Source: an optimization exercise on an open RTL-to-GDS flow (aim: small area). Production flows keep margins and buffers that such runs may drop. In this exercise RTL edits were held to simulation tests only and were not proved equivalent to the original. Not every run is shown, and edits may drop behaviour that the tests do not exercise. In runs 8 to 11 the design's own scripts or RTL, not TritonCTS, make the clock network. No driver is modelled on the clock port, so clock power and skew are understated where the tree is cut down; a real chip needs a root buffer or a tree. Power and IR drop assume default switching activity.

==> design/flow/design.v <==
`timescale 1ns/1ps
module button_control(clk,rst,button,valid_vote);
input clk,rst,button;
output reg valid_vote;
reg [30:0]counter;
always@(posedge clk)begin 
	if(rst) counter<=0;
	else begin 
		if(button && counter<11) counter<=counter+1;
		else if(button!=0) counter<=0;
	end
end
always@(posedge clk)begin 
	if(rst) valid_vote<=1'b0;
	else begin 
		if(counter==10) valid_vote<=1'b1;
		else valid_vote<=1'b0;
	end
end
endmodule
module mode_control(
input clk,rst,mode,valid_vote_casted,
input [7:0] cand1_vote,cand2_vote,cand3_vote,cand4_vote,
input cand1_button_press,cand2_button_press,cand3_button_press,cand4_button_press,
output reg [7:0] leds);
reg [30:0]counter;
always@(posedge clk)begin 
	if(rst) counter<=0;
	else if(valid_vote_casted) counter<=counter+1;
	else if(counter!=0 && counter<10) counter<=counter+1;
	else counter<=0;
end
always@(posedge clk)begin 
	if(rst) leds <=0;
	else begin 
		if(mode==0 && counter>0) leds <=8'hFF;
		else if(mode==0) leds <=8'h00;
		else if(mode==1) begin 
			if(cand1_button_press) leds<=cand1_vote;
			else if(cand2_button_press) leds<=cand2_vote;
			else if(cand3_button_press) leds<=cand3_vote;
			else if(cand4_button_press) leds<=cand4_vote;
		end
	end
end
endmodule
module Voter_Logger( clk,rst,mode,cand1_valid_vote,cand2_valid_vote,cand3_valid_vote,cand4_valid_vote, cand1_vote_rcvd,cand2_vote_rcvd,cand3_vote_rcvd,cand4_vote_rcvd);
input clk,rst,mode;
input cand1_valid_vote;
input cand2_valid_vote;
input cand3_valid_vote;
input cand4_valid_vote;
output reg  [7:0] cand1_vote_rcvd,cand2_vote_rcvd,cand3_vote_rcvd,cand4_vote_rcvd;
always@(posedge clk)begin 
	if(rst) begin 
		cand1_vote_rcvd <=0;
		cand2_vote_rcvd <=0;
		cand3_vote_rcvd <=0;
		cand4_vote_rcvd <=0;
	end
	else begin 
		if(cand1_valid_vote && mode==0) cand1_vote_rcvd<=cand1_vote_rcvd+1;
		else if(cand2_valid_vote && mode==0) cand2_vote_rcvd<=cand2_vote_rcvd+1;
		else if(cand3_valid_vote && mode==0) cand3_vote_rcvd<=cand3_vote_rcvd+1;
		else if(cand4_valid_vote && mode==0) cand4_vote_rcvd<=cand4_vote_rcvd+1;
	end
end
endmodule
module voting_machine(clk,rst,mode,button1,button2,button3,button4,led);
input clk,rst,mode,button1,button2,button3,button4;
output  [7:0] led;
wire [7:0]cand1_vote_rcvd;
wire [7:0]cand2_vote_rcvd;
wire [7:0]cand3_vote_rcvd;
wire [7:0]cand4_vote_rcvd;
wire valid_vote1;
wire valid_vote2;
wire valid_vote3;
wire valid_vote4;
wire any_valid_vote;
assign any_valid_vote=valid_vote1|valid_vote2|valid_vote3|valid_vote4;
button_control bc1(.clk(clk),.rst(rst),.button(button1),.valid_vote(valid_vote1));
button_control bc2(.clk(clk),.rst(rst),.button(button2),.valid_vote(valid_vote2));
button_control bc3(.clk(clk),.rst(rst),.button(button3),.valid_vote(valid_vote3));
button_control bc4(.clk(clk),.rst(rst),.button(button4),.valid_vote(valid_vote4));
Voter_Logger vl(.clk(clk),
.rst(rst),
.mode(mode),
.cand1_valid_vote(valid_vote1),
.cand2_valid_vote(valid_vote2),
.cand3_valid_vote(valid_vote3),
.cand4_valid_vote(valid_vote4),
.cand1_vote_rcvd(cand1_vote_rcvd),
.cand2_vote_rcvd(cand2_vote_rcvd),
.cand3_vote_rcvd(cand3_vote_rcvd),
.cand4_vote_rcvd(cand4_vote_rcvd));
mode_control mc(.clk(clk),
.rst(rst),
.mode(mode),
.valid_vote_casted(any_valid_vote),
.cand1_vote(cand1_vote_rcvd),
.cand2_vote(cand2_vote_rcvd),
.cand3_vote(cand3_vote_rcvd),
.cand4_vote(cand4_vote_rcvd),
.cand1_button_press(valid_vote1),
.cand2_button_press(valid_vote2),
.cand3_button_press(valid_vote3),
.cand4_button_press(valid_vote4),
.leds(led));
endmodule
==> design/flow/run.sh <==
#!/bin/bash
# synth_recipe.tcl (not shown) runs the flow's synth.tcl, then flattens the netlist and writes it again
# the make line also repeats each setting of config.mk as NAME=value (left out here)
make -C /OpenROAD-flow-scripts/flow DESIGN_CONFIG=/design/flow/config.mk WORK_HOME=/design/flow/orfs CLKGATE_MAP_FILE= SYNTH_SCRIPT=/design/flow/synth_recipe.tcl finish
==> design/flow/config.mk <==
export PLATFORM = sky130hd
export DESIGN_NAME = voting_machine
export DESIGN_NICKNAME = voting_machine
export VERILOG_FILES = /design/flow/design.v
export SDC_FILE = /design/flow/constraint.sdc
export NUM_CORES = 4
export LEC_CHECK = 0
export CAP_MARGIN = 20
export CORE_MARGIN = 2
export CORE_UTILIZATION = 40
export SLEW_MARGIN = 20
==> design/flow/constraint.sdc <==
create_clock -name core_clock -period 5.0 [get_ports {clk}]
set_input_delay 1.0000 -clock core_clock [delete_from_list [all_inputs] [get_ports {clk}]]
set_output_delay 1.0000 -clock core_clock [all_outputs]
set_load 0.01 [all_outputs]
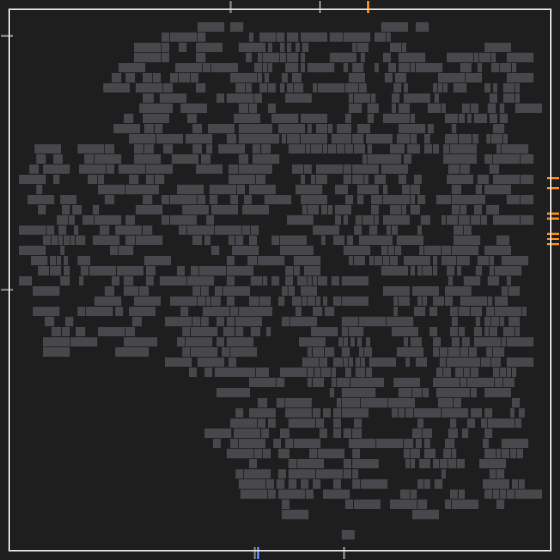
Run 1: I/O pins on the die edge
Pins as bars across the die edge, other pins in grey.
colour	port	pins	direction	edge
orange	`led`	8	output	7 right, 1 top
blue	`rst`	1	input	bottom
all pins by edge	7 right, 3 top, 3 bottom, 2 left

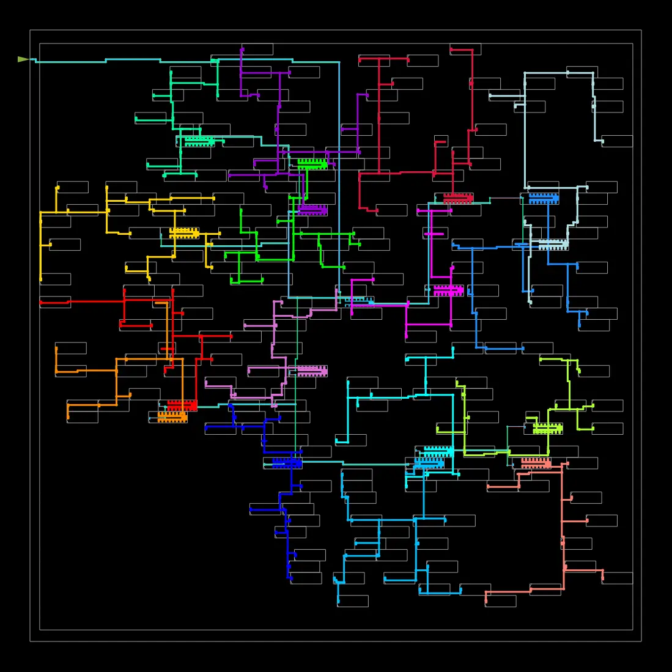
Run 1: clock tree after CTS
Clock Sinks: 199
clock root buffer: sky130_fd_sc_hd__clkbuf_16
number of buffers inserted during clock tree synthesis: 17

==> results.txt, run 1 <==
sequence of cells on the critical path=clkdlybuf4s50_1, or3_1, o31ai_1, a311oi_1; Cell Rows=51; total grt overflow=0; core area=19500 µm²; Synth Warn #=3; fin worst setup slack=2.30 ns; Yosys top cell area share=50.4%; synthesized area per cell=9.40 µm²; Yosys top cell by area=sky130_fd_sc_hd__dfxtp_1; CTS tree=yes; Max Cap Viol=0; Post-DRT Antenna Nets=0; source-to-sink clock delay at the later pin of the worst-skew pair=0.43 ns; slew of the pin with the lowest slew margin=0.884 ns; final setup violating endpoints=0; period utilisation layout=53.9%; Synth area leaders=sky130_fd_sc_hd__dfxtp_1 (50%), sky130_fd_sc_hd__and2_1 (5.2%), sky130_fd_sc_hd__nor3b_1 (4.5%), sky130_fd_sc_hd__nand4_1 (3.6%), sky130_fd_sc_hd__xor2_1 (3.2%); delay of the slowest cell on the worst path=0.76 ns; worst vdd ir=0.247 mV; final cell area excluding filler cells=8850 µm²; Detailed Route WL=14400 µm; total power=3090 µW; half-perimeter wire length after detailed placement=9380 µm; post-CTS clock slew at the launch and capture registers of the worst setup and hold paths=0.07 ns; share of post-route cells with drive strength above 1=5.20%; IO buf count=14; total global-route track usage=14.7%; outcome=finished clean; area after detailed placement=8230 µm²; class of the most critical hold timing path=register to register; switching power summed over all nets=701 µW; total count of max-transition violations in the final report=0; total inserted antenna cells=0
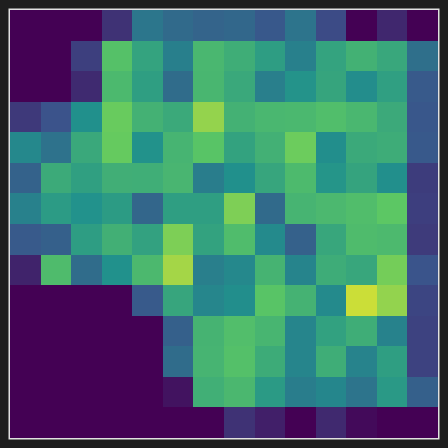
Run 1: local utilization
The die is cut into 14 by 14 equal tiles; dark purple is low, yellow is high, 0 to 100% covered.
nearly empty tiles	19%
mean over tiles	41%
fullest tile	92%

==> run 1: routing by layer <==
layer | wire, µm | global-route usage [%] | vias up
met2 | 6450 | 23.4 | 53
met4 | 98 | 3.93 | 0
met3 | 371 | 4.11 | 8
li1 | - | - | 2999
met1 | 7440 | 19.5 | 2636
met5 | 0 | 0 | -
==> run 1: worst reg2reg max path, cell delays in order, from the launching register on <==
cell and delay (ns):
sky130_fd_sc_hd__dfxtp_1 0.46, sky130_fd_sc_hd__ha_1 0.38, sky130_fd_sc_hd__nand3_1 0.10, sky130_fd_sc_hd__or4_1 0.63, sky130_fd_sc_hd__or4_1 0.54, sky130_fd_sc_hd__a21oi_1 0.14
==> run 1: worst paths after layout <==
path                          end  depth (start not counted)       startpoint  slack (ns)
setup / recovery       mc.leds[7]                          4             mode        2.30
hold / removal    bc2.counter[25]                          1  bc2.counter[25]        0.46
setup reg to reg   mc.counter[26]                          5    mc.counter[1]        2.68
hold reg to reg   bc2.counter[25]                          1  bc2.counter[25]        0.46
==> run 1: final cells by class <==
cell class / instances / area [µm²]
Clock inverter: 14 / 183
Tap cell: 265 / 332
Timing Repair Buffer: 18 / 168
Sequential cell: 199 / 3980
Inverter: 17 / 63.8
Clock buffer: 18 / 439
Fill cell: 1851 / 10600
Multi-Input combinational cell: 580 / 3680
==> run 1: synthesized netlist by cell type, drive strengths merged, types with 2 or more instances <==
cell type,n
dfxtp,199
and2,66
nor2,66
nor3b,48
nand2,46
nand4,46
clkbuf,37
nor4,37
a21oi,33
xor2,29
o21ai,27
nand3,22
inv,17
ha,14
or3,14
and3,13
mux2i,12
nor3,11
or4,11
xnor2,10
buf,9
and4,8
nand2b,8
o31ai,7
nor2b,6
a211oi,4
a21o,4
a311oi,3
nor4b,3
o211ai,3
o21a,3
o22ai,3
a41oi,2
mux2,2
nand3b,2
o211a,2
==> run 1: logic make-up after synthesis <==
family / after synthesis / synth area share [%]
fa+ha+maj: 14 / 2.21
mux: 14 / 1.80
compound gates: 103 / 8.21
buf+inv: 63 / 3.15
simple gates: 410 / 30.0
xor+xnor: 39 / 4.32
flops: 199 / 50.4
==> run 1: power groups by stage <==
stage,clock [µW],sequential (µW),combinational [µW]
2_1_floorplan,0,1640,43.3
3_3_place_gp,0,1640,65.9
3_5_place_dp,0,1640,66.3
4_1_cts,1470,1600,66.5
5_1_grt,1540,1600,74.0
6_report,1430,1600,65.6
## Run 2: what changed since run 1
==> design/flow/design.v (replaced) <==
`timescale 1ns/1ps
module button_control(clk,rst,button,valid_vote);
input clk,rst,button;
output valid_vote;
localparam [3:0] S10A = 4'd10, S11A = 4'd11, S10B = 4'd14, S11B = 4'd15;
reg [3:0] c;
always@(posedge clk)begin
	if(rst) c<=4'd0;
	else if(button) begin
		if(c==S11A || c==S11B) c<=4'd0;
		else if(c==S10A || c==S10B) c<=S11A;
		else c<=c+4'd1;
	end
	else if(c==S10A) c<=S10B;
	else if(c==S11A) c<=S11B;
end
assign valid_vote = (c==S10B) | (c==S11A);
endmodule
module voting_machine(clk,rst,mode,button1,button2,button3,button4,led);
input clk,rst,mode,button1,button2,button3,button4;
output [7:0] led;
wire v1,v2,v3,v4;
button_control bc1(.clk(clk),.rst(rst),.button(button1),.valid_vote(v1));
button_control bc2(.clk(clk),.rst(rst),.button(button2),.valid_vote(v2));
button_control bc3(.clk(clk),.rst(rst),.button(button3),.valid_vote(v3));
button_control bc4(.clk(clk),.rst(rst),.button(button4),.valid_vote(v4));
wire any_v = v1|v2|v3|v4;
reg [7:0] n1,n2,n3,n4;
always@(posedge clk)begin
	if(rst) begin n1<=0; n2<=0; n3<=0; n4<=0; end
	else if(!mode) begin
		if(v1) n1<=n1+8'd1;
		else if(v2) n2<=n2+8'd1;
		else if(v3) n3<=n3+8'd1;
		else if(v4) n4<=n4+8'd1;
	end
end
reg [3:0] m;
always@(posedge clk)begin
	if(rst) m<=0;
	else if(any_v) m<=(m==4'd10) ? m : m+4'd1;
	else if(m!=0 && m!=4'd10) m<=m+4'd1;
	else m<=0;
end
reg [2:0] sel;
always@(posedge clk)begin
	if(rst) sel<=3'd0;
	else if(!mode) sel<={2'b00, m!=0};
	else if(v1) sel<=3'd4;
	else if(v2) sel<=3'd5;
	else if(v3) sel<=3'd6;
	else if(v4) sel<=3'd7;
end
reg [7:0] t;
always@(*)begin
	case(sel[1:0])
	2'd0: t=n1;
	2'd1: t=n2;
	2'd2: t=n3;
	default: t=n4;
	endcase
end
assign led = sel[2] ? t : {8{sel[0]}};
endmodule
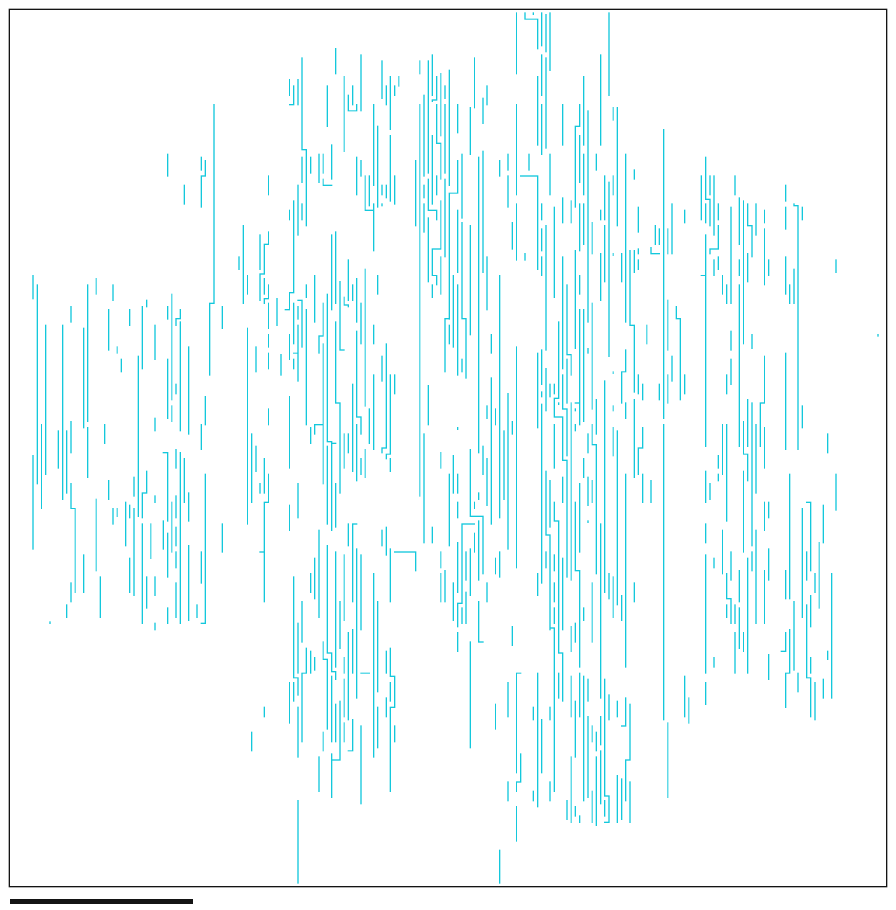
Run 2: M2 wires
Scale bar: 20 µm.
main direction	vertical
nets with wire on the layer	339
wire length on this layer	3420 µm

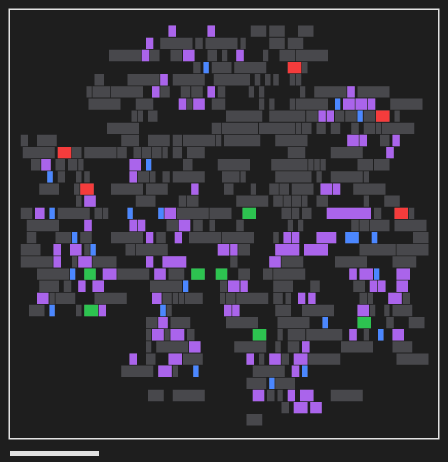
Run 2: gate families picked out
Scale bar: 20 µm.
colour	family	cells
purple	aoi and oai cells	91
blue	inv cells	22
red	xor and xnor cells	5
green	non-inverting ao/oa cells	7

==> run 2 against run 1 <==
Effect of this change:
- clock skew down 0.0061 ns
- final area down 60%
- routed wire length down 48%
- worst setup slack worse by 0.47 ns
- critical path depth unchanged
- sequential share of layout area down 14 points
- critical endpoint is now led[7]
- clock-buffer cell count down 12
- total power down 76%
- still clean
- non-clock buffer count down 3
==> results.txt, run 2 <==
outcome=finished clean; top routing layer in use=met4; startpoint of the worst-slack reg-to-reg timing path=bc1.c[0]; logic depth of the worst setup path including buffers=4; Detailed Route WL=7390 µm; period utilisation layout=63.3%; core area=8220 µm²; total global-route track usage=16.4%; Cell Rows=33; slack of the worst reg-to-reg path=2.77 ns; total grt overflow=0; area of the multi-input gates=2040 µm²; class of the most critical hold timing path=register to register; Clock Sinks=55; detailed-routed wire length on met3=205 µm; most instantiated cells after synthesis=sky130_fd_sc_hd__dfxtp_1 (55), sky130_fd_sc_hd__nand2_1 (38), sky130_fd_sc_hd__a21oi_1 (30), sky130_fd_sc_hd__nor2_1 (27), sky130_fd_sc_hd__inv_1 (20); capture point of the critical path=led[7]; number of fill cells=831; metal2 WL=3420 µm; Post-DRT Antenna Nets=0; Yosys top cell area share=32.6%; post-route met1 wirelength=3720 µm; fin worst setup slack=1.84 ns; share of post-route cells with drive strength above 1=7.51%; Synth area leaders=sky130_fd_sc_hd__dfxtp_1 (33%), sky130_fd_sc_hd__ha_1 (5.6%), sky130_fd_sc_hd__mux4_2 (5.3%), sky130_fd_sc_hd__a21oi_1 (4.4%), sky130_fd_sc_hd__nand2_1 (4.2%); Reg2Reg Capture Point=n2[5]; source-to-sink clock delay at the later pin of the worst-skew pair=0.31 ns; Max Cap Viol=0; sequence of cells on the critical path=mux4_2, nand2_1, nand2_1, clkdlybuf4s50_1; Synth Warn #=2; CTS tree=yes
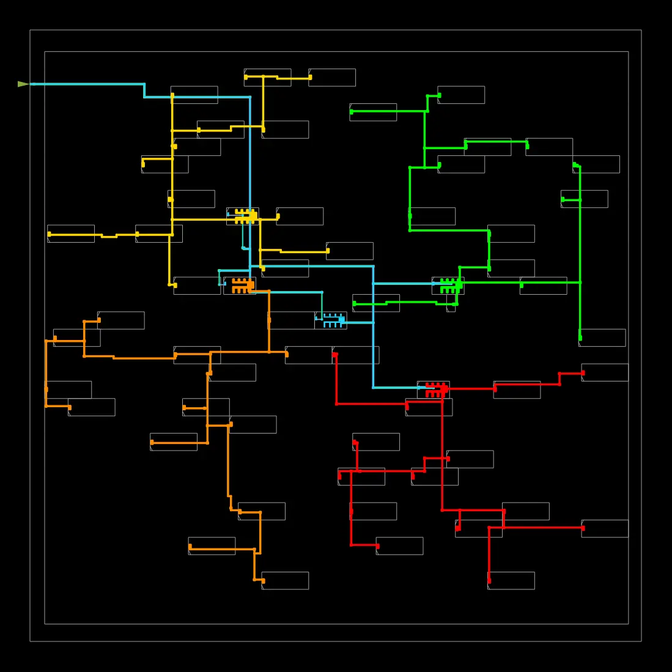
Run 2: clock tree after CTS
clock root buffer: sky130_fd_sc_hd__clkbuf_8
number of buffers inserted during clock tree synthesis: 5

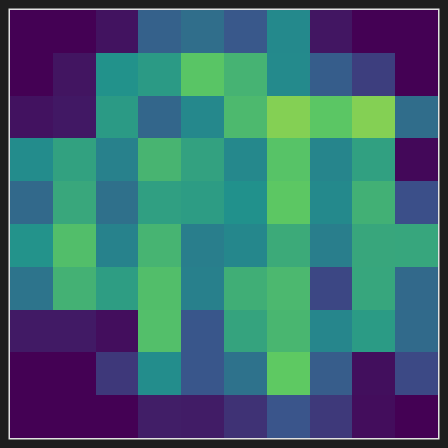
Run 2: local utilization
The die is cut into 10 by 10 equal tiles; dark purple is low, yellow is high, 0 to 100% covered.
tiles over 75% full	2.0%
nearly empty tiles	12%
mean over tiles	38%

[run 2: cell types whose count changed after synthesis, sizes merged, moves of 31 or more]
cell   previous run  this run
dfxtp           199        55
nor2             66        27
nor4             37         6
nand4            46         7
and2             66         2
nor3b            48         0
[run 2: how the worst min path moves through the flow]
stage           from    end  slack [ns]  cells after the start
3_5_place_dp   n2[7]  n2[7]        0.49                      2
3_3_place_gp   n2[7]  n2[7]        0.48                      2
4_1_cts        n2[7]  n2[7]        0.50                      2
2_1_floorplan  n2[7]  n2[7]        0.45                      2
5_1_grt        n2[7]  n2[7]        0.52                      2
6_report       n2[7]  n2[7]        0.50                      2
[run 2: layer usage]
metal	GRT usage, %	up-vias
li1	-	1430
met1	22.3	1380
met2	27.4	35
met3	2.90	6
met4	3.57	0
met5	0	-
[run 2: worst register-to-register path: cells and delay by family (launching register included)]
family / cells / cell delay, ns
AO/OA/AOI/OAI: 1 / 0.49
AND/OR/NAND/NOR: 1 / 0.19
multiplexers: 2 / 0.65
buffers and inverters: 1 / 0.09
flip-flops: 1 / 0.42
adder cells (fa/ha/maj): 1 / 0.29
[run 2: layout make-up]
cell class	count	share of cell area [%]
well taps	105	3.67
inverters	22	2.45
clock buffers	6	2.03
repair buffers	15	3.99
multi-input cells	288	57.1
flip-flops and latches	55	30.8
[run 2: stage by stage]
| step | instance area (µm²) | power (µW) | cells |
|---|---|---|---|
| 5_1_grt | 3580 | 781 | 491 |
| 3_3_place_gp | 3510 | 523 | 485 |
| 6_report | 3580 | 750 | 491 |
| 2_1_floorplan | 3380 | 510 | 390 |
| 3_5_place_dp | 3510 | 525 | 485 |
| 4_1_cts | 3580 | 760 | 491 |
[run 2: logic make-up (layout without fill, tap and decap cells)]
family,count (synthesis),count (layout),synth area share (%)
flip-flops,55,55,32.6
multiplexers,24,24,11.4
XOR/XNOR,5,5,1.30
adder cells (fa/ha/maj),15,15,5.56
AND/OR/NAND/NOR,146,146,22.0
AO/OA/AOI/OAI,98,98,20.2
buffers and inverters,47,43,6.86
[run 2: power by group]
part,switching (µW),total [µW],internal (µW),leakage (µW)
clock,141,235,94.0,0.0000371
combinational,34.8,59.1,24.3,0.000678
sequential,10.6,455,445,0.000445
total,187,750,563,0.00116
## Run 3: what changed since run 2
--- a/design/flow/config.mk
+++ b/design/flow/config.mk
@@ -6,4 +6,5 @@
 export NUM_CORES = 4
 export LEC_CHECK = 0
+export ABC_AREA = 1
 export CAP_MARGIN = 20
 export CORE_MARGIN = 2
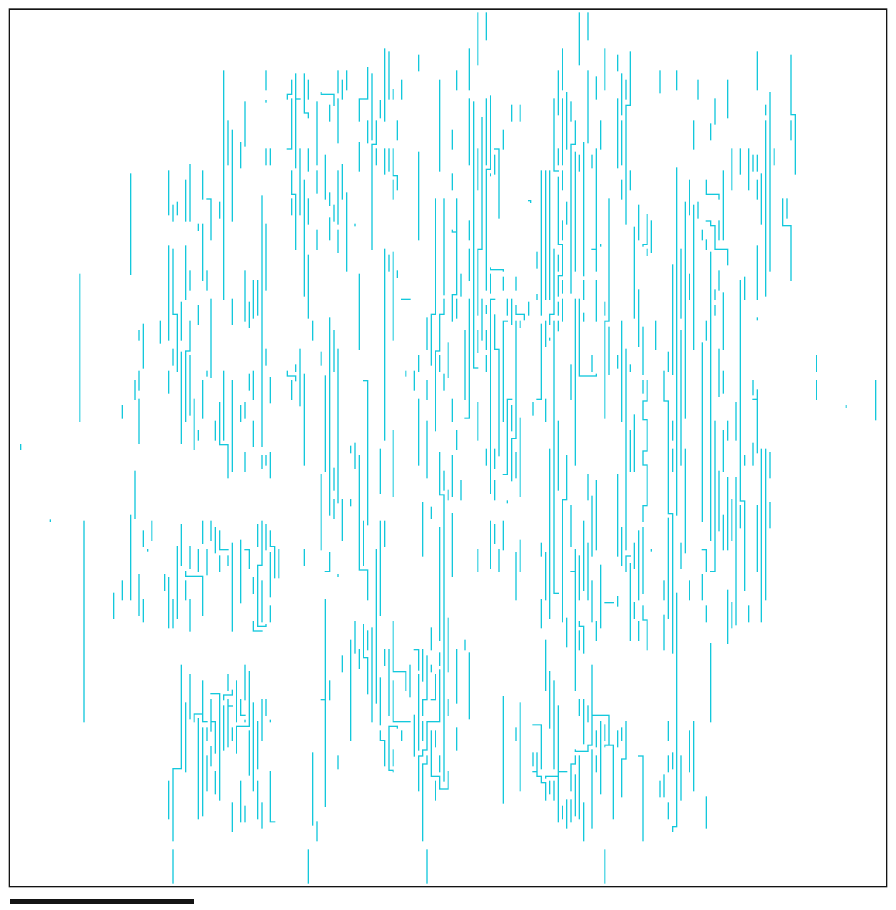
Run 3: M2 wires
Scale bar: 20 µm.
share of all routed wire	44%
main direction	vertical

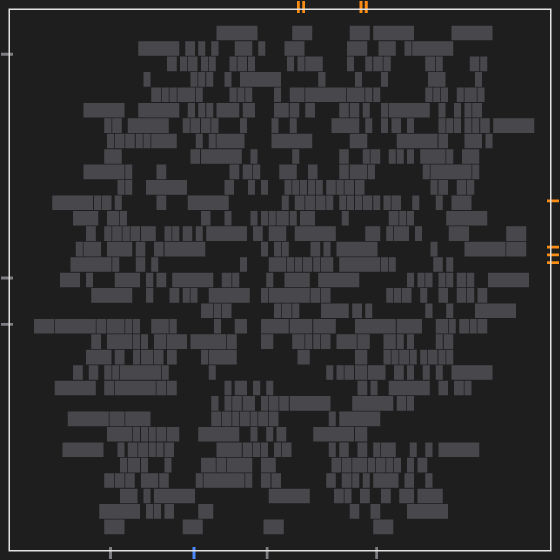
Run 3: I/O pins on the die edge
Pins as bars across the die edge, other pins in grey.
colour	port	pins	direction	edge
blue	`rst`	1	input	bottom
orange	`led`	8	output	4 top, 4 right
all pins by edge	4 bottom, 4 top, 4 right, 3 left

==> run 3 against run 2 <==
Effect of this change:
- die area decreased by 1.4%
- sequential power grew 3%
- clock-buffer cell count unchanged
- sequential cell count unchanged
- hold slack lost 0.015 ns
- final cell count up 25%
- maximum frequency rose by 2.7%
- combinational power is 53% higher
- global-route usage up 0.91 points
- non-clock buffer count is the same
- critical path type unchanged
- critical endpoint is now led[1]
- largest power group unchanged
- highest routed layer unchanged
==> results.txt, run 3 <==
slack of the worst reg-to-reg path=3.00 ns; Synth Warn #=2; IO buf count=14; cell with the most instances after synthesis=sky130_fd_sc_hd__nand2_1; total grt overflow=0; core area=8130 µm²; logic depth of the worst setup path including buffers=6; class of the most critical hold timing path=register to register; final setup violating endpoints=0; Crit. Startpoint=sel[0]; most instantiated cells after synthesis=sky130_fd_sc_hd__nand2_1 (120), sky130_fd_sc_hd__inv_1 (58), sky130_fd_sc_hd__dfxtp_1 (55), sky130_fd_sc_hd__nor2_1 (49); period utilisation layout=61.6%; total inserted antenna cells=0; number of hold-repair buffers added at the cts stage=0; Detailed Route WL=7430 µm; post-CTS clock slew at the launch and capture registers of the worst setup and hold paths=0.10 ns; sequence of cells on the critical path=nor2_1, nand2_1, nand3_1, o211ai_1, nand2_1, clkdlybuf4s50_1; global routing met1 resource utilization=24.1%; Yosys top cell area share=33.1%; outcome=finished clean; half-perimeter wire length after detailed placement=5430 µm; global routing's busiest layer=met2; Cell Rows=33; Reg2Reg Capture Point=n2[4]; Synth area leaders=sky130_fd_sc_hd__dfxtp_1 (33%), sky130_fd_sc_hd__nand2_1 (14%), sky130_fd_sc_hd__a21oi_1 (6.8%), sky130_fd_sc_hd__nand3_1 (6.8%), sky130_fd_sc_hd__inv_1 (6.5%); slew of the pin with the lowest slew margin=0.741 ns; worst vdd ir=0.0917 mV; source-to-sink clock delay at the later pin of the worst-skew pair=0.31 ns; met3 Usage GRT=3.08%; Post-DRT Antenna Nets=0; Yosys top cell by area=sky130_fd_sc_hd__dfxtp_1; delay of the slowest cell on the worst path=0.53 ns; startpoint of the worst-slack reg-to-reg timing path=bc2.c[0]; number of cells traversed by the worst register-to-register path=8; capture point of the critical path=led[1]; clock root buffer=sky130_fd_sc_hd__clkbuf_8; CTS tree=yes; total count of max-transition violations in the final report=0; number of buffers inserted during clock tree synthesis=5; total power=799 µW; total global-route track usage=17.4%; synthesized area per cell=6.68 µm²
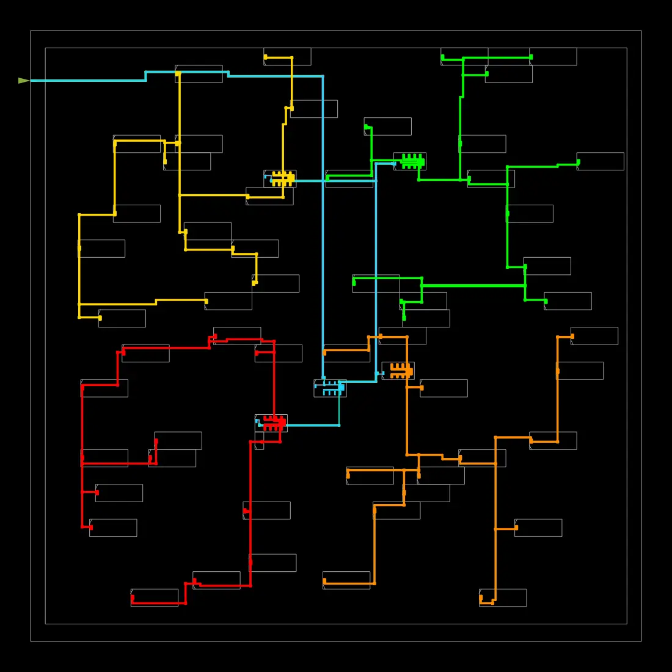
Run 3: clock tree after CTS
Clock Sinks: 55
# H-tree levels: 2

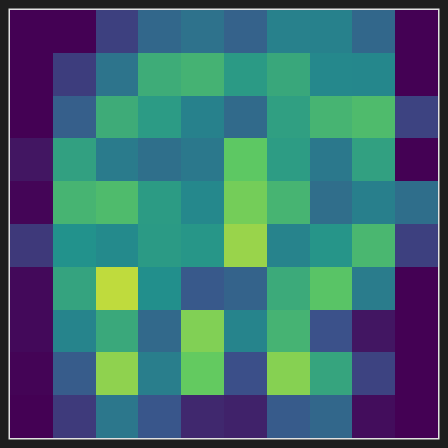
Run 3: local utilization
The die is cut into 10 by 10 equal tiles; dark purple is low, yellow is high, 0 to 100% covered.
fullest tile	90%
nearly empty tiles	14%
densest ninth of the die	middle
mean over tiles	39%
tiles over 75% full	7.0%

-- run 3: cell types whose count changed in the layout (fill, tap and decap cells not counted), sizes merged, moves of 10 or more --
cell   change
nor2      +28
nand2     +89
xor2      +13
or3       -14
a21oi     +15
or4       -11
o31ai     -12
inv       +38
mux2      -10
nand3     +29
o21ai     +16
-- run 3: worst min path at each step --
stage                      from     to  cells after the start  slack, ns
after floorplan           n3[4]  n3[4]                      2       0.44
after global placement    n2[7]  n2[7]                      2       0.47
after detailed placement  n2[3]  n2[3]                      2       0.47
after CTS                 n2[3]  n2[3]                      2       0.49
after global routing      n2[3]  n2[3]                      2       0.50
final                     n2[3]  n2[3]                      2       0.48
-- run 3: cells by family (layout without fill, tap and decap cells) --
| family | Yosys count | after routing | share of synthesized area (%) |
|---|---|---|---|
| compound gates | 93 | 93 | 15.2 |
| simple gates | 247 | 247 | 32.9 |
| flops | 55 | 55 | 33.1 |
| xor+xnor | 17 | 17 | 4.48 |
| fa+ha+maj | 15 | 15 | 5.64 |
| buf+inv | 71 | 81 | 8.65 |
-- run 3: worst min-delay path: cells and delay by family, from the launching register on --
family / cells / cell delay, ns
DFF: 1 / 0.33
AOI/OAI and AO/OA: 1 / 0.05
and+or+nand+nor: 1 / 0.06
-- run 3: cell type report --
class | count | area [µm²]
Fill cell | 840 | 4520
Tap cell | 105 | 131
Timing Repair Buffer | 15 | 148
Inverter | 60 | 225
Multi-Input combinational cell | 372 | 1940
Clock buffer | 6 | 72.6
Sequential cell | 55 | 1100
-- run 3: power breakdown --
group / switching [µW] / internal (µW) / leakage [µW]
combinational: 53.0 / 37.7 / 0.00102
clock: 146 / 94.2 / 0.0000371
sequential: 17.1 / 450 / 0.000447
total: 217 / 582 / 0.00151
-- run 3: through the flow --
stage               std cells  cell area, µm²  worst slack (ns)  util (%)  hold WS [ns]
floorplan                 498            3330              2.98         -         0.436
CTS                       613            3610              1.94      44.4         0.487
global placement          607            3540              2.20      43.5         0.467
detailed placement        607            3540              2.21      43.5         0.472
global route              613            3610              1.77      44.4         0.504
finish                    613            3610              1.92      44.4         0.485
-- run 3: per-layer routing --
layer | vias to the layer above | wire (µm)
met4 | 0 | 97
met2 | 43 | 3300
met5 | - | 0
met3 | 7 | 253
met1 | 1396 | 3780
li1 | 1651 | -
## Run 4: what changed since run 3
==> design/flow/flow/run.sh (new file) <==
#!/bin/bash
# Own flow: the standard layout (standard.sh) with
#  - synthesis mapped by an area-oriented ABC script (flow/area.abc) and
#    without Yosys's half/full-adder extraction,
#  - the smallest buffer on each port,
#  - clock tree built from small clock buffers, without dummy loads.
set -euo pipefail
W=$(pwd)
export MY_ABC_SCRIPT=$W/flow/area.abc
CTS="-sink_clustering_enable -repair_clock_nets -dont_use_dummy_load -buf_list sky130_fd_sc_hd__clkbuf_8 -sink_clustering_size 30 -sink_clustering_max_diameter 100"
sed "s#SYNTH_SCRIPT=[^ ]*#SYNTH_SCRIPT=$W/flow/synth.tcl ADDER_MAP_FILE=#" standard.sh > my_standard.sh
grep -q "SYNTH_SCRIPT=$W/flow/synth.tcl" my_standard.sh
bash my_standard.sh finish "BUFFER_PORTS_ARGS=-buffer_cell sky130_fd_sc_hd__buf_1" "CTS_ARGS=$CTS" > make_flow.log 2>&1
==> design/flow/flow/area.abc (new file) <==
strash
&get -n
&deepsyn -T 20
&dch -f
&nf -R 1000 -p
&put
==> design/flow/flow/synth.tcl (new file) <==
# The standard flow's synthesis script (synth_recipe.tcl) with only the ABC mapping script replaced
proc synth {args} { yosys synth -nofsm -noshare {*}$args }
proc abc {args} {
  set i [lsearch -exact $args -script]
  if { $i >= 0 && [info exists ::env(MY_ABC_SCRIPT)] } {
    lset args [expr {$i + 1}] $::env(MY_ABC_SCRIPT)
  }
  yosys abc {*}$args
}
source $::env(SCRIPTS_DIR)/synth.tcl
# left out here: clear keep_hierarchy, flatten, clean up, hide names made inside functions, write 1_2_yosys.v
==> design/flow/standard.sh (new file) <==
#!/bin/bash
# synth_recipe.tcl (not shown) runs the flow's synth.tcl, then flattens the netlist and writes it again
# the make line also repeats each setting of config.mk as NAME=value (left out here)
make -C /OpenROAD-flow-scripts/flow DESIGN_CONFIG=/design/flow/config.mk WORK_HOME=/design/flow/orfs CLKGATE_MAP_FILE= SYNTH_SCRIPT=/design/flow/synth_recipe.tcl "${@:-finish}"
--- a/design/flow/config.mk
+++ b/design/flow/config.mk
@@ -6,5 +6,4 @@
 export NUM_CORES = 4
 export LEC_CHECK = 0
-export ABC_AREA = 1
 export CAP_MARGIN = 20
 export CORE_MARGIN = 2
removed: design/flow/run.sh
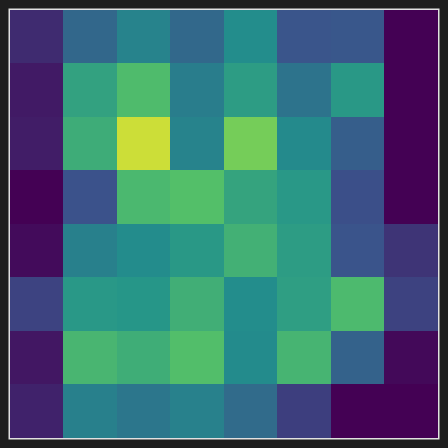
Run 4: local utilization
The die is cut into 8 by 8 equal tiles; dark purple is low, yellow is high, 0 to 100% covered.
nearly empty tiles	11%
fullest tile	92%
tiles over 75% full	3.1%

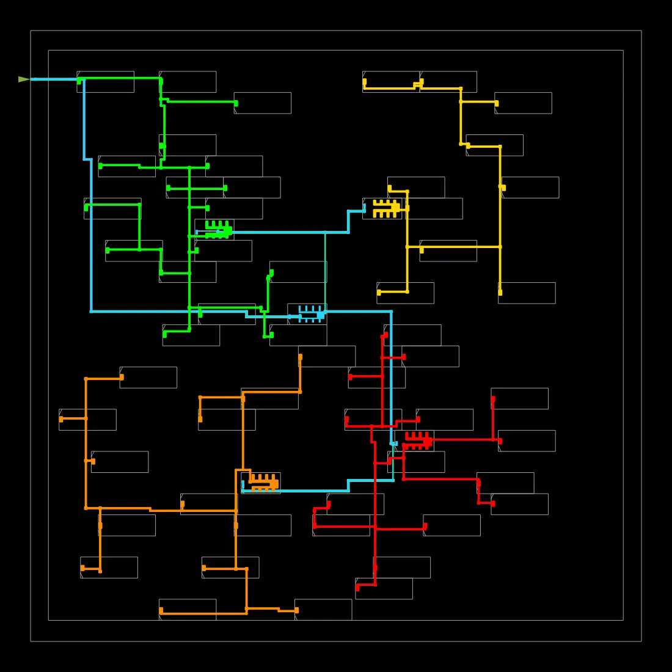
Run 4: clock tree after CTS
number of sequential cells: 55

==> run 4 against run 3 <==
Effect of this change:
- final area decreased by 32%
- sequential share of layout area increased by 14 points
- clock skew increased by 0.011 ns
- first-iteration DRC count decreased by 34%
- die area decreased by 32%
- clock power decreased by 8.7%
- maximum frequency increased by 0.41%
- clock-buffer cell count decreased by 1
- register-to-register slack got worse by 0.48 ns
- largest power group unchanged
- still clean
==> results.txt, run 4 <==
sequential share of power=64.9%; total internal power=543 µW; detailed-routed wire length on met3=105 µm; Cell Rows=27; top routing layer in use=met4; portion of total power attributed to combinational logic=3.3%; switching power summed over all nets=149 µW; source-to-sink clock delay at the later pin of the worst-skew pair=0.30 ns; final cell area excluding filler cells=2450 µm²; worst vdd ir=0.143 mV; most instantiated cells after synthesis=sky130_fd_sc_hd__dfxtp_1 (55), sky130_fd_sc_hd__a21oi_1 (46), sky130_fd_sc_hd__nor3_1 (27), sky130_fd_sc_hd__nor2_1 (22), sky130_fd_sc_hd__and3_1 (19); complex-gate fraction of the synthesized area=22.0%; dominant combinational cell family by area after synthesis=simple AND/OR/NAND/NOR gates; post-CTS clock slew at the launch and capture registers of the worst setup and hold paths=0.10 ns; Clock Sinks=55; total power=692 µW; IO buf count=14; slew of the pin with the lowest slew margin=0.548 ns; number of hold-repair buffers added at the cts stage=0; mux cell area share after synthesis=0%; switching power as a share of total power=21.6%; Yosys top cell area share=49.3%; area share of fa/ha/maj cells after synthesis=0%; outcome=finished clean; cell with the most instances after synthesis=sky130_fd_sc_hd__dfxtp_1; share of post-route cells with drive strength above 1=2.56%; area share of xor/xnor cells in the synthesized design=3.53%; Detailed Route WL=4340 µm; part of the power in the clock network=31.8%; Synth area leaders=sky130_fd_sc_hd__dfxtp_1 (49%), sky130_fd_sc_hd__a21oi_1 (10%), sky130_fd_sc_hd__nor3_1 (6.1%), sky130_fd_sc_hd__and3_1 (5.3%), sky130_fd_sc_hd__nor2_1 (3.7%); post-route met1 wirelength=2190 µm; total grt overflow=0
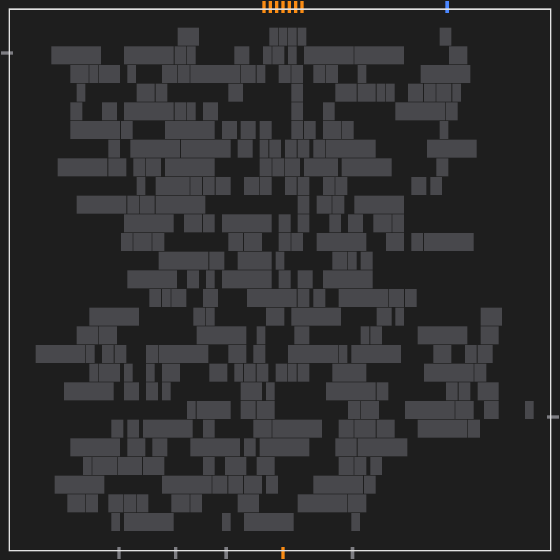
Run 4: I/O pins on the die edge
Pins as bars across the die edge, other pins in grey.
colour	port	pins	direction	edge
blue	`rst`	1	input	top
orange	`led`	8	output	7 top, 1 bottom
all pins by edge	8 top, 5 bottom, 1 right, 1 left

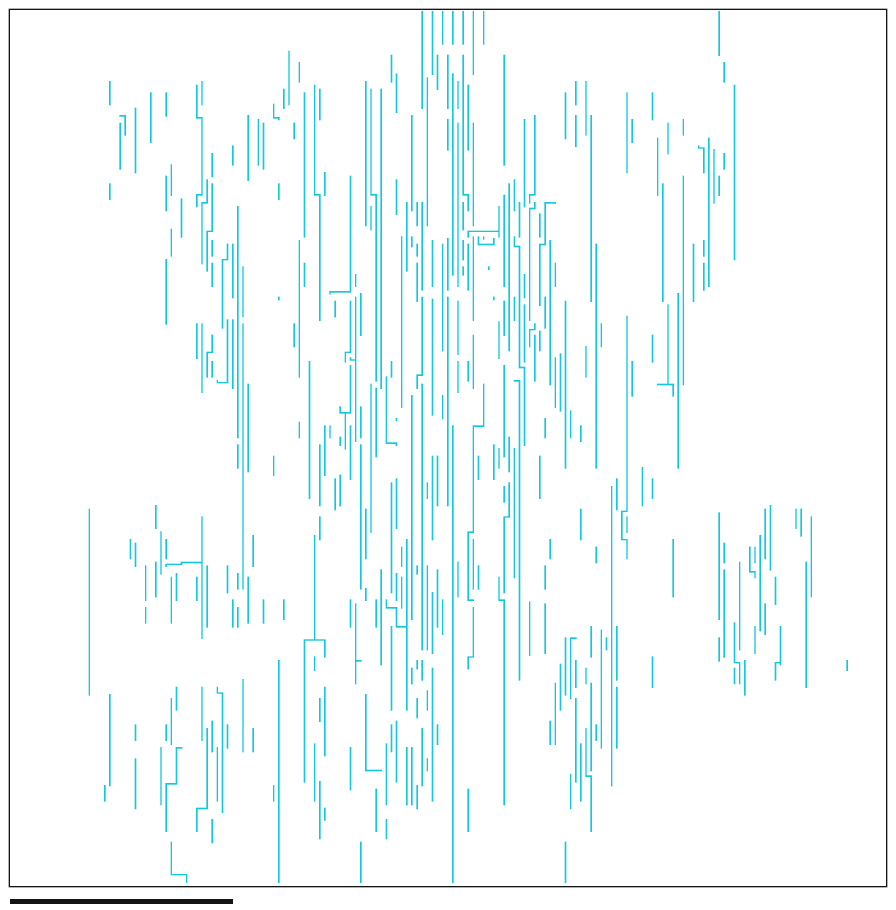
Run 4: M2 wires
Scale bar: 20 µm.
share of all routed wire	46%
wire length on this layer	2000 µm
main direction	vertical
nets with wire on the layer	229
longest straight run	41.0 µm

## run 4: power by group through the flow
| stage | Clock [µW] | Sequential (µW) | Combinational, µW |
|---|---|---|---|
| after CTS | 229 | 449 | 23.3 |
| after global routing | 243 | 451 | 26.8 |
| after detailed placement | 0 | 459 | 23.3 |
| after floorplan | 0 | 458 | 11.6 |
| final | 220 | 449 | 23.1 |
| after global placement | 0 | 460 | 22.9 |
## run 4: critical path, cell delays in order, from the launching register on
cell	delay [ns]
sky130_fd_sc_hd__dfxtp_1	0.52
sky130_fd_sc_hd__nor2b_1	0.52
sky130_fd_sc_hd__nand2_1	0.29
sky130_fd_sc_hd__o22ai_1	0.23
sky130_fd_sc_hd__a21oi_1	0.07
sky130_fd_sc_hd__buf_1	0.13
## run 4: layout make-up
class	count	area, µm²
Fill cell	542	2990
Multi-Input combinational cell	198	1130
Sequential cell	55	1100
Tap cell	72	90.1
Clock buffer	5	68.8
Timing Repair Buffer	15	61.3
## run 4: final timing paths
check | start | to | slack [ns]
worst max-delay path | sel[2] | led[4] | 1.93
worst min register to register | bc4.c[2] | bc4.c[2] | 0.51
worst min-delay path | bc4.c[2] | bc4.c[2] | 0.51
worst max register to register | bc1.c[0] | n3[7] | 2.52
## run 4: metal layers
metal	vias to the layer above	GRT usage [%]
met5	-	0
met4	0	5.26
met3	4	3.75
met2	17	26.1
met1	845	20.4
li1	1000	-
## run 4: cell families after synthesis
kind of cell	Yosys count
AND/OR/NAND/NOR	108
flip-flops	55
XOR/XNOR	9
AO/OA/AOI/OAI	81
## run 4: stage by stage
step	hold slack, ns	std cells
6_report	0.507	345
5_1_grt	0.539	345
4_1_cts	0.505	345
3_5_place_dp	0.484	340
3_3_place_gp	0.481	340
2_1_floorplan	0.455	253
## Run 5: what changed since run 4
--- a/design/flow/flow/run.sh
+++ b/design/flow/flow/run.sh
@@ -8,5 +8,5 @@
 W=$(pwd)
 export MY_ABC_SCRIPT=$W/flow/area.abc
-CTS="-sink_clustering_enable -repair_clock_nets -dont_use_dummy_load -buf_list sky130_fd_sc_hd__clkbuf_8 -sink_clustering_size 30 -sink_clustering_max_diameter 100"
+CTS="-sink_clustering_enable -repair_clock_nets -dont_use_dummy_load -buf_list sky130_fd_sc_hd__clkbuf_8 -sink_clustering_size 60 -sink_clustering_max_diameter 200"
 sed "s#SYNTH_SCRIPT=[^ ]*#SYNTH_SCRIPT=$W/flow/synth.tcl ADDER_MAP_FILE=#" standard.sh > my_standard.sh
 grep -q "SYNTH_SCRIPT=$W/flow/synth.tcl" my_standard.sh
--- a/design/flow/config.mk
+++ b/design/flow/config.mk
@@ -8,4 +8,4 @@
 export CAP_MARGIN = 20
 export CORE_MARGIN = 2
-export CORE_UTILIZATION = 40
+export CORE_UTILIZATION = 60
 export SLEW_MARGIN = 20
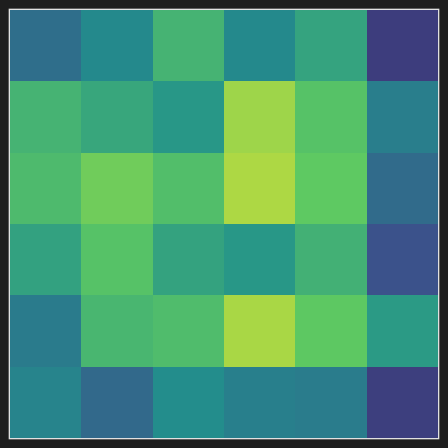
Run 5: local utilization
The die is cut into 6 by 6 equal tiles; dark purple is low, yellow is high, 0 to 100% covered.
mean over tiles	56%
fullest tile	87%
tiles over 75% full	11%

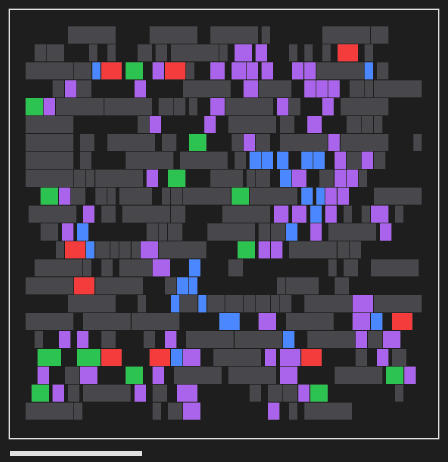
Run 5: gate families picked out
Scale bar: 20 µm.
colour	family	cells
blue	nand cells	23
red	xor and xnor cells	9
green	non-inverting ao/oa cells	13
purple	aoi and oai cells	68

==> run 5 against run 4 <==
Effect of this change:
- critical path depth is the same
- largest cell class unchanged
- routed wire length down 1.6%
- sequential power is essentially flat
- final area fell by 1.2%
- utilization up 22 points
- clock power down 2%
- clock skew is 0.0087 ns higher
- highest routed layer unchanged
- synthesized cell count did not move
- hold slack got worse by 0.0096 ns
==> results.txt, run 5 <==
outcome=finished clean; number of fill cells=322; Detailed Route WL=4270 µm; slew of the pin with the lowest slew margin=0.521 ns; area share of xor/xnor cells in the synthesized design=3.53%; share of post-route cells with drive strength above 1=2.56%; complex-gate fraction of the synthesized area=22.0%; half-perimeter wire length after detailed placement=3010 µm; period utilisation layout=60.6%; number of buffers inserted during clock tree synthesis=5; worst vdd ir=0.230 mV; IO buf count=14; final cell area excluding filler cells=2420 µm²; Yosys top cell by area=sky130_fd_sc_hd__dfxtp_1; dominant combinational cell family by area after synthesis=simple AND/OR/NAND/NOR gates; class of the most critical hold timing path=register to register; source-to-sink clock delay at the later pin of the worst-skew pair=0.30 ns; # H-tree levels=2; core area=3610 µm²; area after detailed placement=2350 µm²; total inserted antenna cells=0; clock root buffer=sky130_fd_sc_hd__clkbuf_8; Cell Rows=22; post-CTS clock slew at the launch and capture registers of the worst setup and hold paths=0.08 ns; Post-DRT Antenna Nets=0; Yosys top cell area share=49.3%; synthesized area per cell=8.82 µm²; number of hold-repair buffers added at the cts stage=0; total grt overflow=0; hold depth=1; area share of and/or/nand/nor cells after synthesis=25.1%; Max Cap Viol=0; number of cells traversed by the worst register-to-register path=11; slack of the worst reg-to-reg path=2.50 ns; CTS tree=yes; cell with the most instances after synthesis=sky130_fd_sc_hd__dfxtp_1
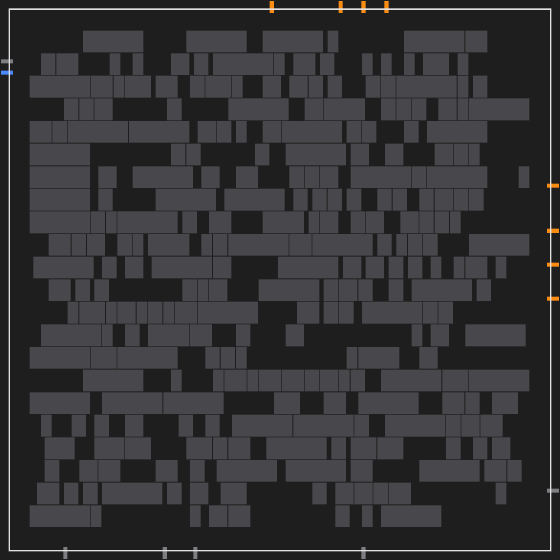
Run 5: I/O pins on the die edge
Pins as bars across the die edge, other pins in grey.
colour	port	pins	direction	edge
blue	`rst`	1	input	left
orange	`led`	8	output	4 right, 4 top
all pins by edge	5 right, 4 bottom, 4 top, 2 left

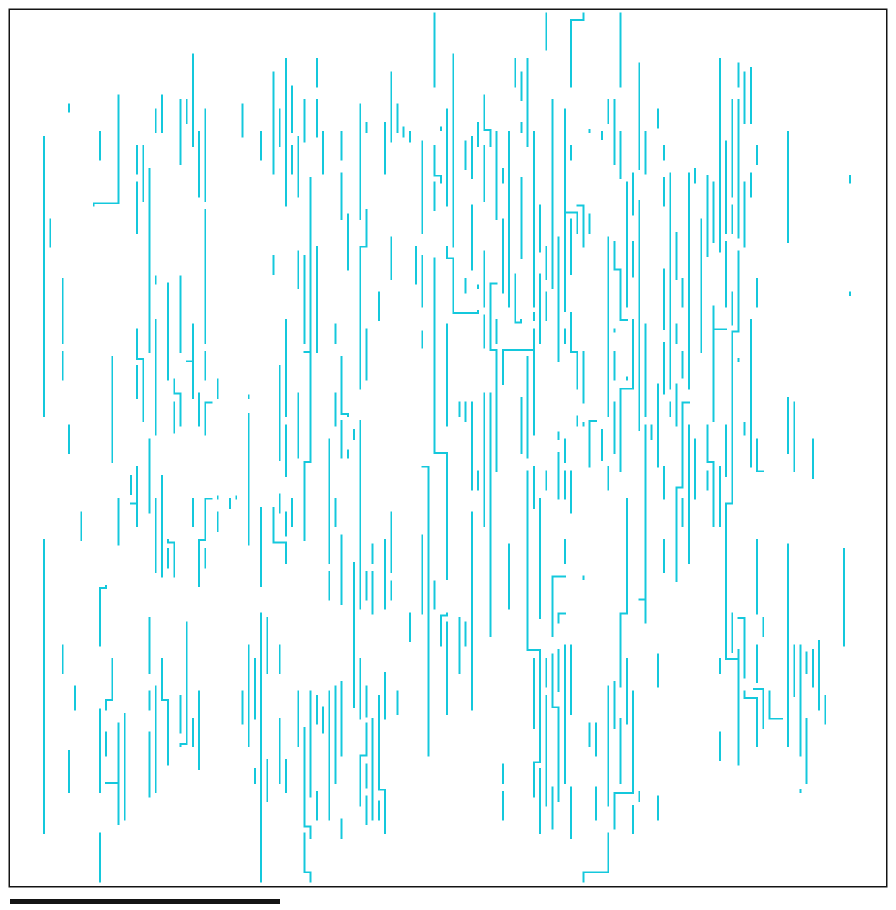
Run 5: M2 wires
Scale bar: 20 µm.
main direction	vertical
longest straight run	21.8 µm
wire length on this layer	1830 µm
share of all routed wire	43%

## run 5: cell counts in the layout (fill, tap and decap cells not counted)
No cell type changed its count.
## run 5: layer usage
layer / global-route usage [%] / vias up / routed length (µm)
li1: - / 990 / -
met1: 32.7 / 872 / 2140
met4: 6.38 / 0 / 31
met2: 33.1 / 45 / 1830
met5: 0 / - / 0
met3: 6.25 / 4 / 273
## run 5: worst paths after layout
kind                 start       end
setup / recovery    sel[2]    led[6]
setup reg to reg  bc1.c[0]     n4[7]
hold reg to reg   bc4.c[2]  bc4.c[2]
hold / removal    bc4.c[2]  bc4.c[2]
## run 5: kinds of logic (layout without fill, tap and decap cells)
kind of cell           Yosys count  count (layout)
flip-flops                      55              55
XOR/XNOR                         9               9
AO/OA/AOI/OAI                   81              81
buffers and inverters            0              20
AND/OR/NAND/NOR                108             108
## run 5: worst max-delay path, cell delays in order, from the launching register on
cell,delay (ns)
sky130_fd_sc_hd__dfxtp_1,0.51
sky130_fd_sc_hd__nor2b_1,0.49
sky130_fd_sc_hd__nand2_1,0.30
sky130_fd_sc_hd__o22ai_1,0.24
sky130_fd_sc_hd__a21oi_1,0.06
sky130_fd_sc_hd__buf_1,0.13
## run 5: power by group
group | internal, µW | switching, µW | leakage, µW | total (µW)
Sequential | 443 | 6.50 | 0.000445 | 450
Combinational | 9.30 | 13.8 | 0.000441 | 23.1
Clock | 90.7 | 125 | 0.0000359 | 215
## run 5: final cells by class
| cell class | instances | area, µm² | area share [%] |
|---|---|---|---|
| clock buffers | 5 | 68.8 | 2.84 |
| multi-input cells | 198 | 1130 | 46.7 |
| flip-flops and latches | 55 | 1100 | 45.5 |
| well taps | 48 | 60.1 | 2.48 |
| repair buffers | 15 | 61.3 | 2.53 |
## run 5: per-stage QoR
step	instances	setup WS, ns	total power (µW)	utilization, %	hold WS (ns)
after floorplan	253	2.59	470	-	0.455
after global placement	316	2.19	482	65.3	0.482
after detailed placement	316	2.16	483	65.3	0.493
after CTS	321	1.96	696	67.2	0.508
after global routing	321	1.71	720	67.2	0.529
final	321	1.97	688	67.2	0.497
## Run 6: what changed since run 5
--- a/design/flow/flow/run.sh
+++ b/design/flow/flow/run.sh
@@ -8,5 +8,5 @@
 W=$(pwd)
 export MY_ABC_SCRIPT=$W/flow/area.abc
-CTS="-sink_clustering_enable -repair_clock_nets -dont_use_dummy_load -buf_list sky130_fd_sc_hd__clkbuf_8 -sink_clustering_size 60 -sink_clustering_max_diameter 200"
+CTS="-sink_clustering_enable -repair_clock_nets -dont_use_dummy_load -buf_list sky130_fd_sc_hd__clkbuf_16 -sink_clustering_size 60 -sink_clustering_max_diameter 200"
 sed "s#SYNTH_SCRIPT=[^ ]*#SYNTH_SCRIPT=$W/flow/synth.tcl ADDER_MAP_FILE=#" standard.sh > my_standard.sh
 grep -q "SYNTH_SCRIPT=$W/flow/synth.tcl" my_standard.sh
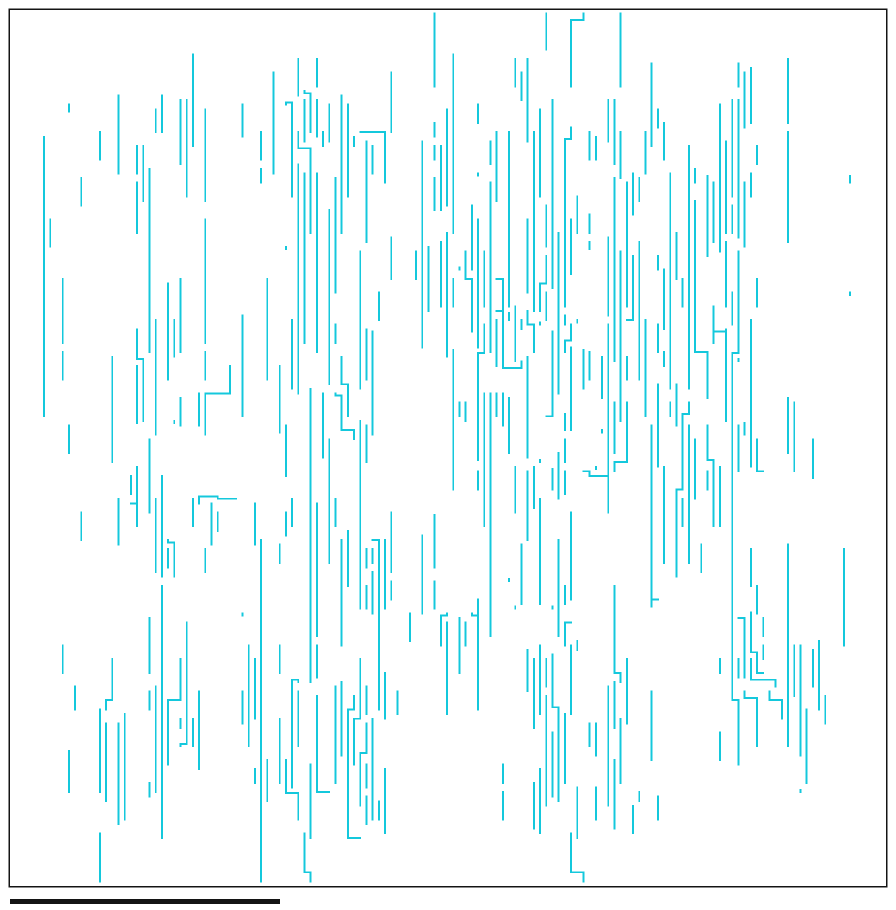
Run 6: M2 wires
Scale bar: 20 µm.
share of all routed wire	43%
wire length on this layer	1870 µm

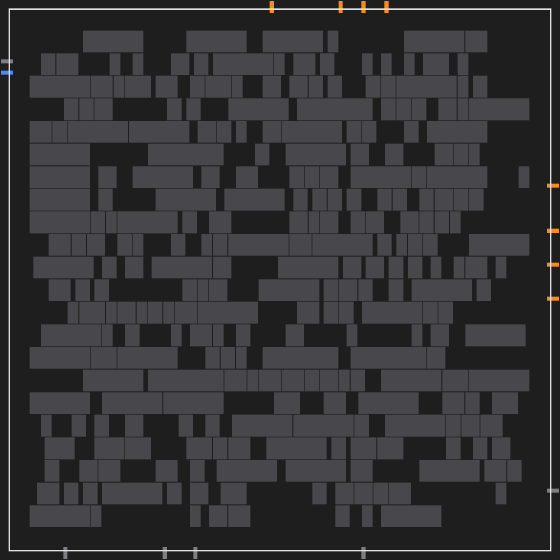
Run 6: I/O pins on the die edge
Pins as bars across the die edge, other pins in grey.
colour	port	pins	direction	edge
orange	`led`	8	output	4 right, 4 top
blue	`rst`	1	input	left
all pins by edge	5 right, 4 bottom, 4 top, 2 left

==> run 6 against run 5 <==
Effect of this change:
- still clean
- routed wire length rose by 1.8%
- via count up 0.37%
- sequential share of layout area fell by 1.0 points
- global-route usage is 0.85 points higher
- final area increased by 2.3%
- critical endpoint is now led[7]
==> results.txt, run 6 <==
fin worst setup slack=1.94 ns; CTS tree=yes; total area of sequential cells=1100 µm²; Clock Sinks=55; source-to-sink clock delay at the later pin of the worst-skew pair=0.29 ns; slew of the pin with the lowest slew margin=0.517 ns; y dimension of the die=65.0 µm; half-perimeter wire length after detailed placement=3010 µm; setup slack at placement=2.16 ns; Yosys top cell by area=sky130_fd_sc_hd__dfxtp_1; Yosys top cell area share=49.3%; switching power summed over all nets=158 µW; Synth area leaders=sky130_fd_sc_hd__dfxtp_1 (49%), sky130_fd_sc_hd__a21oi_1 (10%), sky130_fd_sc_hd__nor3_1 (6.1%), sky130_fd_sc_hd__and3_1 (5.3%), sky130_fd_sc_hd__nor2_1 (3.7%); IO buf count=14; post-CTS clock slew at the launch and capture registers of the worst setup and hold paths=0.06 ns; total count of max-transition violations in the final report=0; # H-tree levels=2; most instantiated cells after synthesis=sky130_fd_sc_hd__dfxtp_1 (55), sky130_fd_sc_hd__a21oi_1 (46), sky130_fd_sc_hd__nor3_1 (27), sky130_fd_sc_hd__nor2_1 (22), sky130_fd_sc_hd__and3_1 (19); class of the most critical hold timing path=register to register; Synth Warn #=2; total inserted antenna cells=0; Post-DRT Antenna Nets=0; share of post-route cells with drive strength above 1=2.56%; core area=3610 µm²; total global-route track usage=23.5%; outcome=finished clean; area of the multi-input gates=1130 µm²; worst vdd ir=0.290 mV; Max Cap Viol=0; Detailed Route WL=4350 µm; Cell Rows=22; period utilisation layout=61.1%; switching power as a share of total power=20.0%; part of the power in the clock network=39.9%; number of fill cells=319; sequential share of power=57.1%; portion of total power attributed to combinational logic=2.9%; synthesized area per cell=8.82 µm²; number of buffers inserted during clock tree synthesis=5
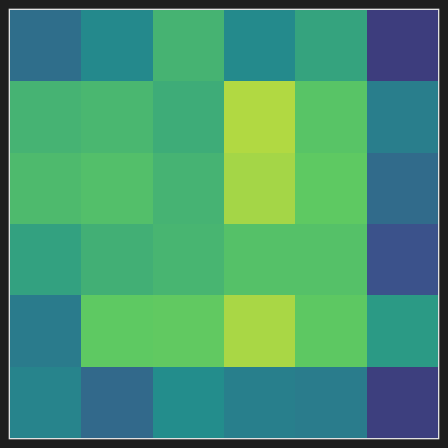
Run 6: local utilization
The die is cut into 6 by 6 equal tiles; dark purple is low, yellow is high, 0 to 100% covered.
tiles over 75% full	11%
mean over tiles	57%
densest ninth of the die	middle
fullest tile	88%

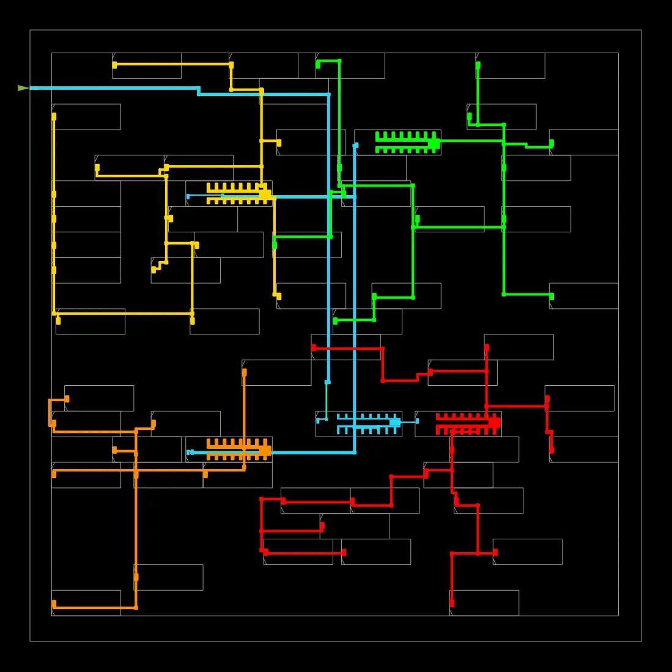
Run 6: clock tree after CTS
clock root buffer: sky130_fd_sc_hd__clkbuf_16

-- run 6: routing by layer --
metal,routed length [µm],global-route usage (%),up-vias,share of wire [%]
li1,-,-,1001,-
met1,2170,32.9,874,50
met2,1870,35.2,37,43
met3,239,5.73,6,5.5
met4,63,8.78,0,1.4
met5,0,0,-,0
-- run 6: cell type report --
class,instances,share of cell area [%]
Tap cell,48,2.42
Timing Repair Buffer,15,2.47
Multi-Input combinational cell,198,45.6
Sequential cell,55,44.4
Clock buffer,5,5.05
-- run 6: worst max-delay path, cell delays in order, from the launching register on --
cell                      delay [ns]
sky130_fd_sc_hd__dfxtp_1        0.51
sky130_fd_sc_hd__nor2b_1        0.49
sky130_fd_sc_hd__nand2_1        0.31
sky130_fd_sc_hd__o22ai_1        0.27
sky130_fd_sc_hd__a21oi_1        0.06
sky130_fd_sc_hd__buf_1          0.13
-- run 6: path summary, 6_finish.rpt --
kind / from / endpoint / slack (ns) / cells after the start
max reg2reg: bc1.c[0] / n4[7] / 2.50 / 11
max: sel[2] / led[7] / 1.94 / 5
min reg2reg: bc4.c[2] / bc4.c[2] / 0.49 / 1
min: bc4.c[2] / bc4.c[2] / 0.49 / 1
-- run 6: through the flow --
step | hold WS, ns | power [µW] | instances | instance area, µm² | util [%]
finish | 0.494 | 788 | 321 | 2480 | 68.7
detailed placement | 0.493 | 483 | 316 | 2350 | 65.3
global placement | 0.482 | 482 | 316 | 2350 | 65.3
CTS | 0.505 | 793 | 321 | 2480 | 68.7
floorplan | 0.455 | 470 | 253 | 2230 | -
global route | 0.525 | 817 | 321 | 2480 | 68.7
-- run 6: logic make-up after synthesis --
kind of cell	count (synthesis)	share of synthesized area (%)
xor+xnor	9	3.53
flops	55	49.3
compound gates	81	22.0
simple gates	108	25.1
-- run 6: power groups by stage --
stage,Clock (µW),Sequential [µW],Combinational [µW]
2_1_floorplan,0,458,11.6
3_3_place_gp,0,459,22.7
3_5_place_dp,0,460,23.0
4_1_cts,321,450,23.0
5_1_grt,339,451,26.6
6_report,315,450,23.1
## Run 7: what changed since run 6
==> design/flow/flow/run.sh (replaced) <==
#!/bin/bash
# Own flow: the standard layout (standard.sh), with synthesis mapped by an
# area-oriented ABC script and without Yosys's half/full-adder extraction.
set -euo pipefail
W=$(pwd)
export MY_ABC_SCRIPT=$W/flow/area.abc
sed "s#SYNTH_SCRIPT=[^ ]*#SYNTH_SCRIPT=$W/flow/synth.tcl ADDER_MAP_FILE=#" standard.sh > my_standard.sh
grep -q "SYNTH_SCRIPT=$W/flow/synth.tcl" my_standard.sh
bash my_standard.sh finish > make_flow.log 2>&1
--- a/design/flow/config.mk
+++ b/design/flow/config.mk
@@ -8,4 +8,4 @@
 export CAP_MARGIN = 20
 export CORE_MARGIN = 2
-export CORE_UTILIZATION = 60
+export CORE_UTILIZATION = 40
 export SLEW_MARGIN = 20
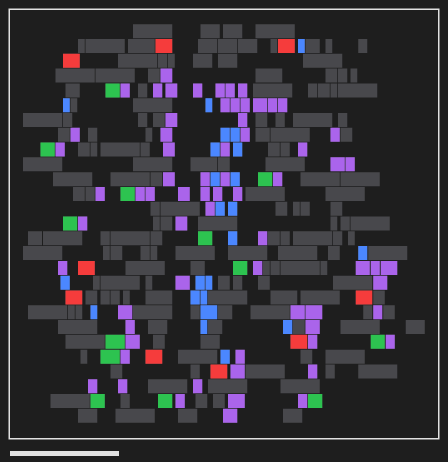
Run 7: gate families picked out
Scale bar: 20 µm.
colour	family	cells
blue	nand cells	23
purple	aoi and oai cells	68
green	non-inverting ao/oa cells	13
red	xor and xnor cells	9

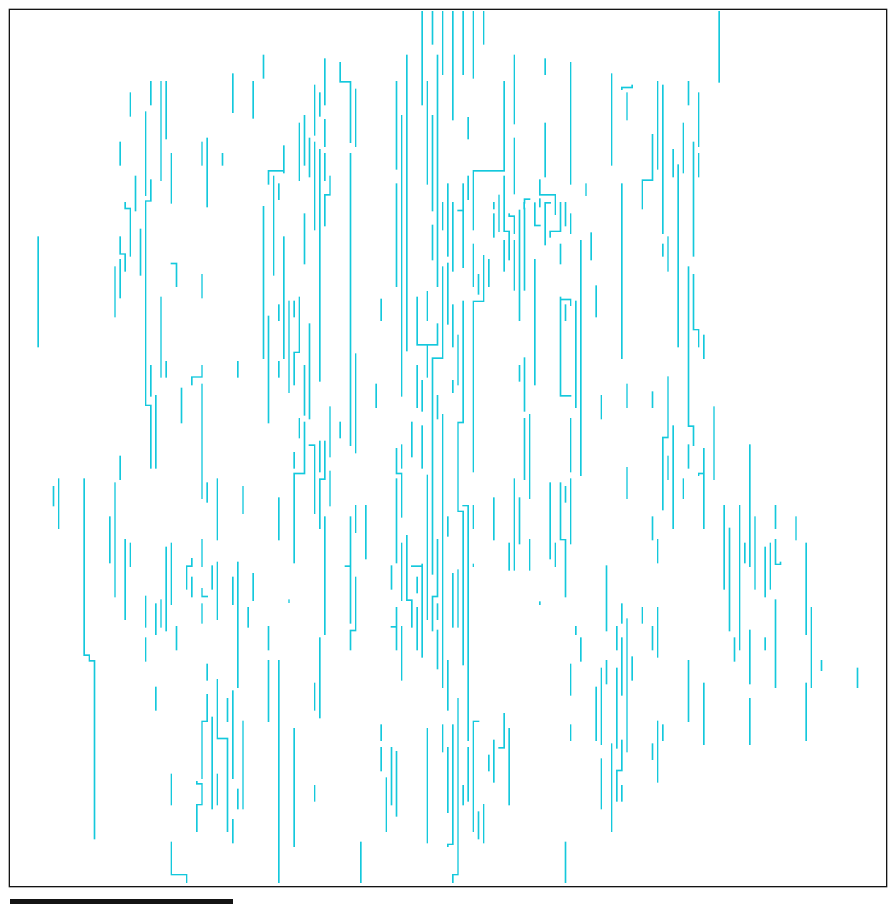
Run 7: M2 wires
Scale bar: 20 µm.
share of all routed wire	43%
nets with wire on the layer	226
main direction	vertical

==> run 7 against run 6 <==
Effect of this change:
- critical path type unchanged
- clock power down 23%
- synthesized cell count unchanged
- worst setup slack worse by 0.39 ns
- sequential power about the same
- area after synthesis unchanged
- register-to-register slack worse by 0.02 ns
- total power down 9.0%
- final cell count up 8.1%
==> results.txt, run 7 <==
type of the worst setup path=register to output port; outcome=finished clean; share of post-route cells with drive strength above 1=2.91%; total grt overflow=0; # H-tree levels=2; total internal power=553 µW; total inserted antenna cells=0; number of hold-repair buffers added at the cts stage=0; fin worst setup slack=1.55 ns; total global-route track usage=15.3%; Post-DRT Antenna Nets=0; Clock Sinks=55; slew of the pin with the lowest slew margin=0.909 ns; Post-Synthesis Cells=253; Cell Rows=27; y dimension of the die=78.7 µm; post-CTS clock slew at the launch and capture registers of the worst setup and hold paths=0.10 ns; RSZ-0062 raised after global routing=no; number of buffers inserted during clock tree synthesis=5; core area=5440 µm²; class of the most critical hold timing path=register to register; part of the power in the clock network=33.8%; synthesized area per cell=8.82 µm²; cell type of the slowest stage on the worst timing path=sky130_fd_sc_hd__dfxtp_1; area after detailed placement=2460 µm²; Yosys top cell area share=49.3%; CTS tree=yes; Mapped Area=2230 µm²; half-perimeter wire length after detailed placement=3070 µm; final cell area excluding filler cells=2540 µm²; setup slack at placement=1.73 ns; minimum clock period after layout=3.45 ns; Top delay family on crit path=simple AND/OR/NAND/NOR gates; Synth area leaders=sky130_fd_sc_hd__dfxtp_1 (49%), sky130_fd_sc_hd__a21oi_1 (10%), sky130_fd_sc_hd__nor3_1 (6.1%), sky130_fd_sc_hd__and3_1 (5.3%), sky130_fd_sc_hd__nor2_1 (3.7%); cell with the most instances after synthesis=sky130_fd_sc_hd__dfxtp_1; Yosys top cell by area=sky130_fd_sc_hd__dfxtp_1; switching power summed over all nets=164 µW; Synth Warn #=2; most instantiated cells after synthesis=sky130_fd_sc_hd__dfxtp_1 (55), sky130_fd_sc_hd__a21oi_1 (46), sky130_fd_sc_hd__nor3_1 (27), sky130_fd_sc_hd__nor2_1 (22), sky130_fd_sc_hd__and3_1 (19); IO buf count=14; portion of total power attributed to combinational logic=3.5%; Max Cap Viol=0; switching power as a share of total power=22.8%; sequence of cells on the critical path=nor2b_1, nand2_1, o22ai_1, a21oi_1, clkdlybuf4s50_1; number of fill cells=540; source-to-sink clock delay at the later pin of the worst-skew pair=0.31 ns; placed instance count=339; total count of max-transition violations in the final report=0; delay of the slowest cell on the worst path=0.52 ns; startpoint kind of the worst setup timing path=register; worst vdd ir=0.128 mV; worst path bufs/invs=1; sequential share of power=62.7%; Worst EP required=4.00 ns; non-filler cells, final=347; final setup violating endpoints=0
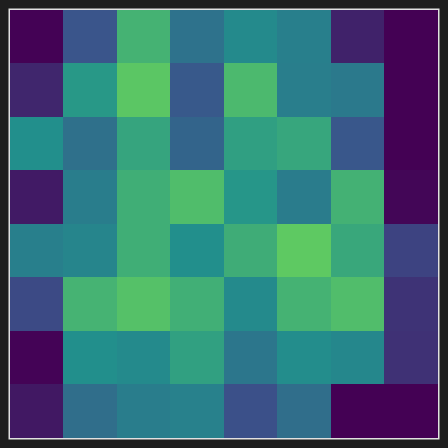
Run 7: local utilization
The die is cut into 8 by 8 equal tiles; dark purple is low, yellow is high, 0 to 100% covered.
densest ninth of the die	middle
nearly empty tiles	13%
fullest tile	75%
emptiest ninth of the die	top right
mean over tiles	40%

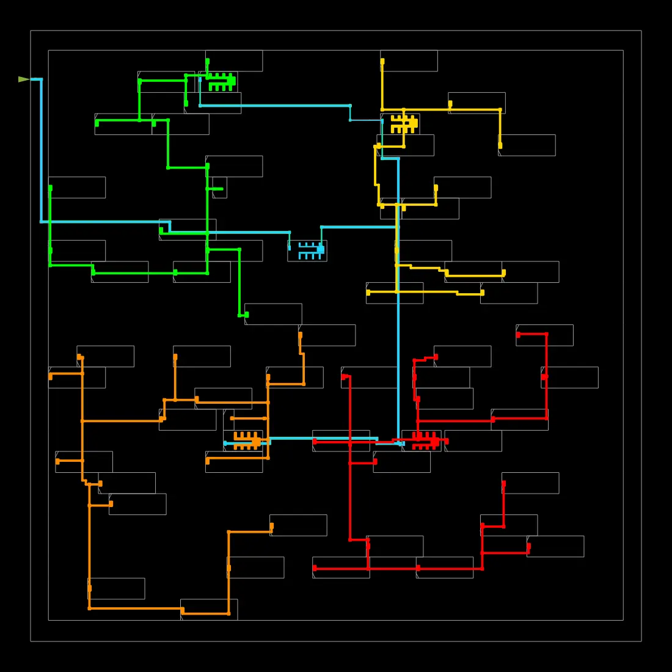
Run 7: clock tree after CTS
clock root buffer: sky130_fd_sc_hd__clkbuf_8

-- run 7: cell type report --
| cell class | instances | area [µm²] | area share [%] |
|---|---|---|---|
| timing repair buffer | 14 | 135 | 5.31 |
| tap | 72 | 90.1 | 3.54 |
| clock buffer | 6 | 72.6 | 2.85 |
| multi-input combinational | 198 | 1130 | 44.5 |
| sequential | 55 | 1100 | 43.3 |
| clock inverter | 2 | 12.5 | 0.492 |
-- run 7: per-layer routing --
metal	vias to the layer above	share of wire [%]	track usage, %
met4	0	1.3	5.26
met1	837	53	21.0
met3	5	2.9	3.75
met5	-	0	0
li1	991	-	-
met2	14	43	23.6
-- run 7: path summary, 6_finish.rpt --
| path | start | cells past startpoint | endpoint | slack [ns] |
|---|---|---|---|---|
| setup / recovery | sel[2] | 5 | led[4] | 1.55 |
| hold / removal | bc4.c[2] | 1 | bc4.c[2] | 0.51 |
| setup reg to reg | bc1.c[0] | 11 | n4[7] | 2.48 |
| hold reg to reg | bc4.c[2] | 1 | bc4.c[2] | 0.51 |
-- run 7: worst reg2reg max path: cells and delay by family (launching register included) --
kind          cells  cell delay (ns)
xor+xnor          2             0.30
simple gates      9             1.72
flops             1             0.36
-- run 7: stage by stage --
step / total power (µW) / utilization [%] / hold slack [ns]
3_3_place_gp: 484 / 45.2 / 0.483
6_report: 716 / 46.7 / 0.515
2_1_floorplan: 470 / - / 0.455
5_1_grt: 744 / 46.7 / 0.540
3_5_place_dp: 485 / 45.2 / 0.487
4_1_cts: 725 / 46.7 / 0.506
-- run 7: cell families (layout without fill, tap and decap cells) --
| kind of cell | Yosys count | in the layout | synth area share, % |
|---|---|---|---|
| AO/OA/AOI/OAI | 81 | 81 | 22.0 |
| XOR/XNOR | 9 | 9 | 3.53 |
| buffers and inverters | 0 | 22 | 0 |
| flip-flops | 55 | 55 | 49.3 |
| AND/OR/NAND/NOR | 108 | 108 | 25.1 |
-- run 7: power by group through the flow --
stage          combinational (µW)  sequential, µW  clock (µW)
3_3_place_gp                 24.9             460           0
4_1_cts                      25.5             449         250
5_1_grt                      29.0             451         264
2_1_floorplan                11.6             458           0
3_5_place_dp                 25.3             460           0
6_report                     25.2             449         242
## Run 8: what changed since run 7
==> design/flow/flow/run.sh (replaced) <==
#!/bin/bash
# Own flow: the standard layout (standard.sh) with
#  - synthesis mapped by an area-oriented ABC script (flow/area.abc) and
#    without Yosys's half/full-adder extraction,
#  - the smallest buffer on each port,
#  - a clock tree of a few clock buffers fed by the clock port (flow/cts.tcl).
set -euo pipefail
W=$(pwd)
export MY_ABC_SCRIPT=$W/flow/area.abc
sed "s#SYNTH_SCRIPT=[^ ]*#SYNTH_SCRIPT=$W/flow/synth.tcl ADDER_MAP_FILE=#" standard.sh > my_standard.sh
grep -q "SYNTH_SCRIPT=$W/flow/synth.tcl" my_standard.sh
bash my_standard.sh finish "BUFFER_PORTS_ARGS=-buffer_cell sky130_fd_sc_hd__buf_1" "PRE_CTS_TCL=$W/flow/cts.tcl" > make_flow.log 2>&1
==> design/flow/flow/cts.tcl (new file) <==
# Clock tree: the flip-flops are split into 4 groups by position (k-means),
# and each group gets one clock buffer driven from the clock port. The
# buffers are equal and equally loaded, so the registers' clock arrivals stay
# balanced. Replaces clock_tree_synthesis for this design.
proc clock_tree_synthesis {args} {
  set k 4
  set cell sky130_fd_sc_hd__clkbuf_8
  set block [ord::get_db_block]
  set dbu [$block getDbUnitsPerMicron]
  set pts {}
  foreach inst [$block getInsts] {
    if { [[$inst getMaster] isSequential] } {
      set bb [$inst getBBox]
      lappend pts [list $inst [expr {([$bb xMin] + [$bb xMax]) / 2.0}] \
        [expr {([$bb yMin] + [$bb yMax]) / 2.0}]]
    }
  }
  set pts [lsort -real -index 1 $pts]
  set n [llength $pts]
  # start from k groups of the flip-flops sorted by x
  set cs {}
  for {set i 0} {$i < $k} {incr i} {
    set p [lindex $pts [expr {int(($i + 0.5) * $n / $k)}]]
    lappend cs [list [lindex $p 1] [lindex $p 2]]
  }
  for {set it 0} {$it < 50} {incr it} {
    set sums {}
    for {set i 0} {$i < $k} {incr i} { lappend sums [list 0.0 0.0 0] }
    set asg {}
    foreach p $pts {
      set best 0
      set bd 1e30
      for {set i 0} {$i < $k} {incr i} {
        set c [lindex $cs $i]
        set d [expr {abs([lindex $p 1] - [lindex $c 0]) + abs([lindex $p 2] - [lindex $c 1])}]
        if { $d < $bd } { set bd $d; set best $i }
      }
      lappend asg $best
      set s [lindex $sums $best]
      lset sums $best [list [expr {[lindex $s 0] + [lindex $p 1]}] \
        [expr {[lindex $s 1] + [lindex $p 2]}] [expr {[lindex $s 2] + 1}]]
    }
    for {set i 0} {$i < $k} {incr i} {
      set s [lindex $sums $i]
      if { [lindex $s 2] > 0 } {
        lset cs $i [list [expr {[lindex $s 0] / [lindex $s 2]}] [expr {[lindex $s 1] / [lindex $s 2]}]]
      }
    }
  }
  foreach sp [get_pins -of_objects [get_nets clk]] {
    set it [sta::sta_to_db_pin $sp]
    if { $it != "NULL" && $it != "" } {
      set pinof([[$it getInst] getName]) $sp
    }
  }
  for {set i 0} {$i < $k} {incr i} {
    set pins {}
    foreach p $pts a $asg {
      if { $a == $i } {
        lappend pins $pinof([[lindex $p 0] getName])
      }
    }
    if { [llength $pins] == 0 } { continue }
    set c [lindex $cs $i]
    set x [expr {[lindex $c 0] / $dbu}]
    set y [expr {[lindex $c 1] / $dbu}]
    puts "clock buffer $i ($cell) at $x $y for [llength $pins] flip-flops"
    insert_buffer -buffer_cell $cell -net clk -load_pins $pins \
      -location [list $x $y] -buffer_name clkbuf_$i -net_name clknet_$i
  }
  set_propagated_clock [all_clocks]
}
--- a/design/flow/config.mk
+++ b/design/flow/config.mk
@@ -8,4 +8,4 @@
 export CAP_MARGIN = 20
 export CORE_MARGIN = 2
-export CORE_UTILIZATION = 40
+export CORE_UTILIZATION = 60
 export SLEW_MARGIN = 20
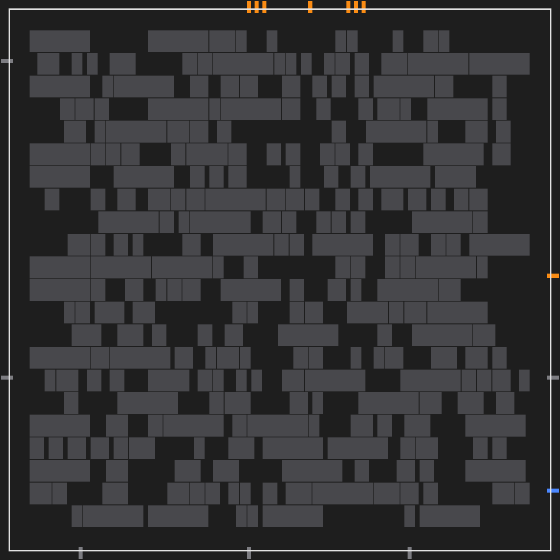
Run 8: I/O pins on the die edge
Pins as bars across the die edge, other pins in grey.
colour	port	pins	direction	edge
blue	`rst`	1	input	right
orange	`led`	8	output	7 top, 1 right
all pins by edge	7 top, 3 right, 3 bottom, 2 left

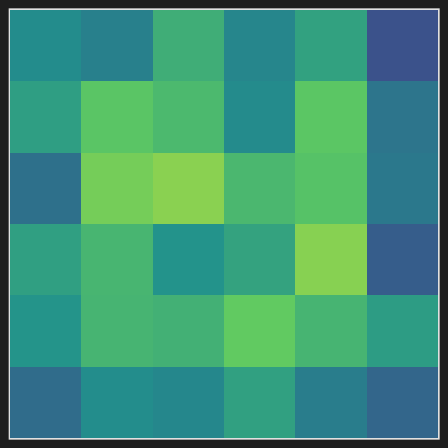
Run 8: local utilization
The die is cut into 6 by 6 equal tiles; dark purple is low, yellow is high, 0 to 100% covered.
fullest tile	82%
tiles over 75% full	11%
mean over tiles	55%

==> run 8 against run 7 <==
Effect of this change:
- sequential share of layout area grew 2.6 points
- first-iteration DRC count down 4.0%
- combinational power is 24% higher
- highest routed layer unchanged
==> results.txt, run 8 <==
Cell Rows=22; cell with the most instances after synthesis=sky130_fd_sc_hd__dfxtp_1; global routing met1 resource utilization=30.6%; number of cells traversed by the worst register-to-register path=11; switching power as a share of total power=20.4%; total inserted antenna cells=0; Post-Synthesis Cells=254; Synth area leaders=sky130_fd_sc_hd__dfxtp_1 (49%), sky130_fd_sc_hd__a21oi_1 (11%), sky130_fd_sc_hd__nor3_1 (6.3%), sky130_fd_sc_hd__and3_1 (4.8%), sky130_fd_sc_hd__o21a_1 (4.4%); total grt overflow=0; total internal power=529 µW; global routing's busiest layer=met2; final setup violating endpoints=0; Max Cap Viol=0; worst vdd ir=0.191 mV; share of post-route cells with drive strength above 1=1.84%; part of the power in the clock network=27.5%; minimum clock period after layout=2.91 ns; total global-route track usage=21.4%; area after detailed placement=2340 µm²; outcome=finished clean; Detailed Route WL=4270 µm; sequential share of power=67.8%; leading cell type in the layout, fill and taps excluded=sky130_fd_sc_hd__dfxtp_1; Yosys top cell area share=49.4%; startpoint kind of the worst setup timing path=register; number of hold-repair buffers added at the cts stage=0; source-to-sink clock delay at the later pin of the worst-skew pair=0.15 ns; Synth Warn #=2; class of the most critical hold timing path=register to register; met3 Usage GRT=1.91%; y dimension of the die=65.0 µm; final cell area excluding filler cells=2400 µm²; Post-DRT Antenna Nets=0; period utilisation layout=58.3%; core area=3610 µm²; post-CTS clock slew at the launch and capture registers of the worst setup and hold paths=0.10 ns; hold depth=1; portion of total power attributed to combinational logic=4.7%; switching power summed over all nets=136 µW; slew of the pin with the lowest slew margin=1.03 ns; half-perimeter wire length after detailed placement=3010 µm; Global Route met2 Usage=36.3%; most instantiated cells after synthesis=sky130_fd_sc_hd__dfxtp_1 (55), sky130_fd_sc_hd__a21oi_1 (48), sky130_fd_sc_hd__nor3_1 (28), sky130_fd_sc_hd__nor2_1 (23), sky130_fd_sc_hd__and3_1 (17); RSZ-0062 raised after global routing=no; Worst EP required=4.00 ns; type of the worst setup path=register to output port; synthesized area per cell=8.78 µm²
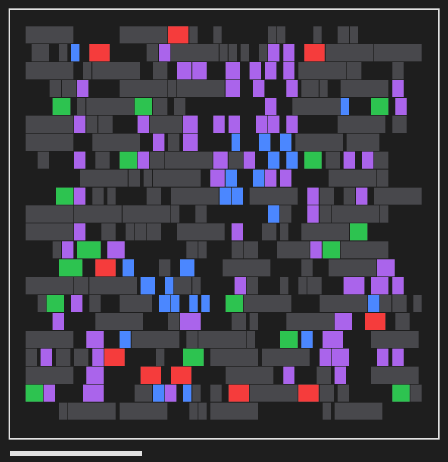
Run 8: gate families picked out
Scale bar: 20 µm.
colour	family	cells
purple	aoi and oai cells	67
blue	nand cells	25
green	non-inverting ao/oa cells	16
red	xor and xnor cells	10

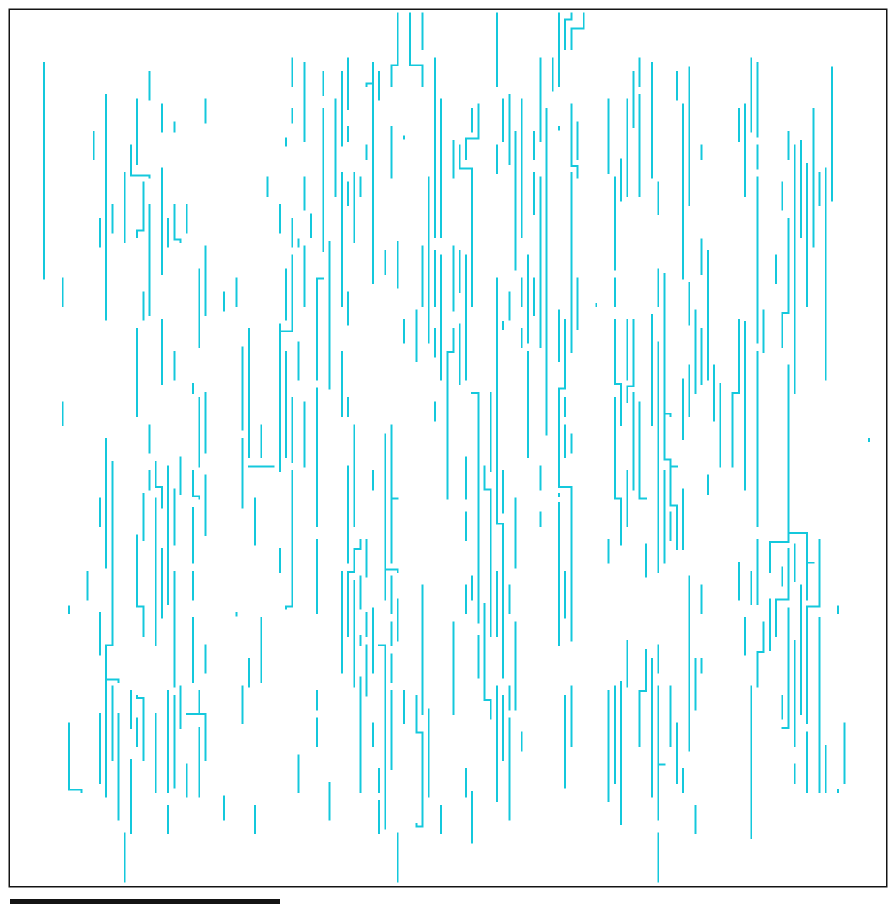
Run 8: M2 wires
Scale bar: 20 µm.
nets with wire on the layer	229
wire length on this layer	1860 µm
share of all routed wire	44%
main direction	vertical

[run 8: cell types whose count changed in the layout (fill, tap and decap cells not counted), sizes merged, moves of 2 or more]
cell / change
o21bai: -3
clkdlybuf4s50: -13
o21a: +2
and3: -2
a21oi: +2
nor3b: -2
nand2b: +2
buf: +12
[run 8: area by class of cell, without the clock buffers]
class	count	area (µm²)
Sequential cell	55	1100
Tap cell	48	60.1
Multi-Input combinational cell	199	1130
Timing Repair Buffer	14	53.8
Fill cell	322	1210
[run 8: cells by family after synthesis]
kind of cell              Yosys count  share of synthesized area (%)
xor gates and xnor gates           10                           3.93
DFF                                55                           49.4
and+or+nand+nor                   106                           24.1
AOI/OAI and AO/OA                  83                           22.6
[run 8: final timing paths]
path	start	to	slack, ns
min	bc4.c[2]	bc4.c[2]	0.50
max reg2reg	bc1.c[0]	n4[7]	2.44
min reg2reg	bc4.c[2]	bc4.c[2]	0.50
max	sel[2]	led[0]	2.09
[run 8: worst max-delay path, cell delays in order (launching register included)]
cell	delay (ns)
sky130_fd_sc_hd__dfxtp_1	0.51
sky130_fd_sc_hd__nor2b_1	0.50
sky130_fd_sc_hd__nand2_1	0.30
sky130_fd_sc_hd__o22ai_1	0.23
sky130_fd_sc_hd__a21oi_1	0.08
sky130_fd_sc_hd__buf_1	0.13
[run 8: stage by stage]
| stage | util, % | instances | worst slack, ns | power [µW] | hold WS, ns |
|---|---|---|---|---|---|
| 2_1_floorplan | - | 254 | 2.59 | 477 | 0.457 |
| 3_3_place_gp | 65.0 | 316 | 2.15 | 492 | 0.479 |
| 3_5_place_dp | 65.0 | 316 | 2.12 | 493 | 0.483 |
| 4_1_cts | 66.5 | 320 | 2.11 | 667 | 0.506 |
| 5_1_grt | 66.5 | 320 | 1.83 | 688 | 0.516 |
| 6_report | 66.5 | 320 | 2.09 | 665 | 0.504 |
[run 8: per-layer routing]
| metal | up-vias | routed length (µm) | part of all wire, % |
|---|---|---|---|
| li1 | 987 | - | - |
| met1 | 855 | 2240 | 52 |
| met2 | 14 | 1860 | 44 |
| met3 | 6 | 117 | 2.7 |
| met4 | 0 | 51 | 1.2 |
| met5 | - | 0 | 0 |
[run 8: power groups by stage]
stage	registers [µW]	clock network (µW)	logic (µW)
detailed placement	461	0	31.4
global placement	461	0	30.7
floorplan	460	0	17.4
global route	453	199	35.9
CTS	451	184	31.4
finish	451	183	31.3
## Run 9: what changed since run 8
--- a/design/flow/flow/cts.tcl
+++ b/design/flow/flow/cts.tcl
@@ -1,8 +1,8 @@
-# Clock tree: the flip-flops are split into 4 groups by position (k-means),
+# Clock tree: the flip-flops are split into 3 groups by position (k-means),
 # and each group gets one clock buffer driven from the clock port. The
 # buffers are equal and equally loaded, so the registers' clock arrivals stay
 # balanced. Replaces clock_tree_synthesis for this design.
 proc clock_tree_synthesis {args} {
-  set k 4
+  set k 3
   set cell sky130_fd_sc_hd__clkbuf_8
   set block [ord::get_db_block]
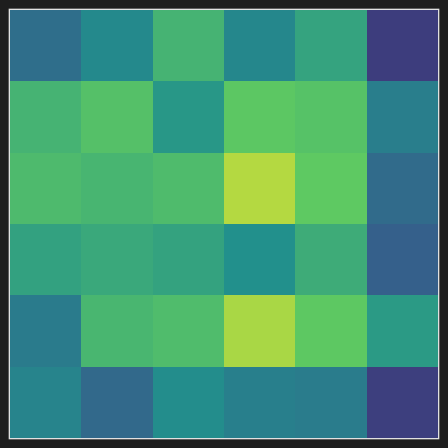
Run 9: local utilization
The die is cut into 6 by 6 equal tiles; dark purple is low, yellow is high, 0 to 100% covered.
tiles over 75% full	5.6%
mean over tiles	55%
fullest tile	89%

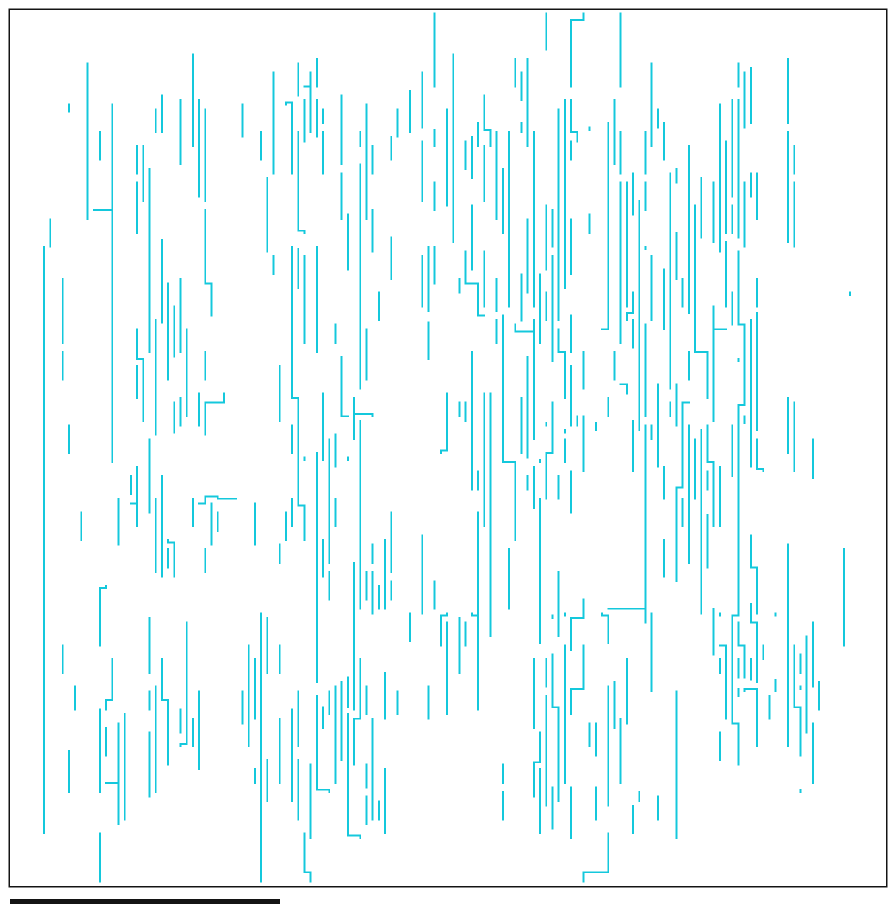
Run 9: M2 wires
Scale bar: 20 µm.
main direction	vertical
wire length on this layer	1830 µm
longest straight run	43.5 µm
share of all routed wire	44%
nets with wire on the layer	231

==> run 9 against run 8 <==
Effect of this change:
- total power fell by 4.7%
- maximum frequency up 0.53%
- via count is 2.6% higher
- hold slack better by 0.0037 ns
==> results.txt, run 9 <==
outcome=finished clean; total global-route track usage=21.0%; worst path bufs/invs=1; placed instance count=316; final setup violating endpoints=0; most instantiated cells after synthesis=sky130_fd_sc_hd__dfxtp_1 (55), sky130_fd_sc_hd__a21oi_1 (46), sky130_fd_sc_hd__nor3_1 (27), sky130_fd_sc_hd__nor2_1 (22), sky130_fd_sc_hd__and3_1 (19); type of the worst setup path=register to output port; setup slack at placement=2.16 ns; cell with the most instances after synthesis=sky130_fd_sc_hd__dfxtp_1; IO buf count=14; top fanout value on the critical path=11; minimum clock period after layout=2.90 ns; RSZ-0062 raised after global routing=no; logic depth of the worst setup path including buffers=5; Max Cap Viol=0; Yosys top cell by area=sky130_fd_sc_hd__dfxtp_1; total inserted antenna cells=0; Top delay family on crit path=simple AND/OR/NAND/NOR gates; share of flip-flops with an asynchronous set or reset=0%; leading cell type in the layout, fill and taps excluded=sky130_fd_sc_hd__dfxtp_1; number of vias in the routed layout=1910; number of hold-repair buffers added at the cts stage=0; delay of the slowest cell on the worst path=0.52 ns; Yosys top cell area share=49.3%; sequence of cells on the critical path=nor2b_1, nand2_1, o22ai_1, a21oi_1, buf_1; total count of max-transition violations in the final report=0; half-perimeter wire length after detailed placement=3010 µm; post-DR vias/cell=5.99; Cell Rows=22; number of cells traversed by the worst register-to-register path=11; slew of the pin with the lowest slew margin=0.524 ns; Synth area leaders=sky130_fd_sc_hd__dfxtp_1 (49%), sky130_fd_sc_hd__a21oi_1 (10%), sky130_fd_sc_hd__nor3_1 (6.1%), sky130_fd_sc_hd__and3_1 (5.3%), sky130_fd_sc_hd__nor2_1 (3.7%); cell type of the slowest stage on the worst timing path=sky130_fd_sc_hd__dfxtp_1; synthesized area per cell=8.82 µm²; fin worst setup slack=2.10 ns; kind of capture point of the worst setup path=output port; worst vdd ir=0.280 mV; Synth Warn #=2; Post-route DRC=0; post-CTS clock slew at the launch and capture registers of the worst setup and hold paths=0.11 ns; hold depth=1; y dimension of the die=65.0 µm; largest net degree at the start of global routing=53; total grt overflow=0; Mapped Area=2230 µm²; highest clock frequency the design can meet=345 MHz; Post-DRT Antenna Nets=0; total power density per cell area=265 nW/µm²; Detailed Route WL=4190 µm; startpoint kind of the worst setup timing path=register; Worst EP required=4.00 ns; data arrival time of the critical path=1.90 ns; period utilisation layout=58.0%; source-to-sink clock delay at the later pin of the worst-skew pair=0.16 ns; post-DR wirelength/cell=13.1 µm; Post-Synthesis Cells=253; class of the most critical hold timing path=register to register; share of post-route cells with drive strength above 1=1.85%; core area=3610 µm²; non-filler cells, final=319
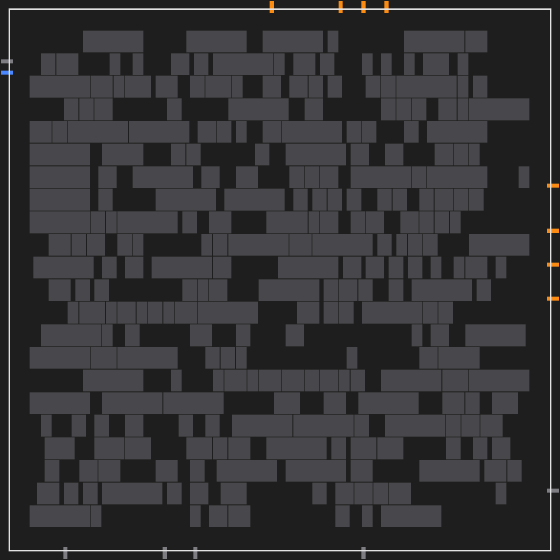
Run 9: I/O pins on the die edge
Pins as bars across the die edge, other pins in grey.
colour	port	pins	direction	edge
blue	`rst`	1	input	left
orange	`led`	8	output	4 right, 4 top
all pins by edge	5 right, 4 bottom, 4 top, 2 left

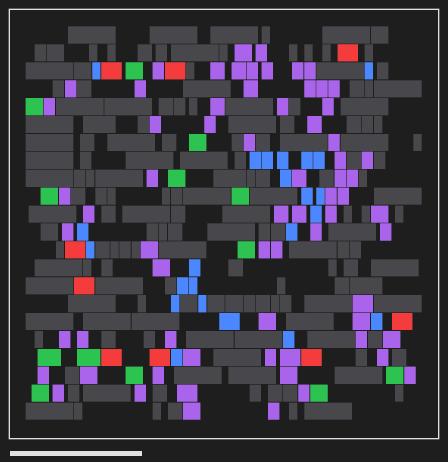
Run 9: gate families picked out
Scale bar: 20 µm.
colour	family	cells
purple	aoi and oai cells	68
green	non-inverting ao/oa cells	13
red	xor and xnor cells	9
blue	nand cells	23

==> run 9: report_power, final <==
group | internal, µW | switching, µW | total [µW]
logic | 9.30 | 13.8 | 23.1
registers | 443 | 6.46 | 450
clock network | 55.9 | 105 | 161
==> run 9: kinds of logic after synthesis <==
| logic type | synth area share (%) |
|---|---|
| AOI/OAI and AO/OA | 22.0 |
| DFF | 49.3 |
| and+or+nand+nor | 25.1 |
| xor gates and xnor gates | 3.53 |
==> run 9: layout make-up, without the clock buffers <==
cell class | count | area, µm²
multi-input cells | 198 | 1130
well taps | 48 | 60.1
repair buffers | 15 | 61.3
fillers | 325 | 1210
flip-flops and latches | 55 | 1100
==> run 9: routing by layer <==
layer  track usage [%]  vias up  routed length (µm)
li1                  -      990                   -
met1              31.8      878                2140
met2              34.3       38                1830
met3              1.56        4                 201
met4              1.33        0                  22
met5                 0        -                   0
==> run 9: final timing paths <==
check	startpoint	end	slack [ns]
worst max register to register	bc4.c[0]	n4[7]	2.48
worst max-delay path	sel[2]	led[6]	2.10
worst min register to register	bc4.c[2]	bc4.c[2]	0.51
worst min-delay path	bc4.c[2]	bc4.c[2]	0.51
==> run 9: stage by stage <==
step / util (%) / total power [µW] / hold slack, ns / cell area (µm²)
4_1_cts: 66.4 / 637 / 0.516 / 2390
6_report: 66.4 / 634 / 0.507 / 2390
2_1_floorplan: - / 470 / 0.455 / 2230
5_1_grt: 66.4 / 660 / 0.542 / 2390
3_3_place_gp: 65.3 / 482 / 0.482 / 2350
3_5_place_dp: 65.3 / 483 / 0.493 / 2350
## Run 10: what changed since run 9
==> design/flow/flow/run.sh (replaced) <==
#!/bin/bash
# Own flow: the standard layout (standard.sh) with
#  - synthesis mapped by area-oriented ABC scripts (flow/area*.abc, the
#    smallest result kept; see flow/synth.tcl) and without Yosys's
#    half/full-adder extraction,
#  - the smallest buffer on each port,
#  - a clock tree of four clock buffers fed by the clock port (flow/cts.tcl).
# Each tool's output is in make_flow.log and orfs/logs/.
set -euo pipefail
W=$(pwd)
export MY_ABC_SCRIPTS="$(ls $W/flow/area*.abc | tr '\n' ' ')"
sed "s#SYNTH_SCRIPT=[^ ]*#SYNTH_SCRIPT=$W/flow/synth.tcl ADDER_MAP_FILE=#" standard.sh > my_standard.sh
grep -q "SYNTH_SCRIPT=$W/flow/synth.tcl" my_standard.sh
bash my_standard.sh finish "BUFFER_PORTS_ARGS=-buffer_cell sky130_fd_sc_hd__buf_1" "PRE_CTS_TCL=$W/flow/cts.tcl" > make_flow.log 2>&1
==> design/flow/flow/area1.abc (new file) <==
strash
&get -n
&deepsyn -T 20 -S 1
&dch -f
&nf -R 1000 -p
&put
==> design/flow/flow/area10.abc (new file) <==
strash
&get -n
&deepsyn -T 20 -S 10
&dch -f
&nf -R 1000 -p
&put
==> design/flow/flow/area11.abc (new file) <==
strash
&get -n
&deepsyn -T 20 -S 11
&dch -f
&nf -R 1000 -p
&put
==> design/flow/flow/area12.abc (new file) <==
strash
&get -n
&deepsyn -T 20 -S 12
&dch -f
&nf -R 1000 -p
&put
==> design/flow/flow/area2.abc (new file) <==
strash
&get -n
&deepsyn -T 20 -S 2
&dch -f
&nf -R 1000 -p
&put
==> design/flow/flow/area3.abc (new file) <==
strash
&get -n
&deepsyn -T 20 -S 3
&dch -f
&nf -R 1000 -p
&put
==> design/flow/flow/area4.abc (new file) <==
strash
&get -n
&deepsyn -T 20 -S 4
&dch -f
&nf -R 1000 -p
&put
==> design/flow/flow/area5.abc (new file) <==
strash
&get -n
&deepsyn -T 20 -S 5
&dch -f
&nf -R 1000 -p
&put
==> design/flow/flow/area6.abc (new file) <==
strash
&get -n
&deepsyn -T 20 -S 6
&dch -f
&nf -R 1000 -p
&put
==> design/flow/flow/area7.abc (new file) <==
strash
&get -n
&deepsyn -T 20 -S 7
&dch -f
&nf -R 1000 -p
&put
==> design/flow/flow/area8.abc (new file) <==
strash
&get -n
&deepsyn -T 20 -S 8
&dch -f
&nf -R 1000 -p
&put
==> design/flow/flow/area9.abc (new file) <==
strash
&get -n
&deepsyn -T 20 -S 9
&dch -f
&nf -R 1000 -p
&put
--- a/design/flow/flow/cts.tcl
+++ b/design/flow/flow/cts.tcl
@@ -1,8 +1,8 @@
-# Clock tree: the flip-flops are split into 3 groups by position (k-means),
+# Clock tree: the flip-flops are split into 4 groups by position (k-means),
 # and each group gets one clock buffer driven from the clock port. The
 # buffers are equal and equally loaded, so the registers' clock arrivals stay
 # balanced. Replaces clock_tree_synthesis for this design.
 proc clock_tree_synthesis {args} {
-  set k 3
+  set k 4
   set cell sky130_fd_sc_hd__clkbuf_8
   set block [ord::get_db_block]
==> design/flow/flow/synth.tcl (replaced) <==
# The standard flow's synthesis script (synth_recipe.tcl), except that the ABC mapping is
# run with each of the area scripts flow/area*.abc and the smallest result kept.
proc synth {args} { yosys synth -nofsm -noshare {*}$args }
proc abc {args} {
  set i [lsearch -exact $args -script]
  set l [lsearch -exact $args -liberty]
  if { $i < 0 || $l < 0 || ![info exists ::env(MY_ABC_SCRIPTS)] } {
    yosys abc {*}$args
    return
  }
  set lib [lindex $args [expr {$l + 1}]]
  yosys design -save pre_abc
  set best 1e30
  foreach script $::env(MY_ABC_SCRIPTS) {
    yosys design -load pre_abc
    lset args [expr {$i + 1}] $script
    yosys abc {*}$args
    set s [tee -q -s result.string stat -liberty $lib]
    if { [regexp {Chip area for (?:module|top module)[^:]*:\s+([0-9.]+)} $s -> a] } {
      puts "ABC script $script: area $a"
      if { $a < $best } {
        set best $a
        yosys design -save best_abc
      }
    }
  }
  yosys design -load best_abc
  puts "ABC: kept area $best"
}
source $::env(SCRIPTS_DIR)/synth.tcl
# left out here: clear keep_hierarchy, flatten, clean up, hide names made inside functions, write 1_2_yosys.v
removed: design/flow/flow/area.abc
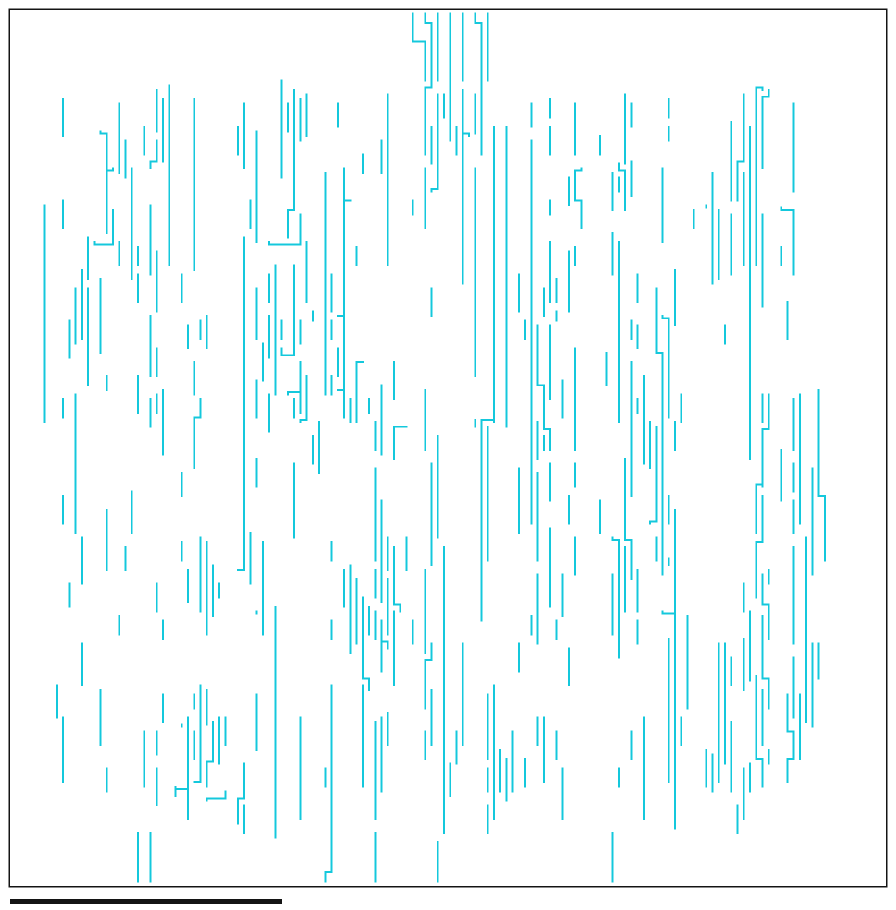
Run 10: M2 wires
Scale bar: 20 µm.
main direction	vertical
longest straight run	28.2 µm

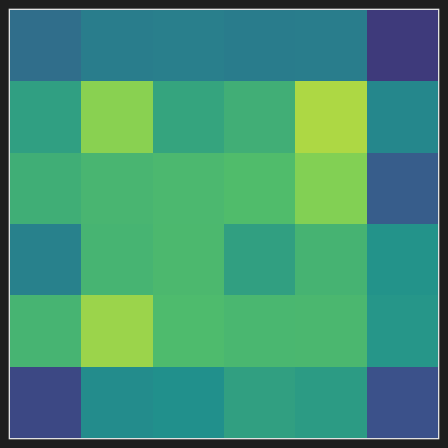
Run 10: local utilization
The die is cut into 6 by 6 equal tiles; dark purple is low, yellow is high, 0 to 100% covered.
tiles over 75% full	11%
mean over tiles	56%
fullest tile	87%

==> run 10 against run 9 <==
Effect of this change:
- highest routed layer unchanged
- sequential power hardly changed
- critical endpoint is now led[1]
- largest power group unchanged
- area after synthesis is 1.5% lower
- still clean on timing, DRC and antenna
- routed wire length shrank 6.6%
- critical path type unchanged
==> results.txt, run 10 <==
outcome=finished clean; total inserted antenna cells=0; Post-DRT Antenna Nets=0; setup slack at placement=2.33 ns; Yosys top cell by area=sky130_fd_sc_hd__dfxtp_1; core area=3420 µm²; post-DR vias/cell=5.80; Cell Rows=21; source-to-sink clock delay at the later pin of the worst-skew pair=0.15 ns; total power density per cell area=274 nW/µm²; total global-route track usage=20.2%; cell with the most instances after synthesis=sky130_fd_sc_hd__dfxtp_1; final setup violating endpoints=0; area of the multi-input gates=1090 µm²; top fanout value on the critical path=9; number of fill cells=288; leading cell type in the layout, fill and taps excluded=sky130_fd_sc_hd__dfxtp_1; worst vdd ir=0.183 mV; Synth area leaders=sky130_fd_sc_hd__dfxtp_1 (50%), sky130_fd_sc_hd__a21oi_1 (7.5%), sky130_fd_sc_hd__and3_1 (5.4%), sky130_fd_sc_hd__o21ai_0 (4.8%), sky130_fd_sc_hd__nor3_1 (3.6%); Max Cap Viol=0; startpoint kind of the worst setup timing path=register; class of the most critical hold timing path=register to register; highest clock frequency the design can meet=386 MHz; data arrival time of the critical path=1.59 ns; Mapped Area=2200 µm²; half-perimeter wire length after detailed placement=2740 µm; share of flip-flops with an asynchronous set or reset=0%; fin worst setup slack=2.41 ns; most instantiated cells after synthesis=sky130_fd_sc_hd__dfxtp_1 (55), sky130_fd_sc_hd__a21oi_1 (33), sky130_fd_sc_hd__nor2_1 (21), sky130_fd_sc_hd__o21ai_0 (21), sky130_fd_sc_hd__and3_1 (19); post-DR wirelength/cell=12.7 µm; number of vias in the routed layout=1793; Post-route DRC=0; minimum clock period after layout=2.59 ns; Post-Synthesis Cells=244; kind of capture point of the worst setup path=output port; share of post-route cells with drive strength above 1=1.90%; RSZ-0062 raised after global routing=no; synthesized area per cell=9.01 µm²
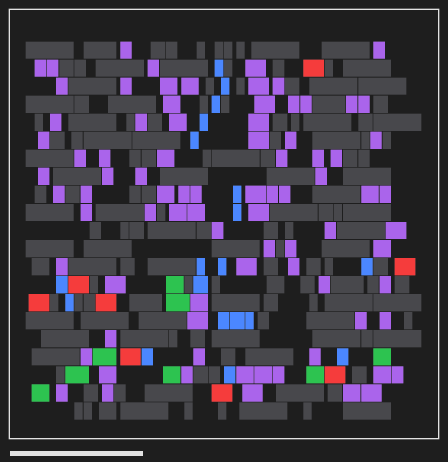
Run 10: gate families picked out
Scale bar: 20 µm.
colour	family	cells
purple	aoi and oai cells	83
blue	nand cells	19
green	non-inverting ao/oa cells	8
red	xor and xnor cells	8

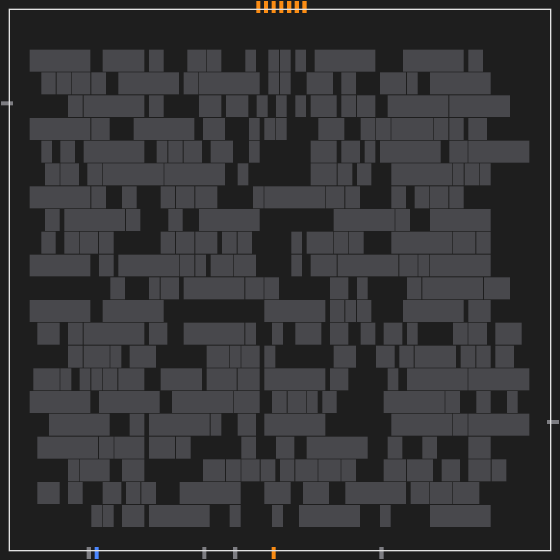
Run 10: I/O pins on the die edge
Pins as bars across the die edge, other pins in grey.
colour	port	pins	direction	edge
blue	`rst`	1	input	bottom
orange	`led`	8	output	7 top, 1 bottom
all pins by edge	7 top, 6 bottom, 1 right, 1 left

## run 10: cell types whose count changed after synthesis, moves of 3 or more
cell / previous run / this run
sky130_fd_sc_hd__nor3b_1: 6 / 2
sky130_fd_sc_hd__nor3_1: 27 / 16
sky130_fd_sc_hd__nand2_1: 7 / 11
sky130_fd_sc_hd__o21bai_1: 3 / 0
sky130_fd_sc_hd__a21oi_1: 46 / 33
sky130_fd_sc_hd__o22ai_1: 8 / 0
sky130_fd_sc_hd__o21a_1: 11 / 5
sky130_fd_sc_hd__o221ai_1: 0 / 8
sky130_fd_sc_hd__o21ai_0: 0 / 21
sky130_fd_sc_hd__a22oi_1: 0 / 8
sky130_fd_sc_hd__nand3_1: 15 / 6
## run 10: cell type report, without the clock buffers
type | count | area share, %
tap | 46 | 2.43
sequential | 55 | 46.4
inverter | 1 | 0.158
multi-input combinational | 188 | 46.1
timing repair buffer | 15 | 2.53
## run 10: power breakdown
group,total [µW],internal (µW),switching [µW]
clock network,178,73.5,104
registers,449,443,6.40
logic,21.8,8.41,13.4
## run 10: routing by layer
layer / GRT usage (%) / wire (µm) / share of wire [%]
met3: 1.39 / 60 / 1.5
met2: 33.2 / 1610 / 41
met1: 29.6 / 2170 / 55
met4: 3.72 / 83 / 2.1
met5: 0 / 0 / 0
## run 10: cells by family (layout without fill, tap and decap cells)
logic type	Yosys count	after routing	synth area share, %
xor gates and xnor gates	8	8	3.19
and+or+nand+nor	89	89	20.5
DFF	55	55	50.1
AOI/OAI and AO/OA	91	91	26.0
buffers and inverters	1	20	0.171
## run 10: worst max-delay path, stage by stage, from the launching register on
cell and delay, ns:
sky130_fd_sc_hd__dfxtp_1 0.33, sky130_fd_sc_hd__nand2b_1 0.27, sky130_fd_sc_hd__nor2_1 0.43, sky130_fd_sc_hd__a22oi_1 0.14
sky130_fd_sc_hd__nand2_1 0.12, sky130_fd_sc_hd__buf_1 0.15
## run 10: worst paths after layout
kind / start / endpoint / slack (ns) / cells past startpoint
setup / recovery: sel[1] / led[1] / 2.41 / 5
hold / removal: n4[7] / n4[7] / 0.50 / 1
setup reg to reg: bc1.c[0] / n4[7] / 2.53 / 11
hold reg to reg: n4[7] / n4[7] / 0.50 / 1
## run 10: metrics by stage
step                      cell area (µm²)  instances
after floorplan                      2200        244
after global placement               2320        305
after detailed placement             2320        305
after CTS                            2370        309
after global routing                 2370        309
final                                2370        309
## Run 11: what changed since run 10
--- a/design/flow/flow/cts.tcl
+++ b/design/flow/flow/cts.tcl
@@ -1,3 +1,4 @@
-# Clock tree: the flip-flops are split into 4 groups by position (k-means),
+# Clock tree: the flip-flops are split into 4 equal groups by position
+# (k-means with balanced group sizes),
 # and each group gets one clock buffer driven from the clock port. The
 # buffers are equal and equally loaded, so the registers' clock arrivals stay
@@ -5,5 +6,6 @@
 proc clock_tree_synthesis {args} {
   set k 4
-  set cell sky130_fd_sc_hd__clkbuf_8
+  set cell sky130_fd_sc_hd__clkbuf_4
+  set bufs {}
   set block [ord::get_db_block]
   set dbu [$block getDbUnitsPerMicron]
@@ -27,16 +29,27 @@
     set sums {}
     for {set i 0} {$i < $k} {incr i} { lappend sums [list 0.0 0.0 0] }
-    set asg {}
+    # balanced assignment: nearest centre first, at most ceil(n/k) per centre
+    set cap [expr {($n + $k - 1) / $k}]
+    set cand {}
+    set j 0
     foreach p $pts {
-      set best 0
-      set bd 1e30
       for {set i 0} {$i < $k} {incr i} {
         set c [lindex $cs $i]
-        set d [expr {abs([lindex $p 1] - [lindex $c 0]) + abs([lindex $p 2] - [lindex $c 1])}]
-        if { $d < $bd } { set bd $d; set best $i }
+        lappend cand [list [expr {abs([lindex $p 1] - [lindex $c 0]) + abs([lindex $p 2] - [lindex $c 1])}] $j $i]
       }
-      lappend asg $best
-      set s [lindex $sums $best]
-      lset sums $best [list [expr {[lindex $s 0] + [lindex $p 1]}] \
+      incr j
+    }
+    set asg [lrepeat $n -1]
+    set cnt [lrepeat $k 0]
+    foreach e [lsort -real -index 0 $cand] {
+      lassign $e d j i
+      if { [lindex $asg $j] < 0 && [lindex $cnt $i] < $cap } {
+        lset asg $j $i
+        lset cnt $i [expr {[lindex $cnt $i] + 1}]
+      }
+    }
+    foreach p $pts a $asg {
+      set s [lindex $sums $a]
+      lset sums $a [list [expr {[lindex $s 0] + [lindex $p 1]}] \
         [expr {[lindex $s 1] + [lindex $p 2]}] [expr {[lindex $s 2] + 1}]]
     }
@@ -66,7 +79,24 @@
     set y [expr {[lindex $c 1] / $dbu}]
     puts "clock buffer $i ($cell) at $x $y for [llength $pins] flip-flops"
-    insert_buffer -buffer_cell $cell -net clk -load_pins $pins \
-      -location [list $x $y] -buffer_name clkbuf_$i -net_name clknet_$i
+    lappend bufs [insert_buffer -buffer_cell $cell -net clk -load_pins $pins \
+      -location [list $x $y] -buffer_name clkbuf_$i -net_name clknet_$i]
   }
   set_propagated_clock [all_clocks]
+  # a buffer whose flip-flops would see a slow clock edge is made stronger
+  estimate_parasitics -placement
+  foreach b $bufs {
+    set net [get_nets -of_objects [get_pins [get_full_name $b]/X]]
+    set mx 0.0
+    foreach p [get_pins -of_objects $net] {
+      if { [get_property $p direction] == "input" } {
+        set s [get_property $p slew_max]
+        if { $s > $mx } { set mx $s }
+      }
+    }
+    puts "clock buffer [get_full_name $b]: largest clock pin slew $mx ns"
+    if { $mx > 0.115 } {
+      puts "  replaced by sky130_fd_sc_hd__clkbuf_8"
+      replace_cell $b sky130_fd_sc_hd__clkbuf_8
+    }
+  }
 }
--- a/design/flow/config.mk
+++ b/design/flow/config.mk
@@ -8,4 +8,4 @@
 export CAP_MARGIN = 20
 export CORE_MARGIN = 2
-export CORE_UTILIZATION = 60
+export CORE_UTILIZATION = 80
 export SLEW_MARGIN = 20
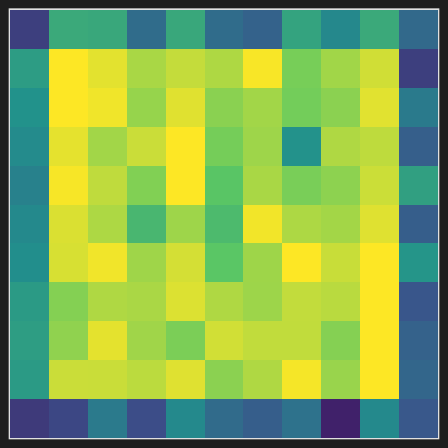
Run 11: local utilization
The die is cut into 11 by 11 equal tiles; dark purple is low, yellow is high, 0 to 100% covered.
mean over tiles	73%
densest ninth of the die	middle
tiles over 75% full	63%
fullest tile	100%

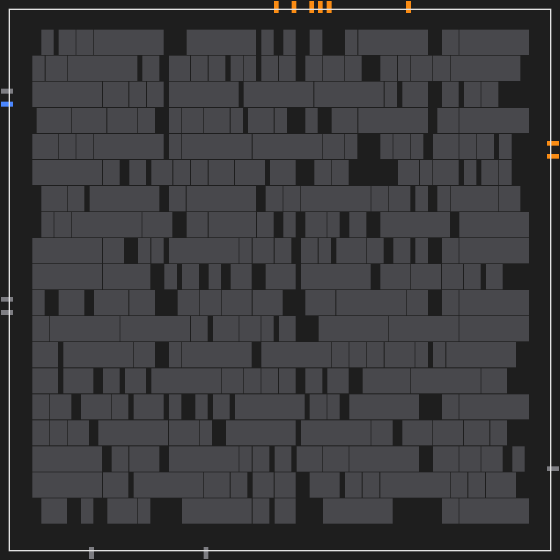
Run 11: I/O pins on the die edge
Pins as bars across the die edge, other pins in grey.
colour	port	pins	direction	edge
blue	`rst`	1	input	left
orange	`led`	8	output	6 top, 2 right
all pins by edge	6 top, 4 left, 3 right, 2 bottom

==> run 11 against run 10 <==
Effect of this change:
- still clean on timing, DRC and antenna
- clock skew shrank 0.0095 ns
- via count grew 6.0%
- total power is 0.59% higher
- final cell count down 4.9%
- routed wire length rose by 12%
- register-to-register slack lost 0.13 ns
- sequential cell count stayed put
- global-route usage increased by 8.6 points
- sequential power barely moved
- maximum frequency is 3.5% lower
- combinational power is essentially flat
- first-iteration DRC count rose by 16%
- critical endpoint unchanged
- largest cell class unchanged
- highest routed layer unchanged
==> results.txt, run 11 <==
Yosys top cell by area=sky130_fd_sc_hd__dfxtp_1; total grt overflow=0; detailed-routed wire length on met3=143 µm; data arrival time of the critical path=1.68 ns; class of the most critical hold timing path=register to register; Mapped Area=2200 µm²; number of hold-repair buffers added at the cts stage=0; post-DR wirelength/cell=14.9 µm; sequential share of power=68.9%; Reg2Reg Capture Point=n3[7]; share of flip-flops with an asynchronous set or reset=0%; area share of and/or/nand/nor cells after synthesis=20.5%; worst vdd ir=0.255 mV; final setup violating endpoints=0; Cell Rows=19; total count of max-transition violations in the final report=0; period utilisation layout=53.6%; met3 Usage GRT=1.84%; complex-gate fraction of the synthesized area=26.0%; outcome=finished clean; post-DR vias/cell=6.46; switching power summed over all nets=128 µW; synthesized area per cell=9.01 µm²; slack of the worst reg-to-reg path=2.40 ns; total global-route track usage=28.7%; y dimension of the die=56.4 µm; core area=2690 µm²; source-to-sink clock delay at the later pin of the worst-skew pair=0.15 ns; leading cell type in the layout, fill and taps excluded=sky130_fd_sc_hd__dfxtp_1; global routing met1 resource utilization=35.5%; Worst EP required=4.00 ns; area share of xor/xnor cells in the synthesized design=3.19%; Post-DRT Antenna Nets=0; switching power as a share of total power=19.5%; post-CTS clock slew at the launch and capture registers of the worst setup and hold paths=0.09 ns; share of post-route cells with drive strength above 1=1.90%; startpoint kind of the worst setup timing path=register; top routing layer in use=met4; Crit. Startpoint=sel[1]; Hold Crit Start=n4[7]; number of cells traversed by the worst register-to-register path=11
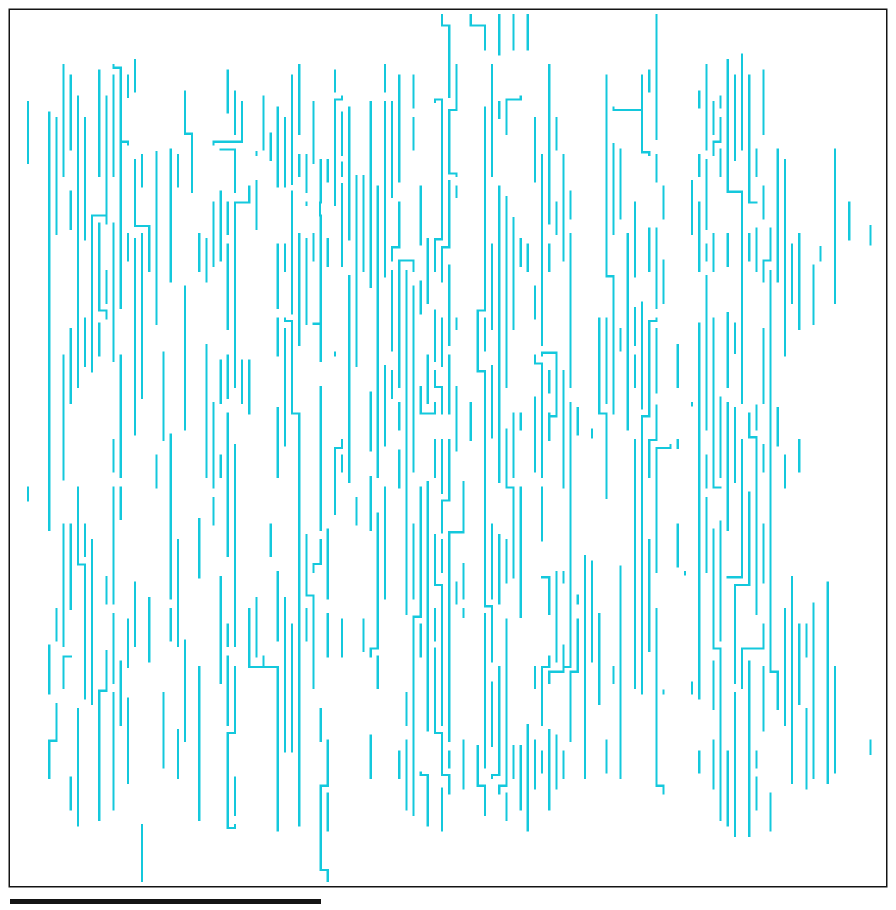
Run 11: M2 wires
Scale bar: 20 µm.
main direction	vertical
longest straight run	26.9 µm

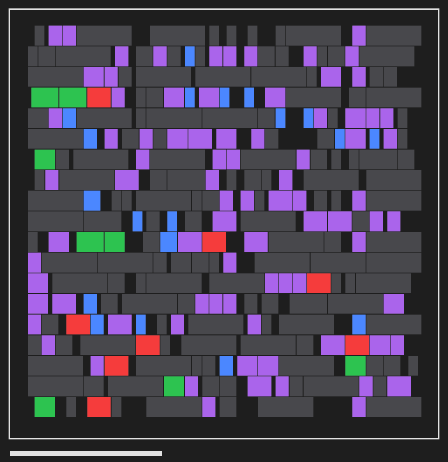
Run 11: gate families picked out
Scale bar: 20 µm.
colour	family	cells
green	non-inverting ao/oa cells	8
purple	aoi and oai cells	83
blue	nand cells	19
red	xor and xnor cells	8

-- run 11: final cells by class, without the clock buffers --
type	instances	area [µm²]
well taps	31	38.8
fillers	151	334
inverters	1	3.75
flip-flops and latches	55	1100
repair buffers	15	60.1
multi-input cells	188	1090
-- run 11: worst max-delay path by stage --
stage | end | cells after the start
finish | led[1] | 5
global route | led[4] | 5
CTS | led[1] | 5
detailed placement | n2[7] | 8
global placement | n2[7] | 8
floorplan | n2[7] | 7
-- run 11: power groups by stage --
stage	clock network [µW]	registers, µW	logic (µW)
2_1_floorplan	0	458	11.5
3_3_place_gp	0	459	20.7
3_5_place_dp	0	460	21.5
4_1_cts	180	449	21.7
5_1_grt	194	451	24.6
6_report	181	450	21.7
-- run 11: critical path, cell delays in order, from the launching register on --
cell	delay, ns
sky130_fd_sc_hd__dfxtp_1	0.33
sky130_fd_sc_hd__nand2b_1	0.30
sky130_fd_sc_hd__nor2_1	0.49
sky130_fd_sc_hd__a22oi_1	0.15
sky130_fd_sc_hd__nand2_1	0.10
sky130_fd_sc_hd__buf_1	0.15
-- run 11: kinds of logic (layout without fill, tap and decap cells) --
group,count (synthesis),count (layout)
AOI/OAI and AO/OA,91,91
and+or+nand+nor,89,89
buffers and inverters,1,20
DFF,55,55
xor gates and xnor gates,8,8
-- run 11: stage by stage --
stage / cells / power [µW] / setup slack, ns / hold slack [ns] / instance area, µm²
CTS: 294 / 651 / 2.36 / 0.466 / 2350
floorplan: 244 / 470 / 2.67 / 0.426 / 2200
global route: 294 / 669 / 2.17 / 0.503 / 2350
finish: 294 / 653 / 2.32 / 0.463 / 2350
detailed placement: 290 / 481 / 2.29 / 0.454 / 2300
global placement: 290 / 480 / 2.41 / 0.446 / 2300

==> layout pictures side by side <==
Gate families picked out.
image #1
Scale bar: 20 µm.
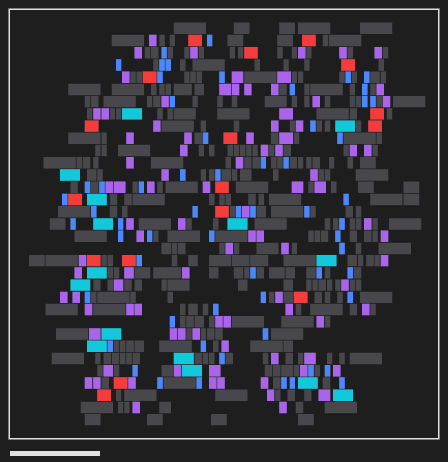
image #2
Scale bar: 20 µm.
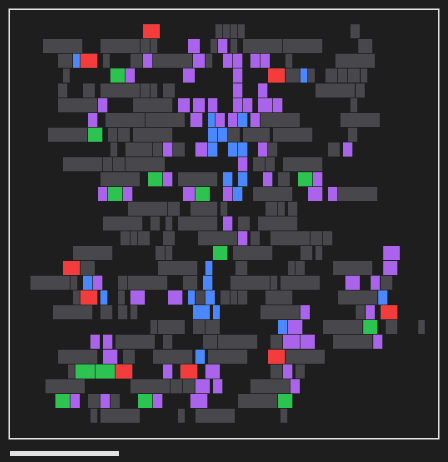
image #3
Scale bar: 50 µm.
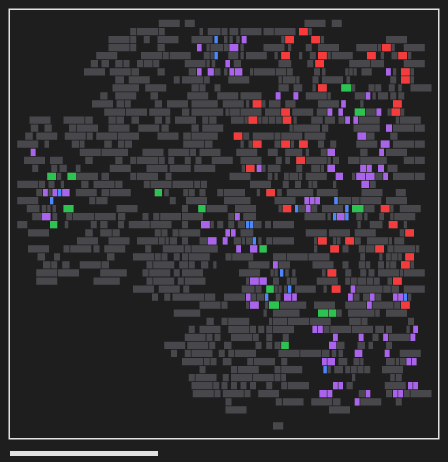
image #4
Scale bar: 20 µm.
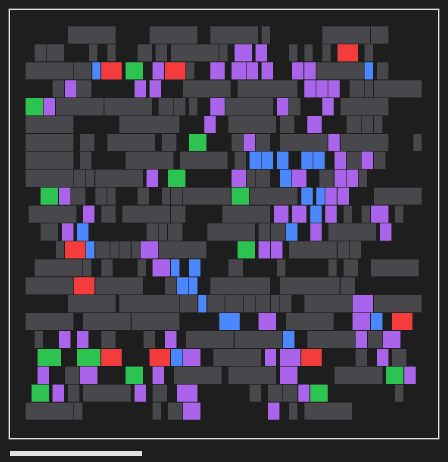
- image #4 = run 6
- image #3 = run 1
- image #1 = run 3
- image #2 = run 4

Key to image #1:
colour	family	cells
blue	inv cells	60
cyan	fa/ha/maj cells	15
purple	aoi and oai cells	92
red	xor and xnor cells	17

-- static timing again, ports no longer ideal --
In the flow no input, the clock included, has a driving cell. The finished layouts below were timed again as built, in two steps.
Step 1 (the two cells are an assumption about what drives the block):
set clk [get_ports {clk}]
set_driving_cell -lib_cell sky130_fd_sc_hd__clkbuf_16 $clk
set_driving_cell -lib_cell sky130_fd_sc_hd__buf_2 [delete_from_list [all_inputs] $clk]
Step 2 moves the port delays by t, midway between the first and last clock arrival at a register: inputs arrive t later, outputs are due t later. That takes back most of the time a late clock gives input paths.
Three values: ideal ports, drivers, drivers and shift; two values: the first two.
run	shift t [ns]	slack for setup (ns)	worst hold slack (ns)	pins driven straight from the clock port
run 1	0.469	2.304 / 2.324 / 1.855	0.462 / 0.462 / 0.462	1
run 2	0.337	1.836 / 1.804 / 2.083	0.500 / 0.500 / 0.500	1
run 3	0.339	1.919 / 1.885 / 2.224	0.485 / 0.485 / 0.485	1
run 4	0.324	1.932 / 1.906 / 2.163	0.507 / 0.507 / 0.507	1
run 5	0.315	1.968 / 1.941 / 2.164	0.497 / 0.497 / 0.497	1
run 6	0.313	1.943 / 1.909 / 2.147	0.494 / 0.494 / 0.494	1
run 7	0.335	1.548 / 1.523 / 1.735	0.515 / 0.515 / 0.515	1
run 8	0.200	2.087 / 2.033 / 2.076	0.504 / 0.504 / 0.504	4
run 9	0.203	2.102 / 2.059 / 2.147	0.507 / 0.507 / 0.507	3
run 10	0.195	2.412 / 2.357 / 2.311	0.496 / 0.496 / 0.496	4
run 11	0.194	2.318 / 2.268 / 2.269	0.463 / 0.463 / 0.463	4
After both steps every run listed still meets setup and hold. For run 1, which loses most, drivers alone change the setup slack by +0.020 ns; drivers and shift together by -0.449 ns.
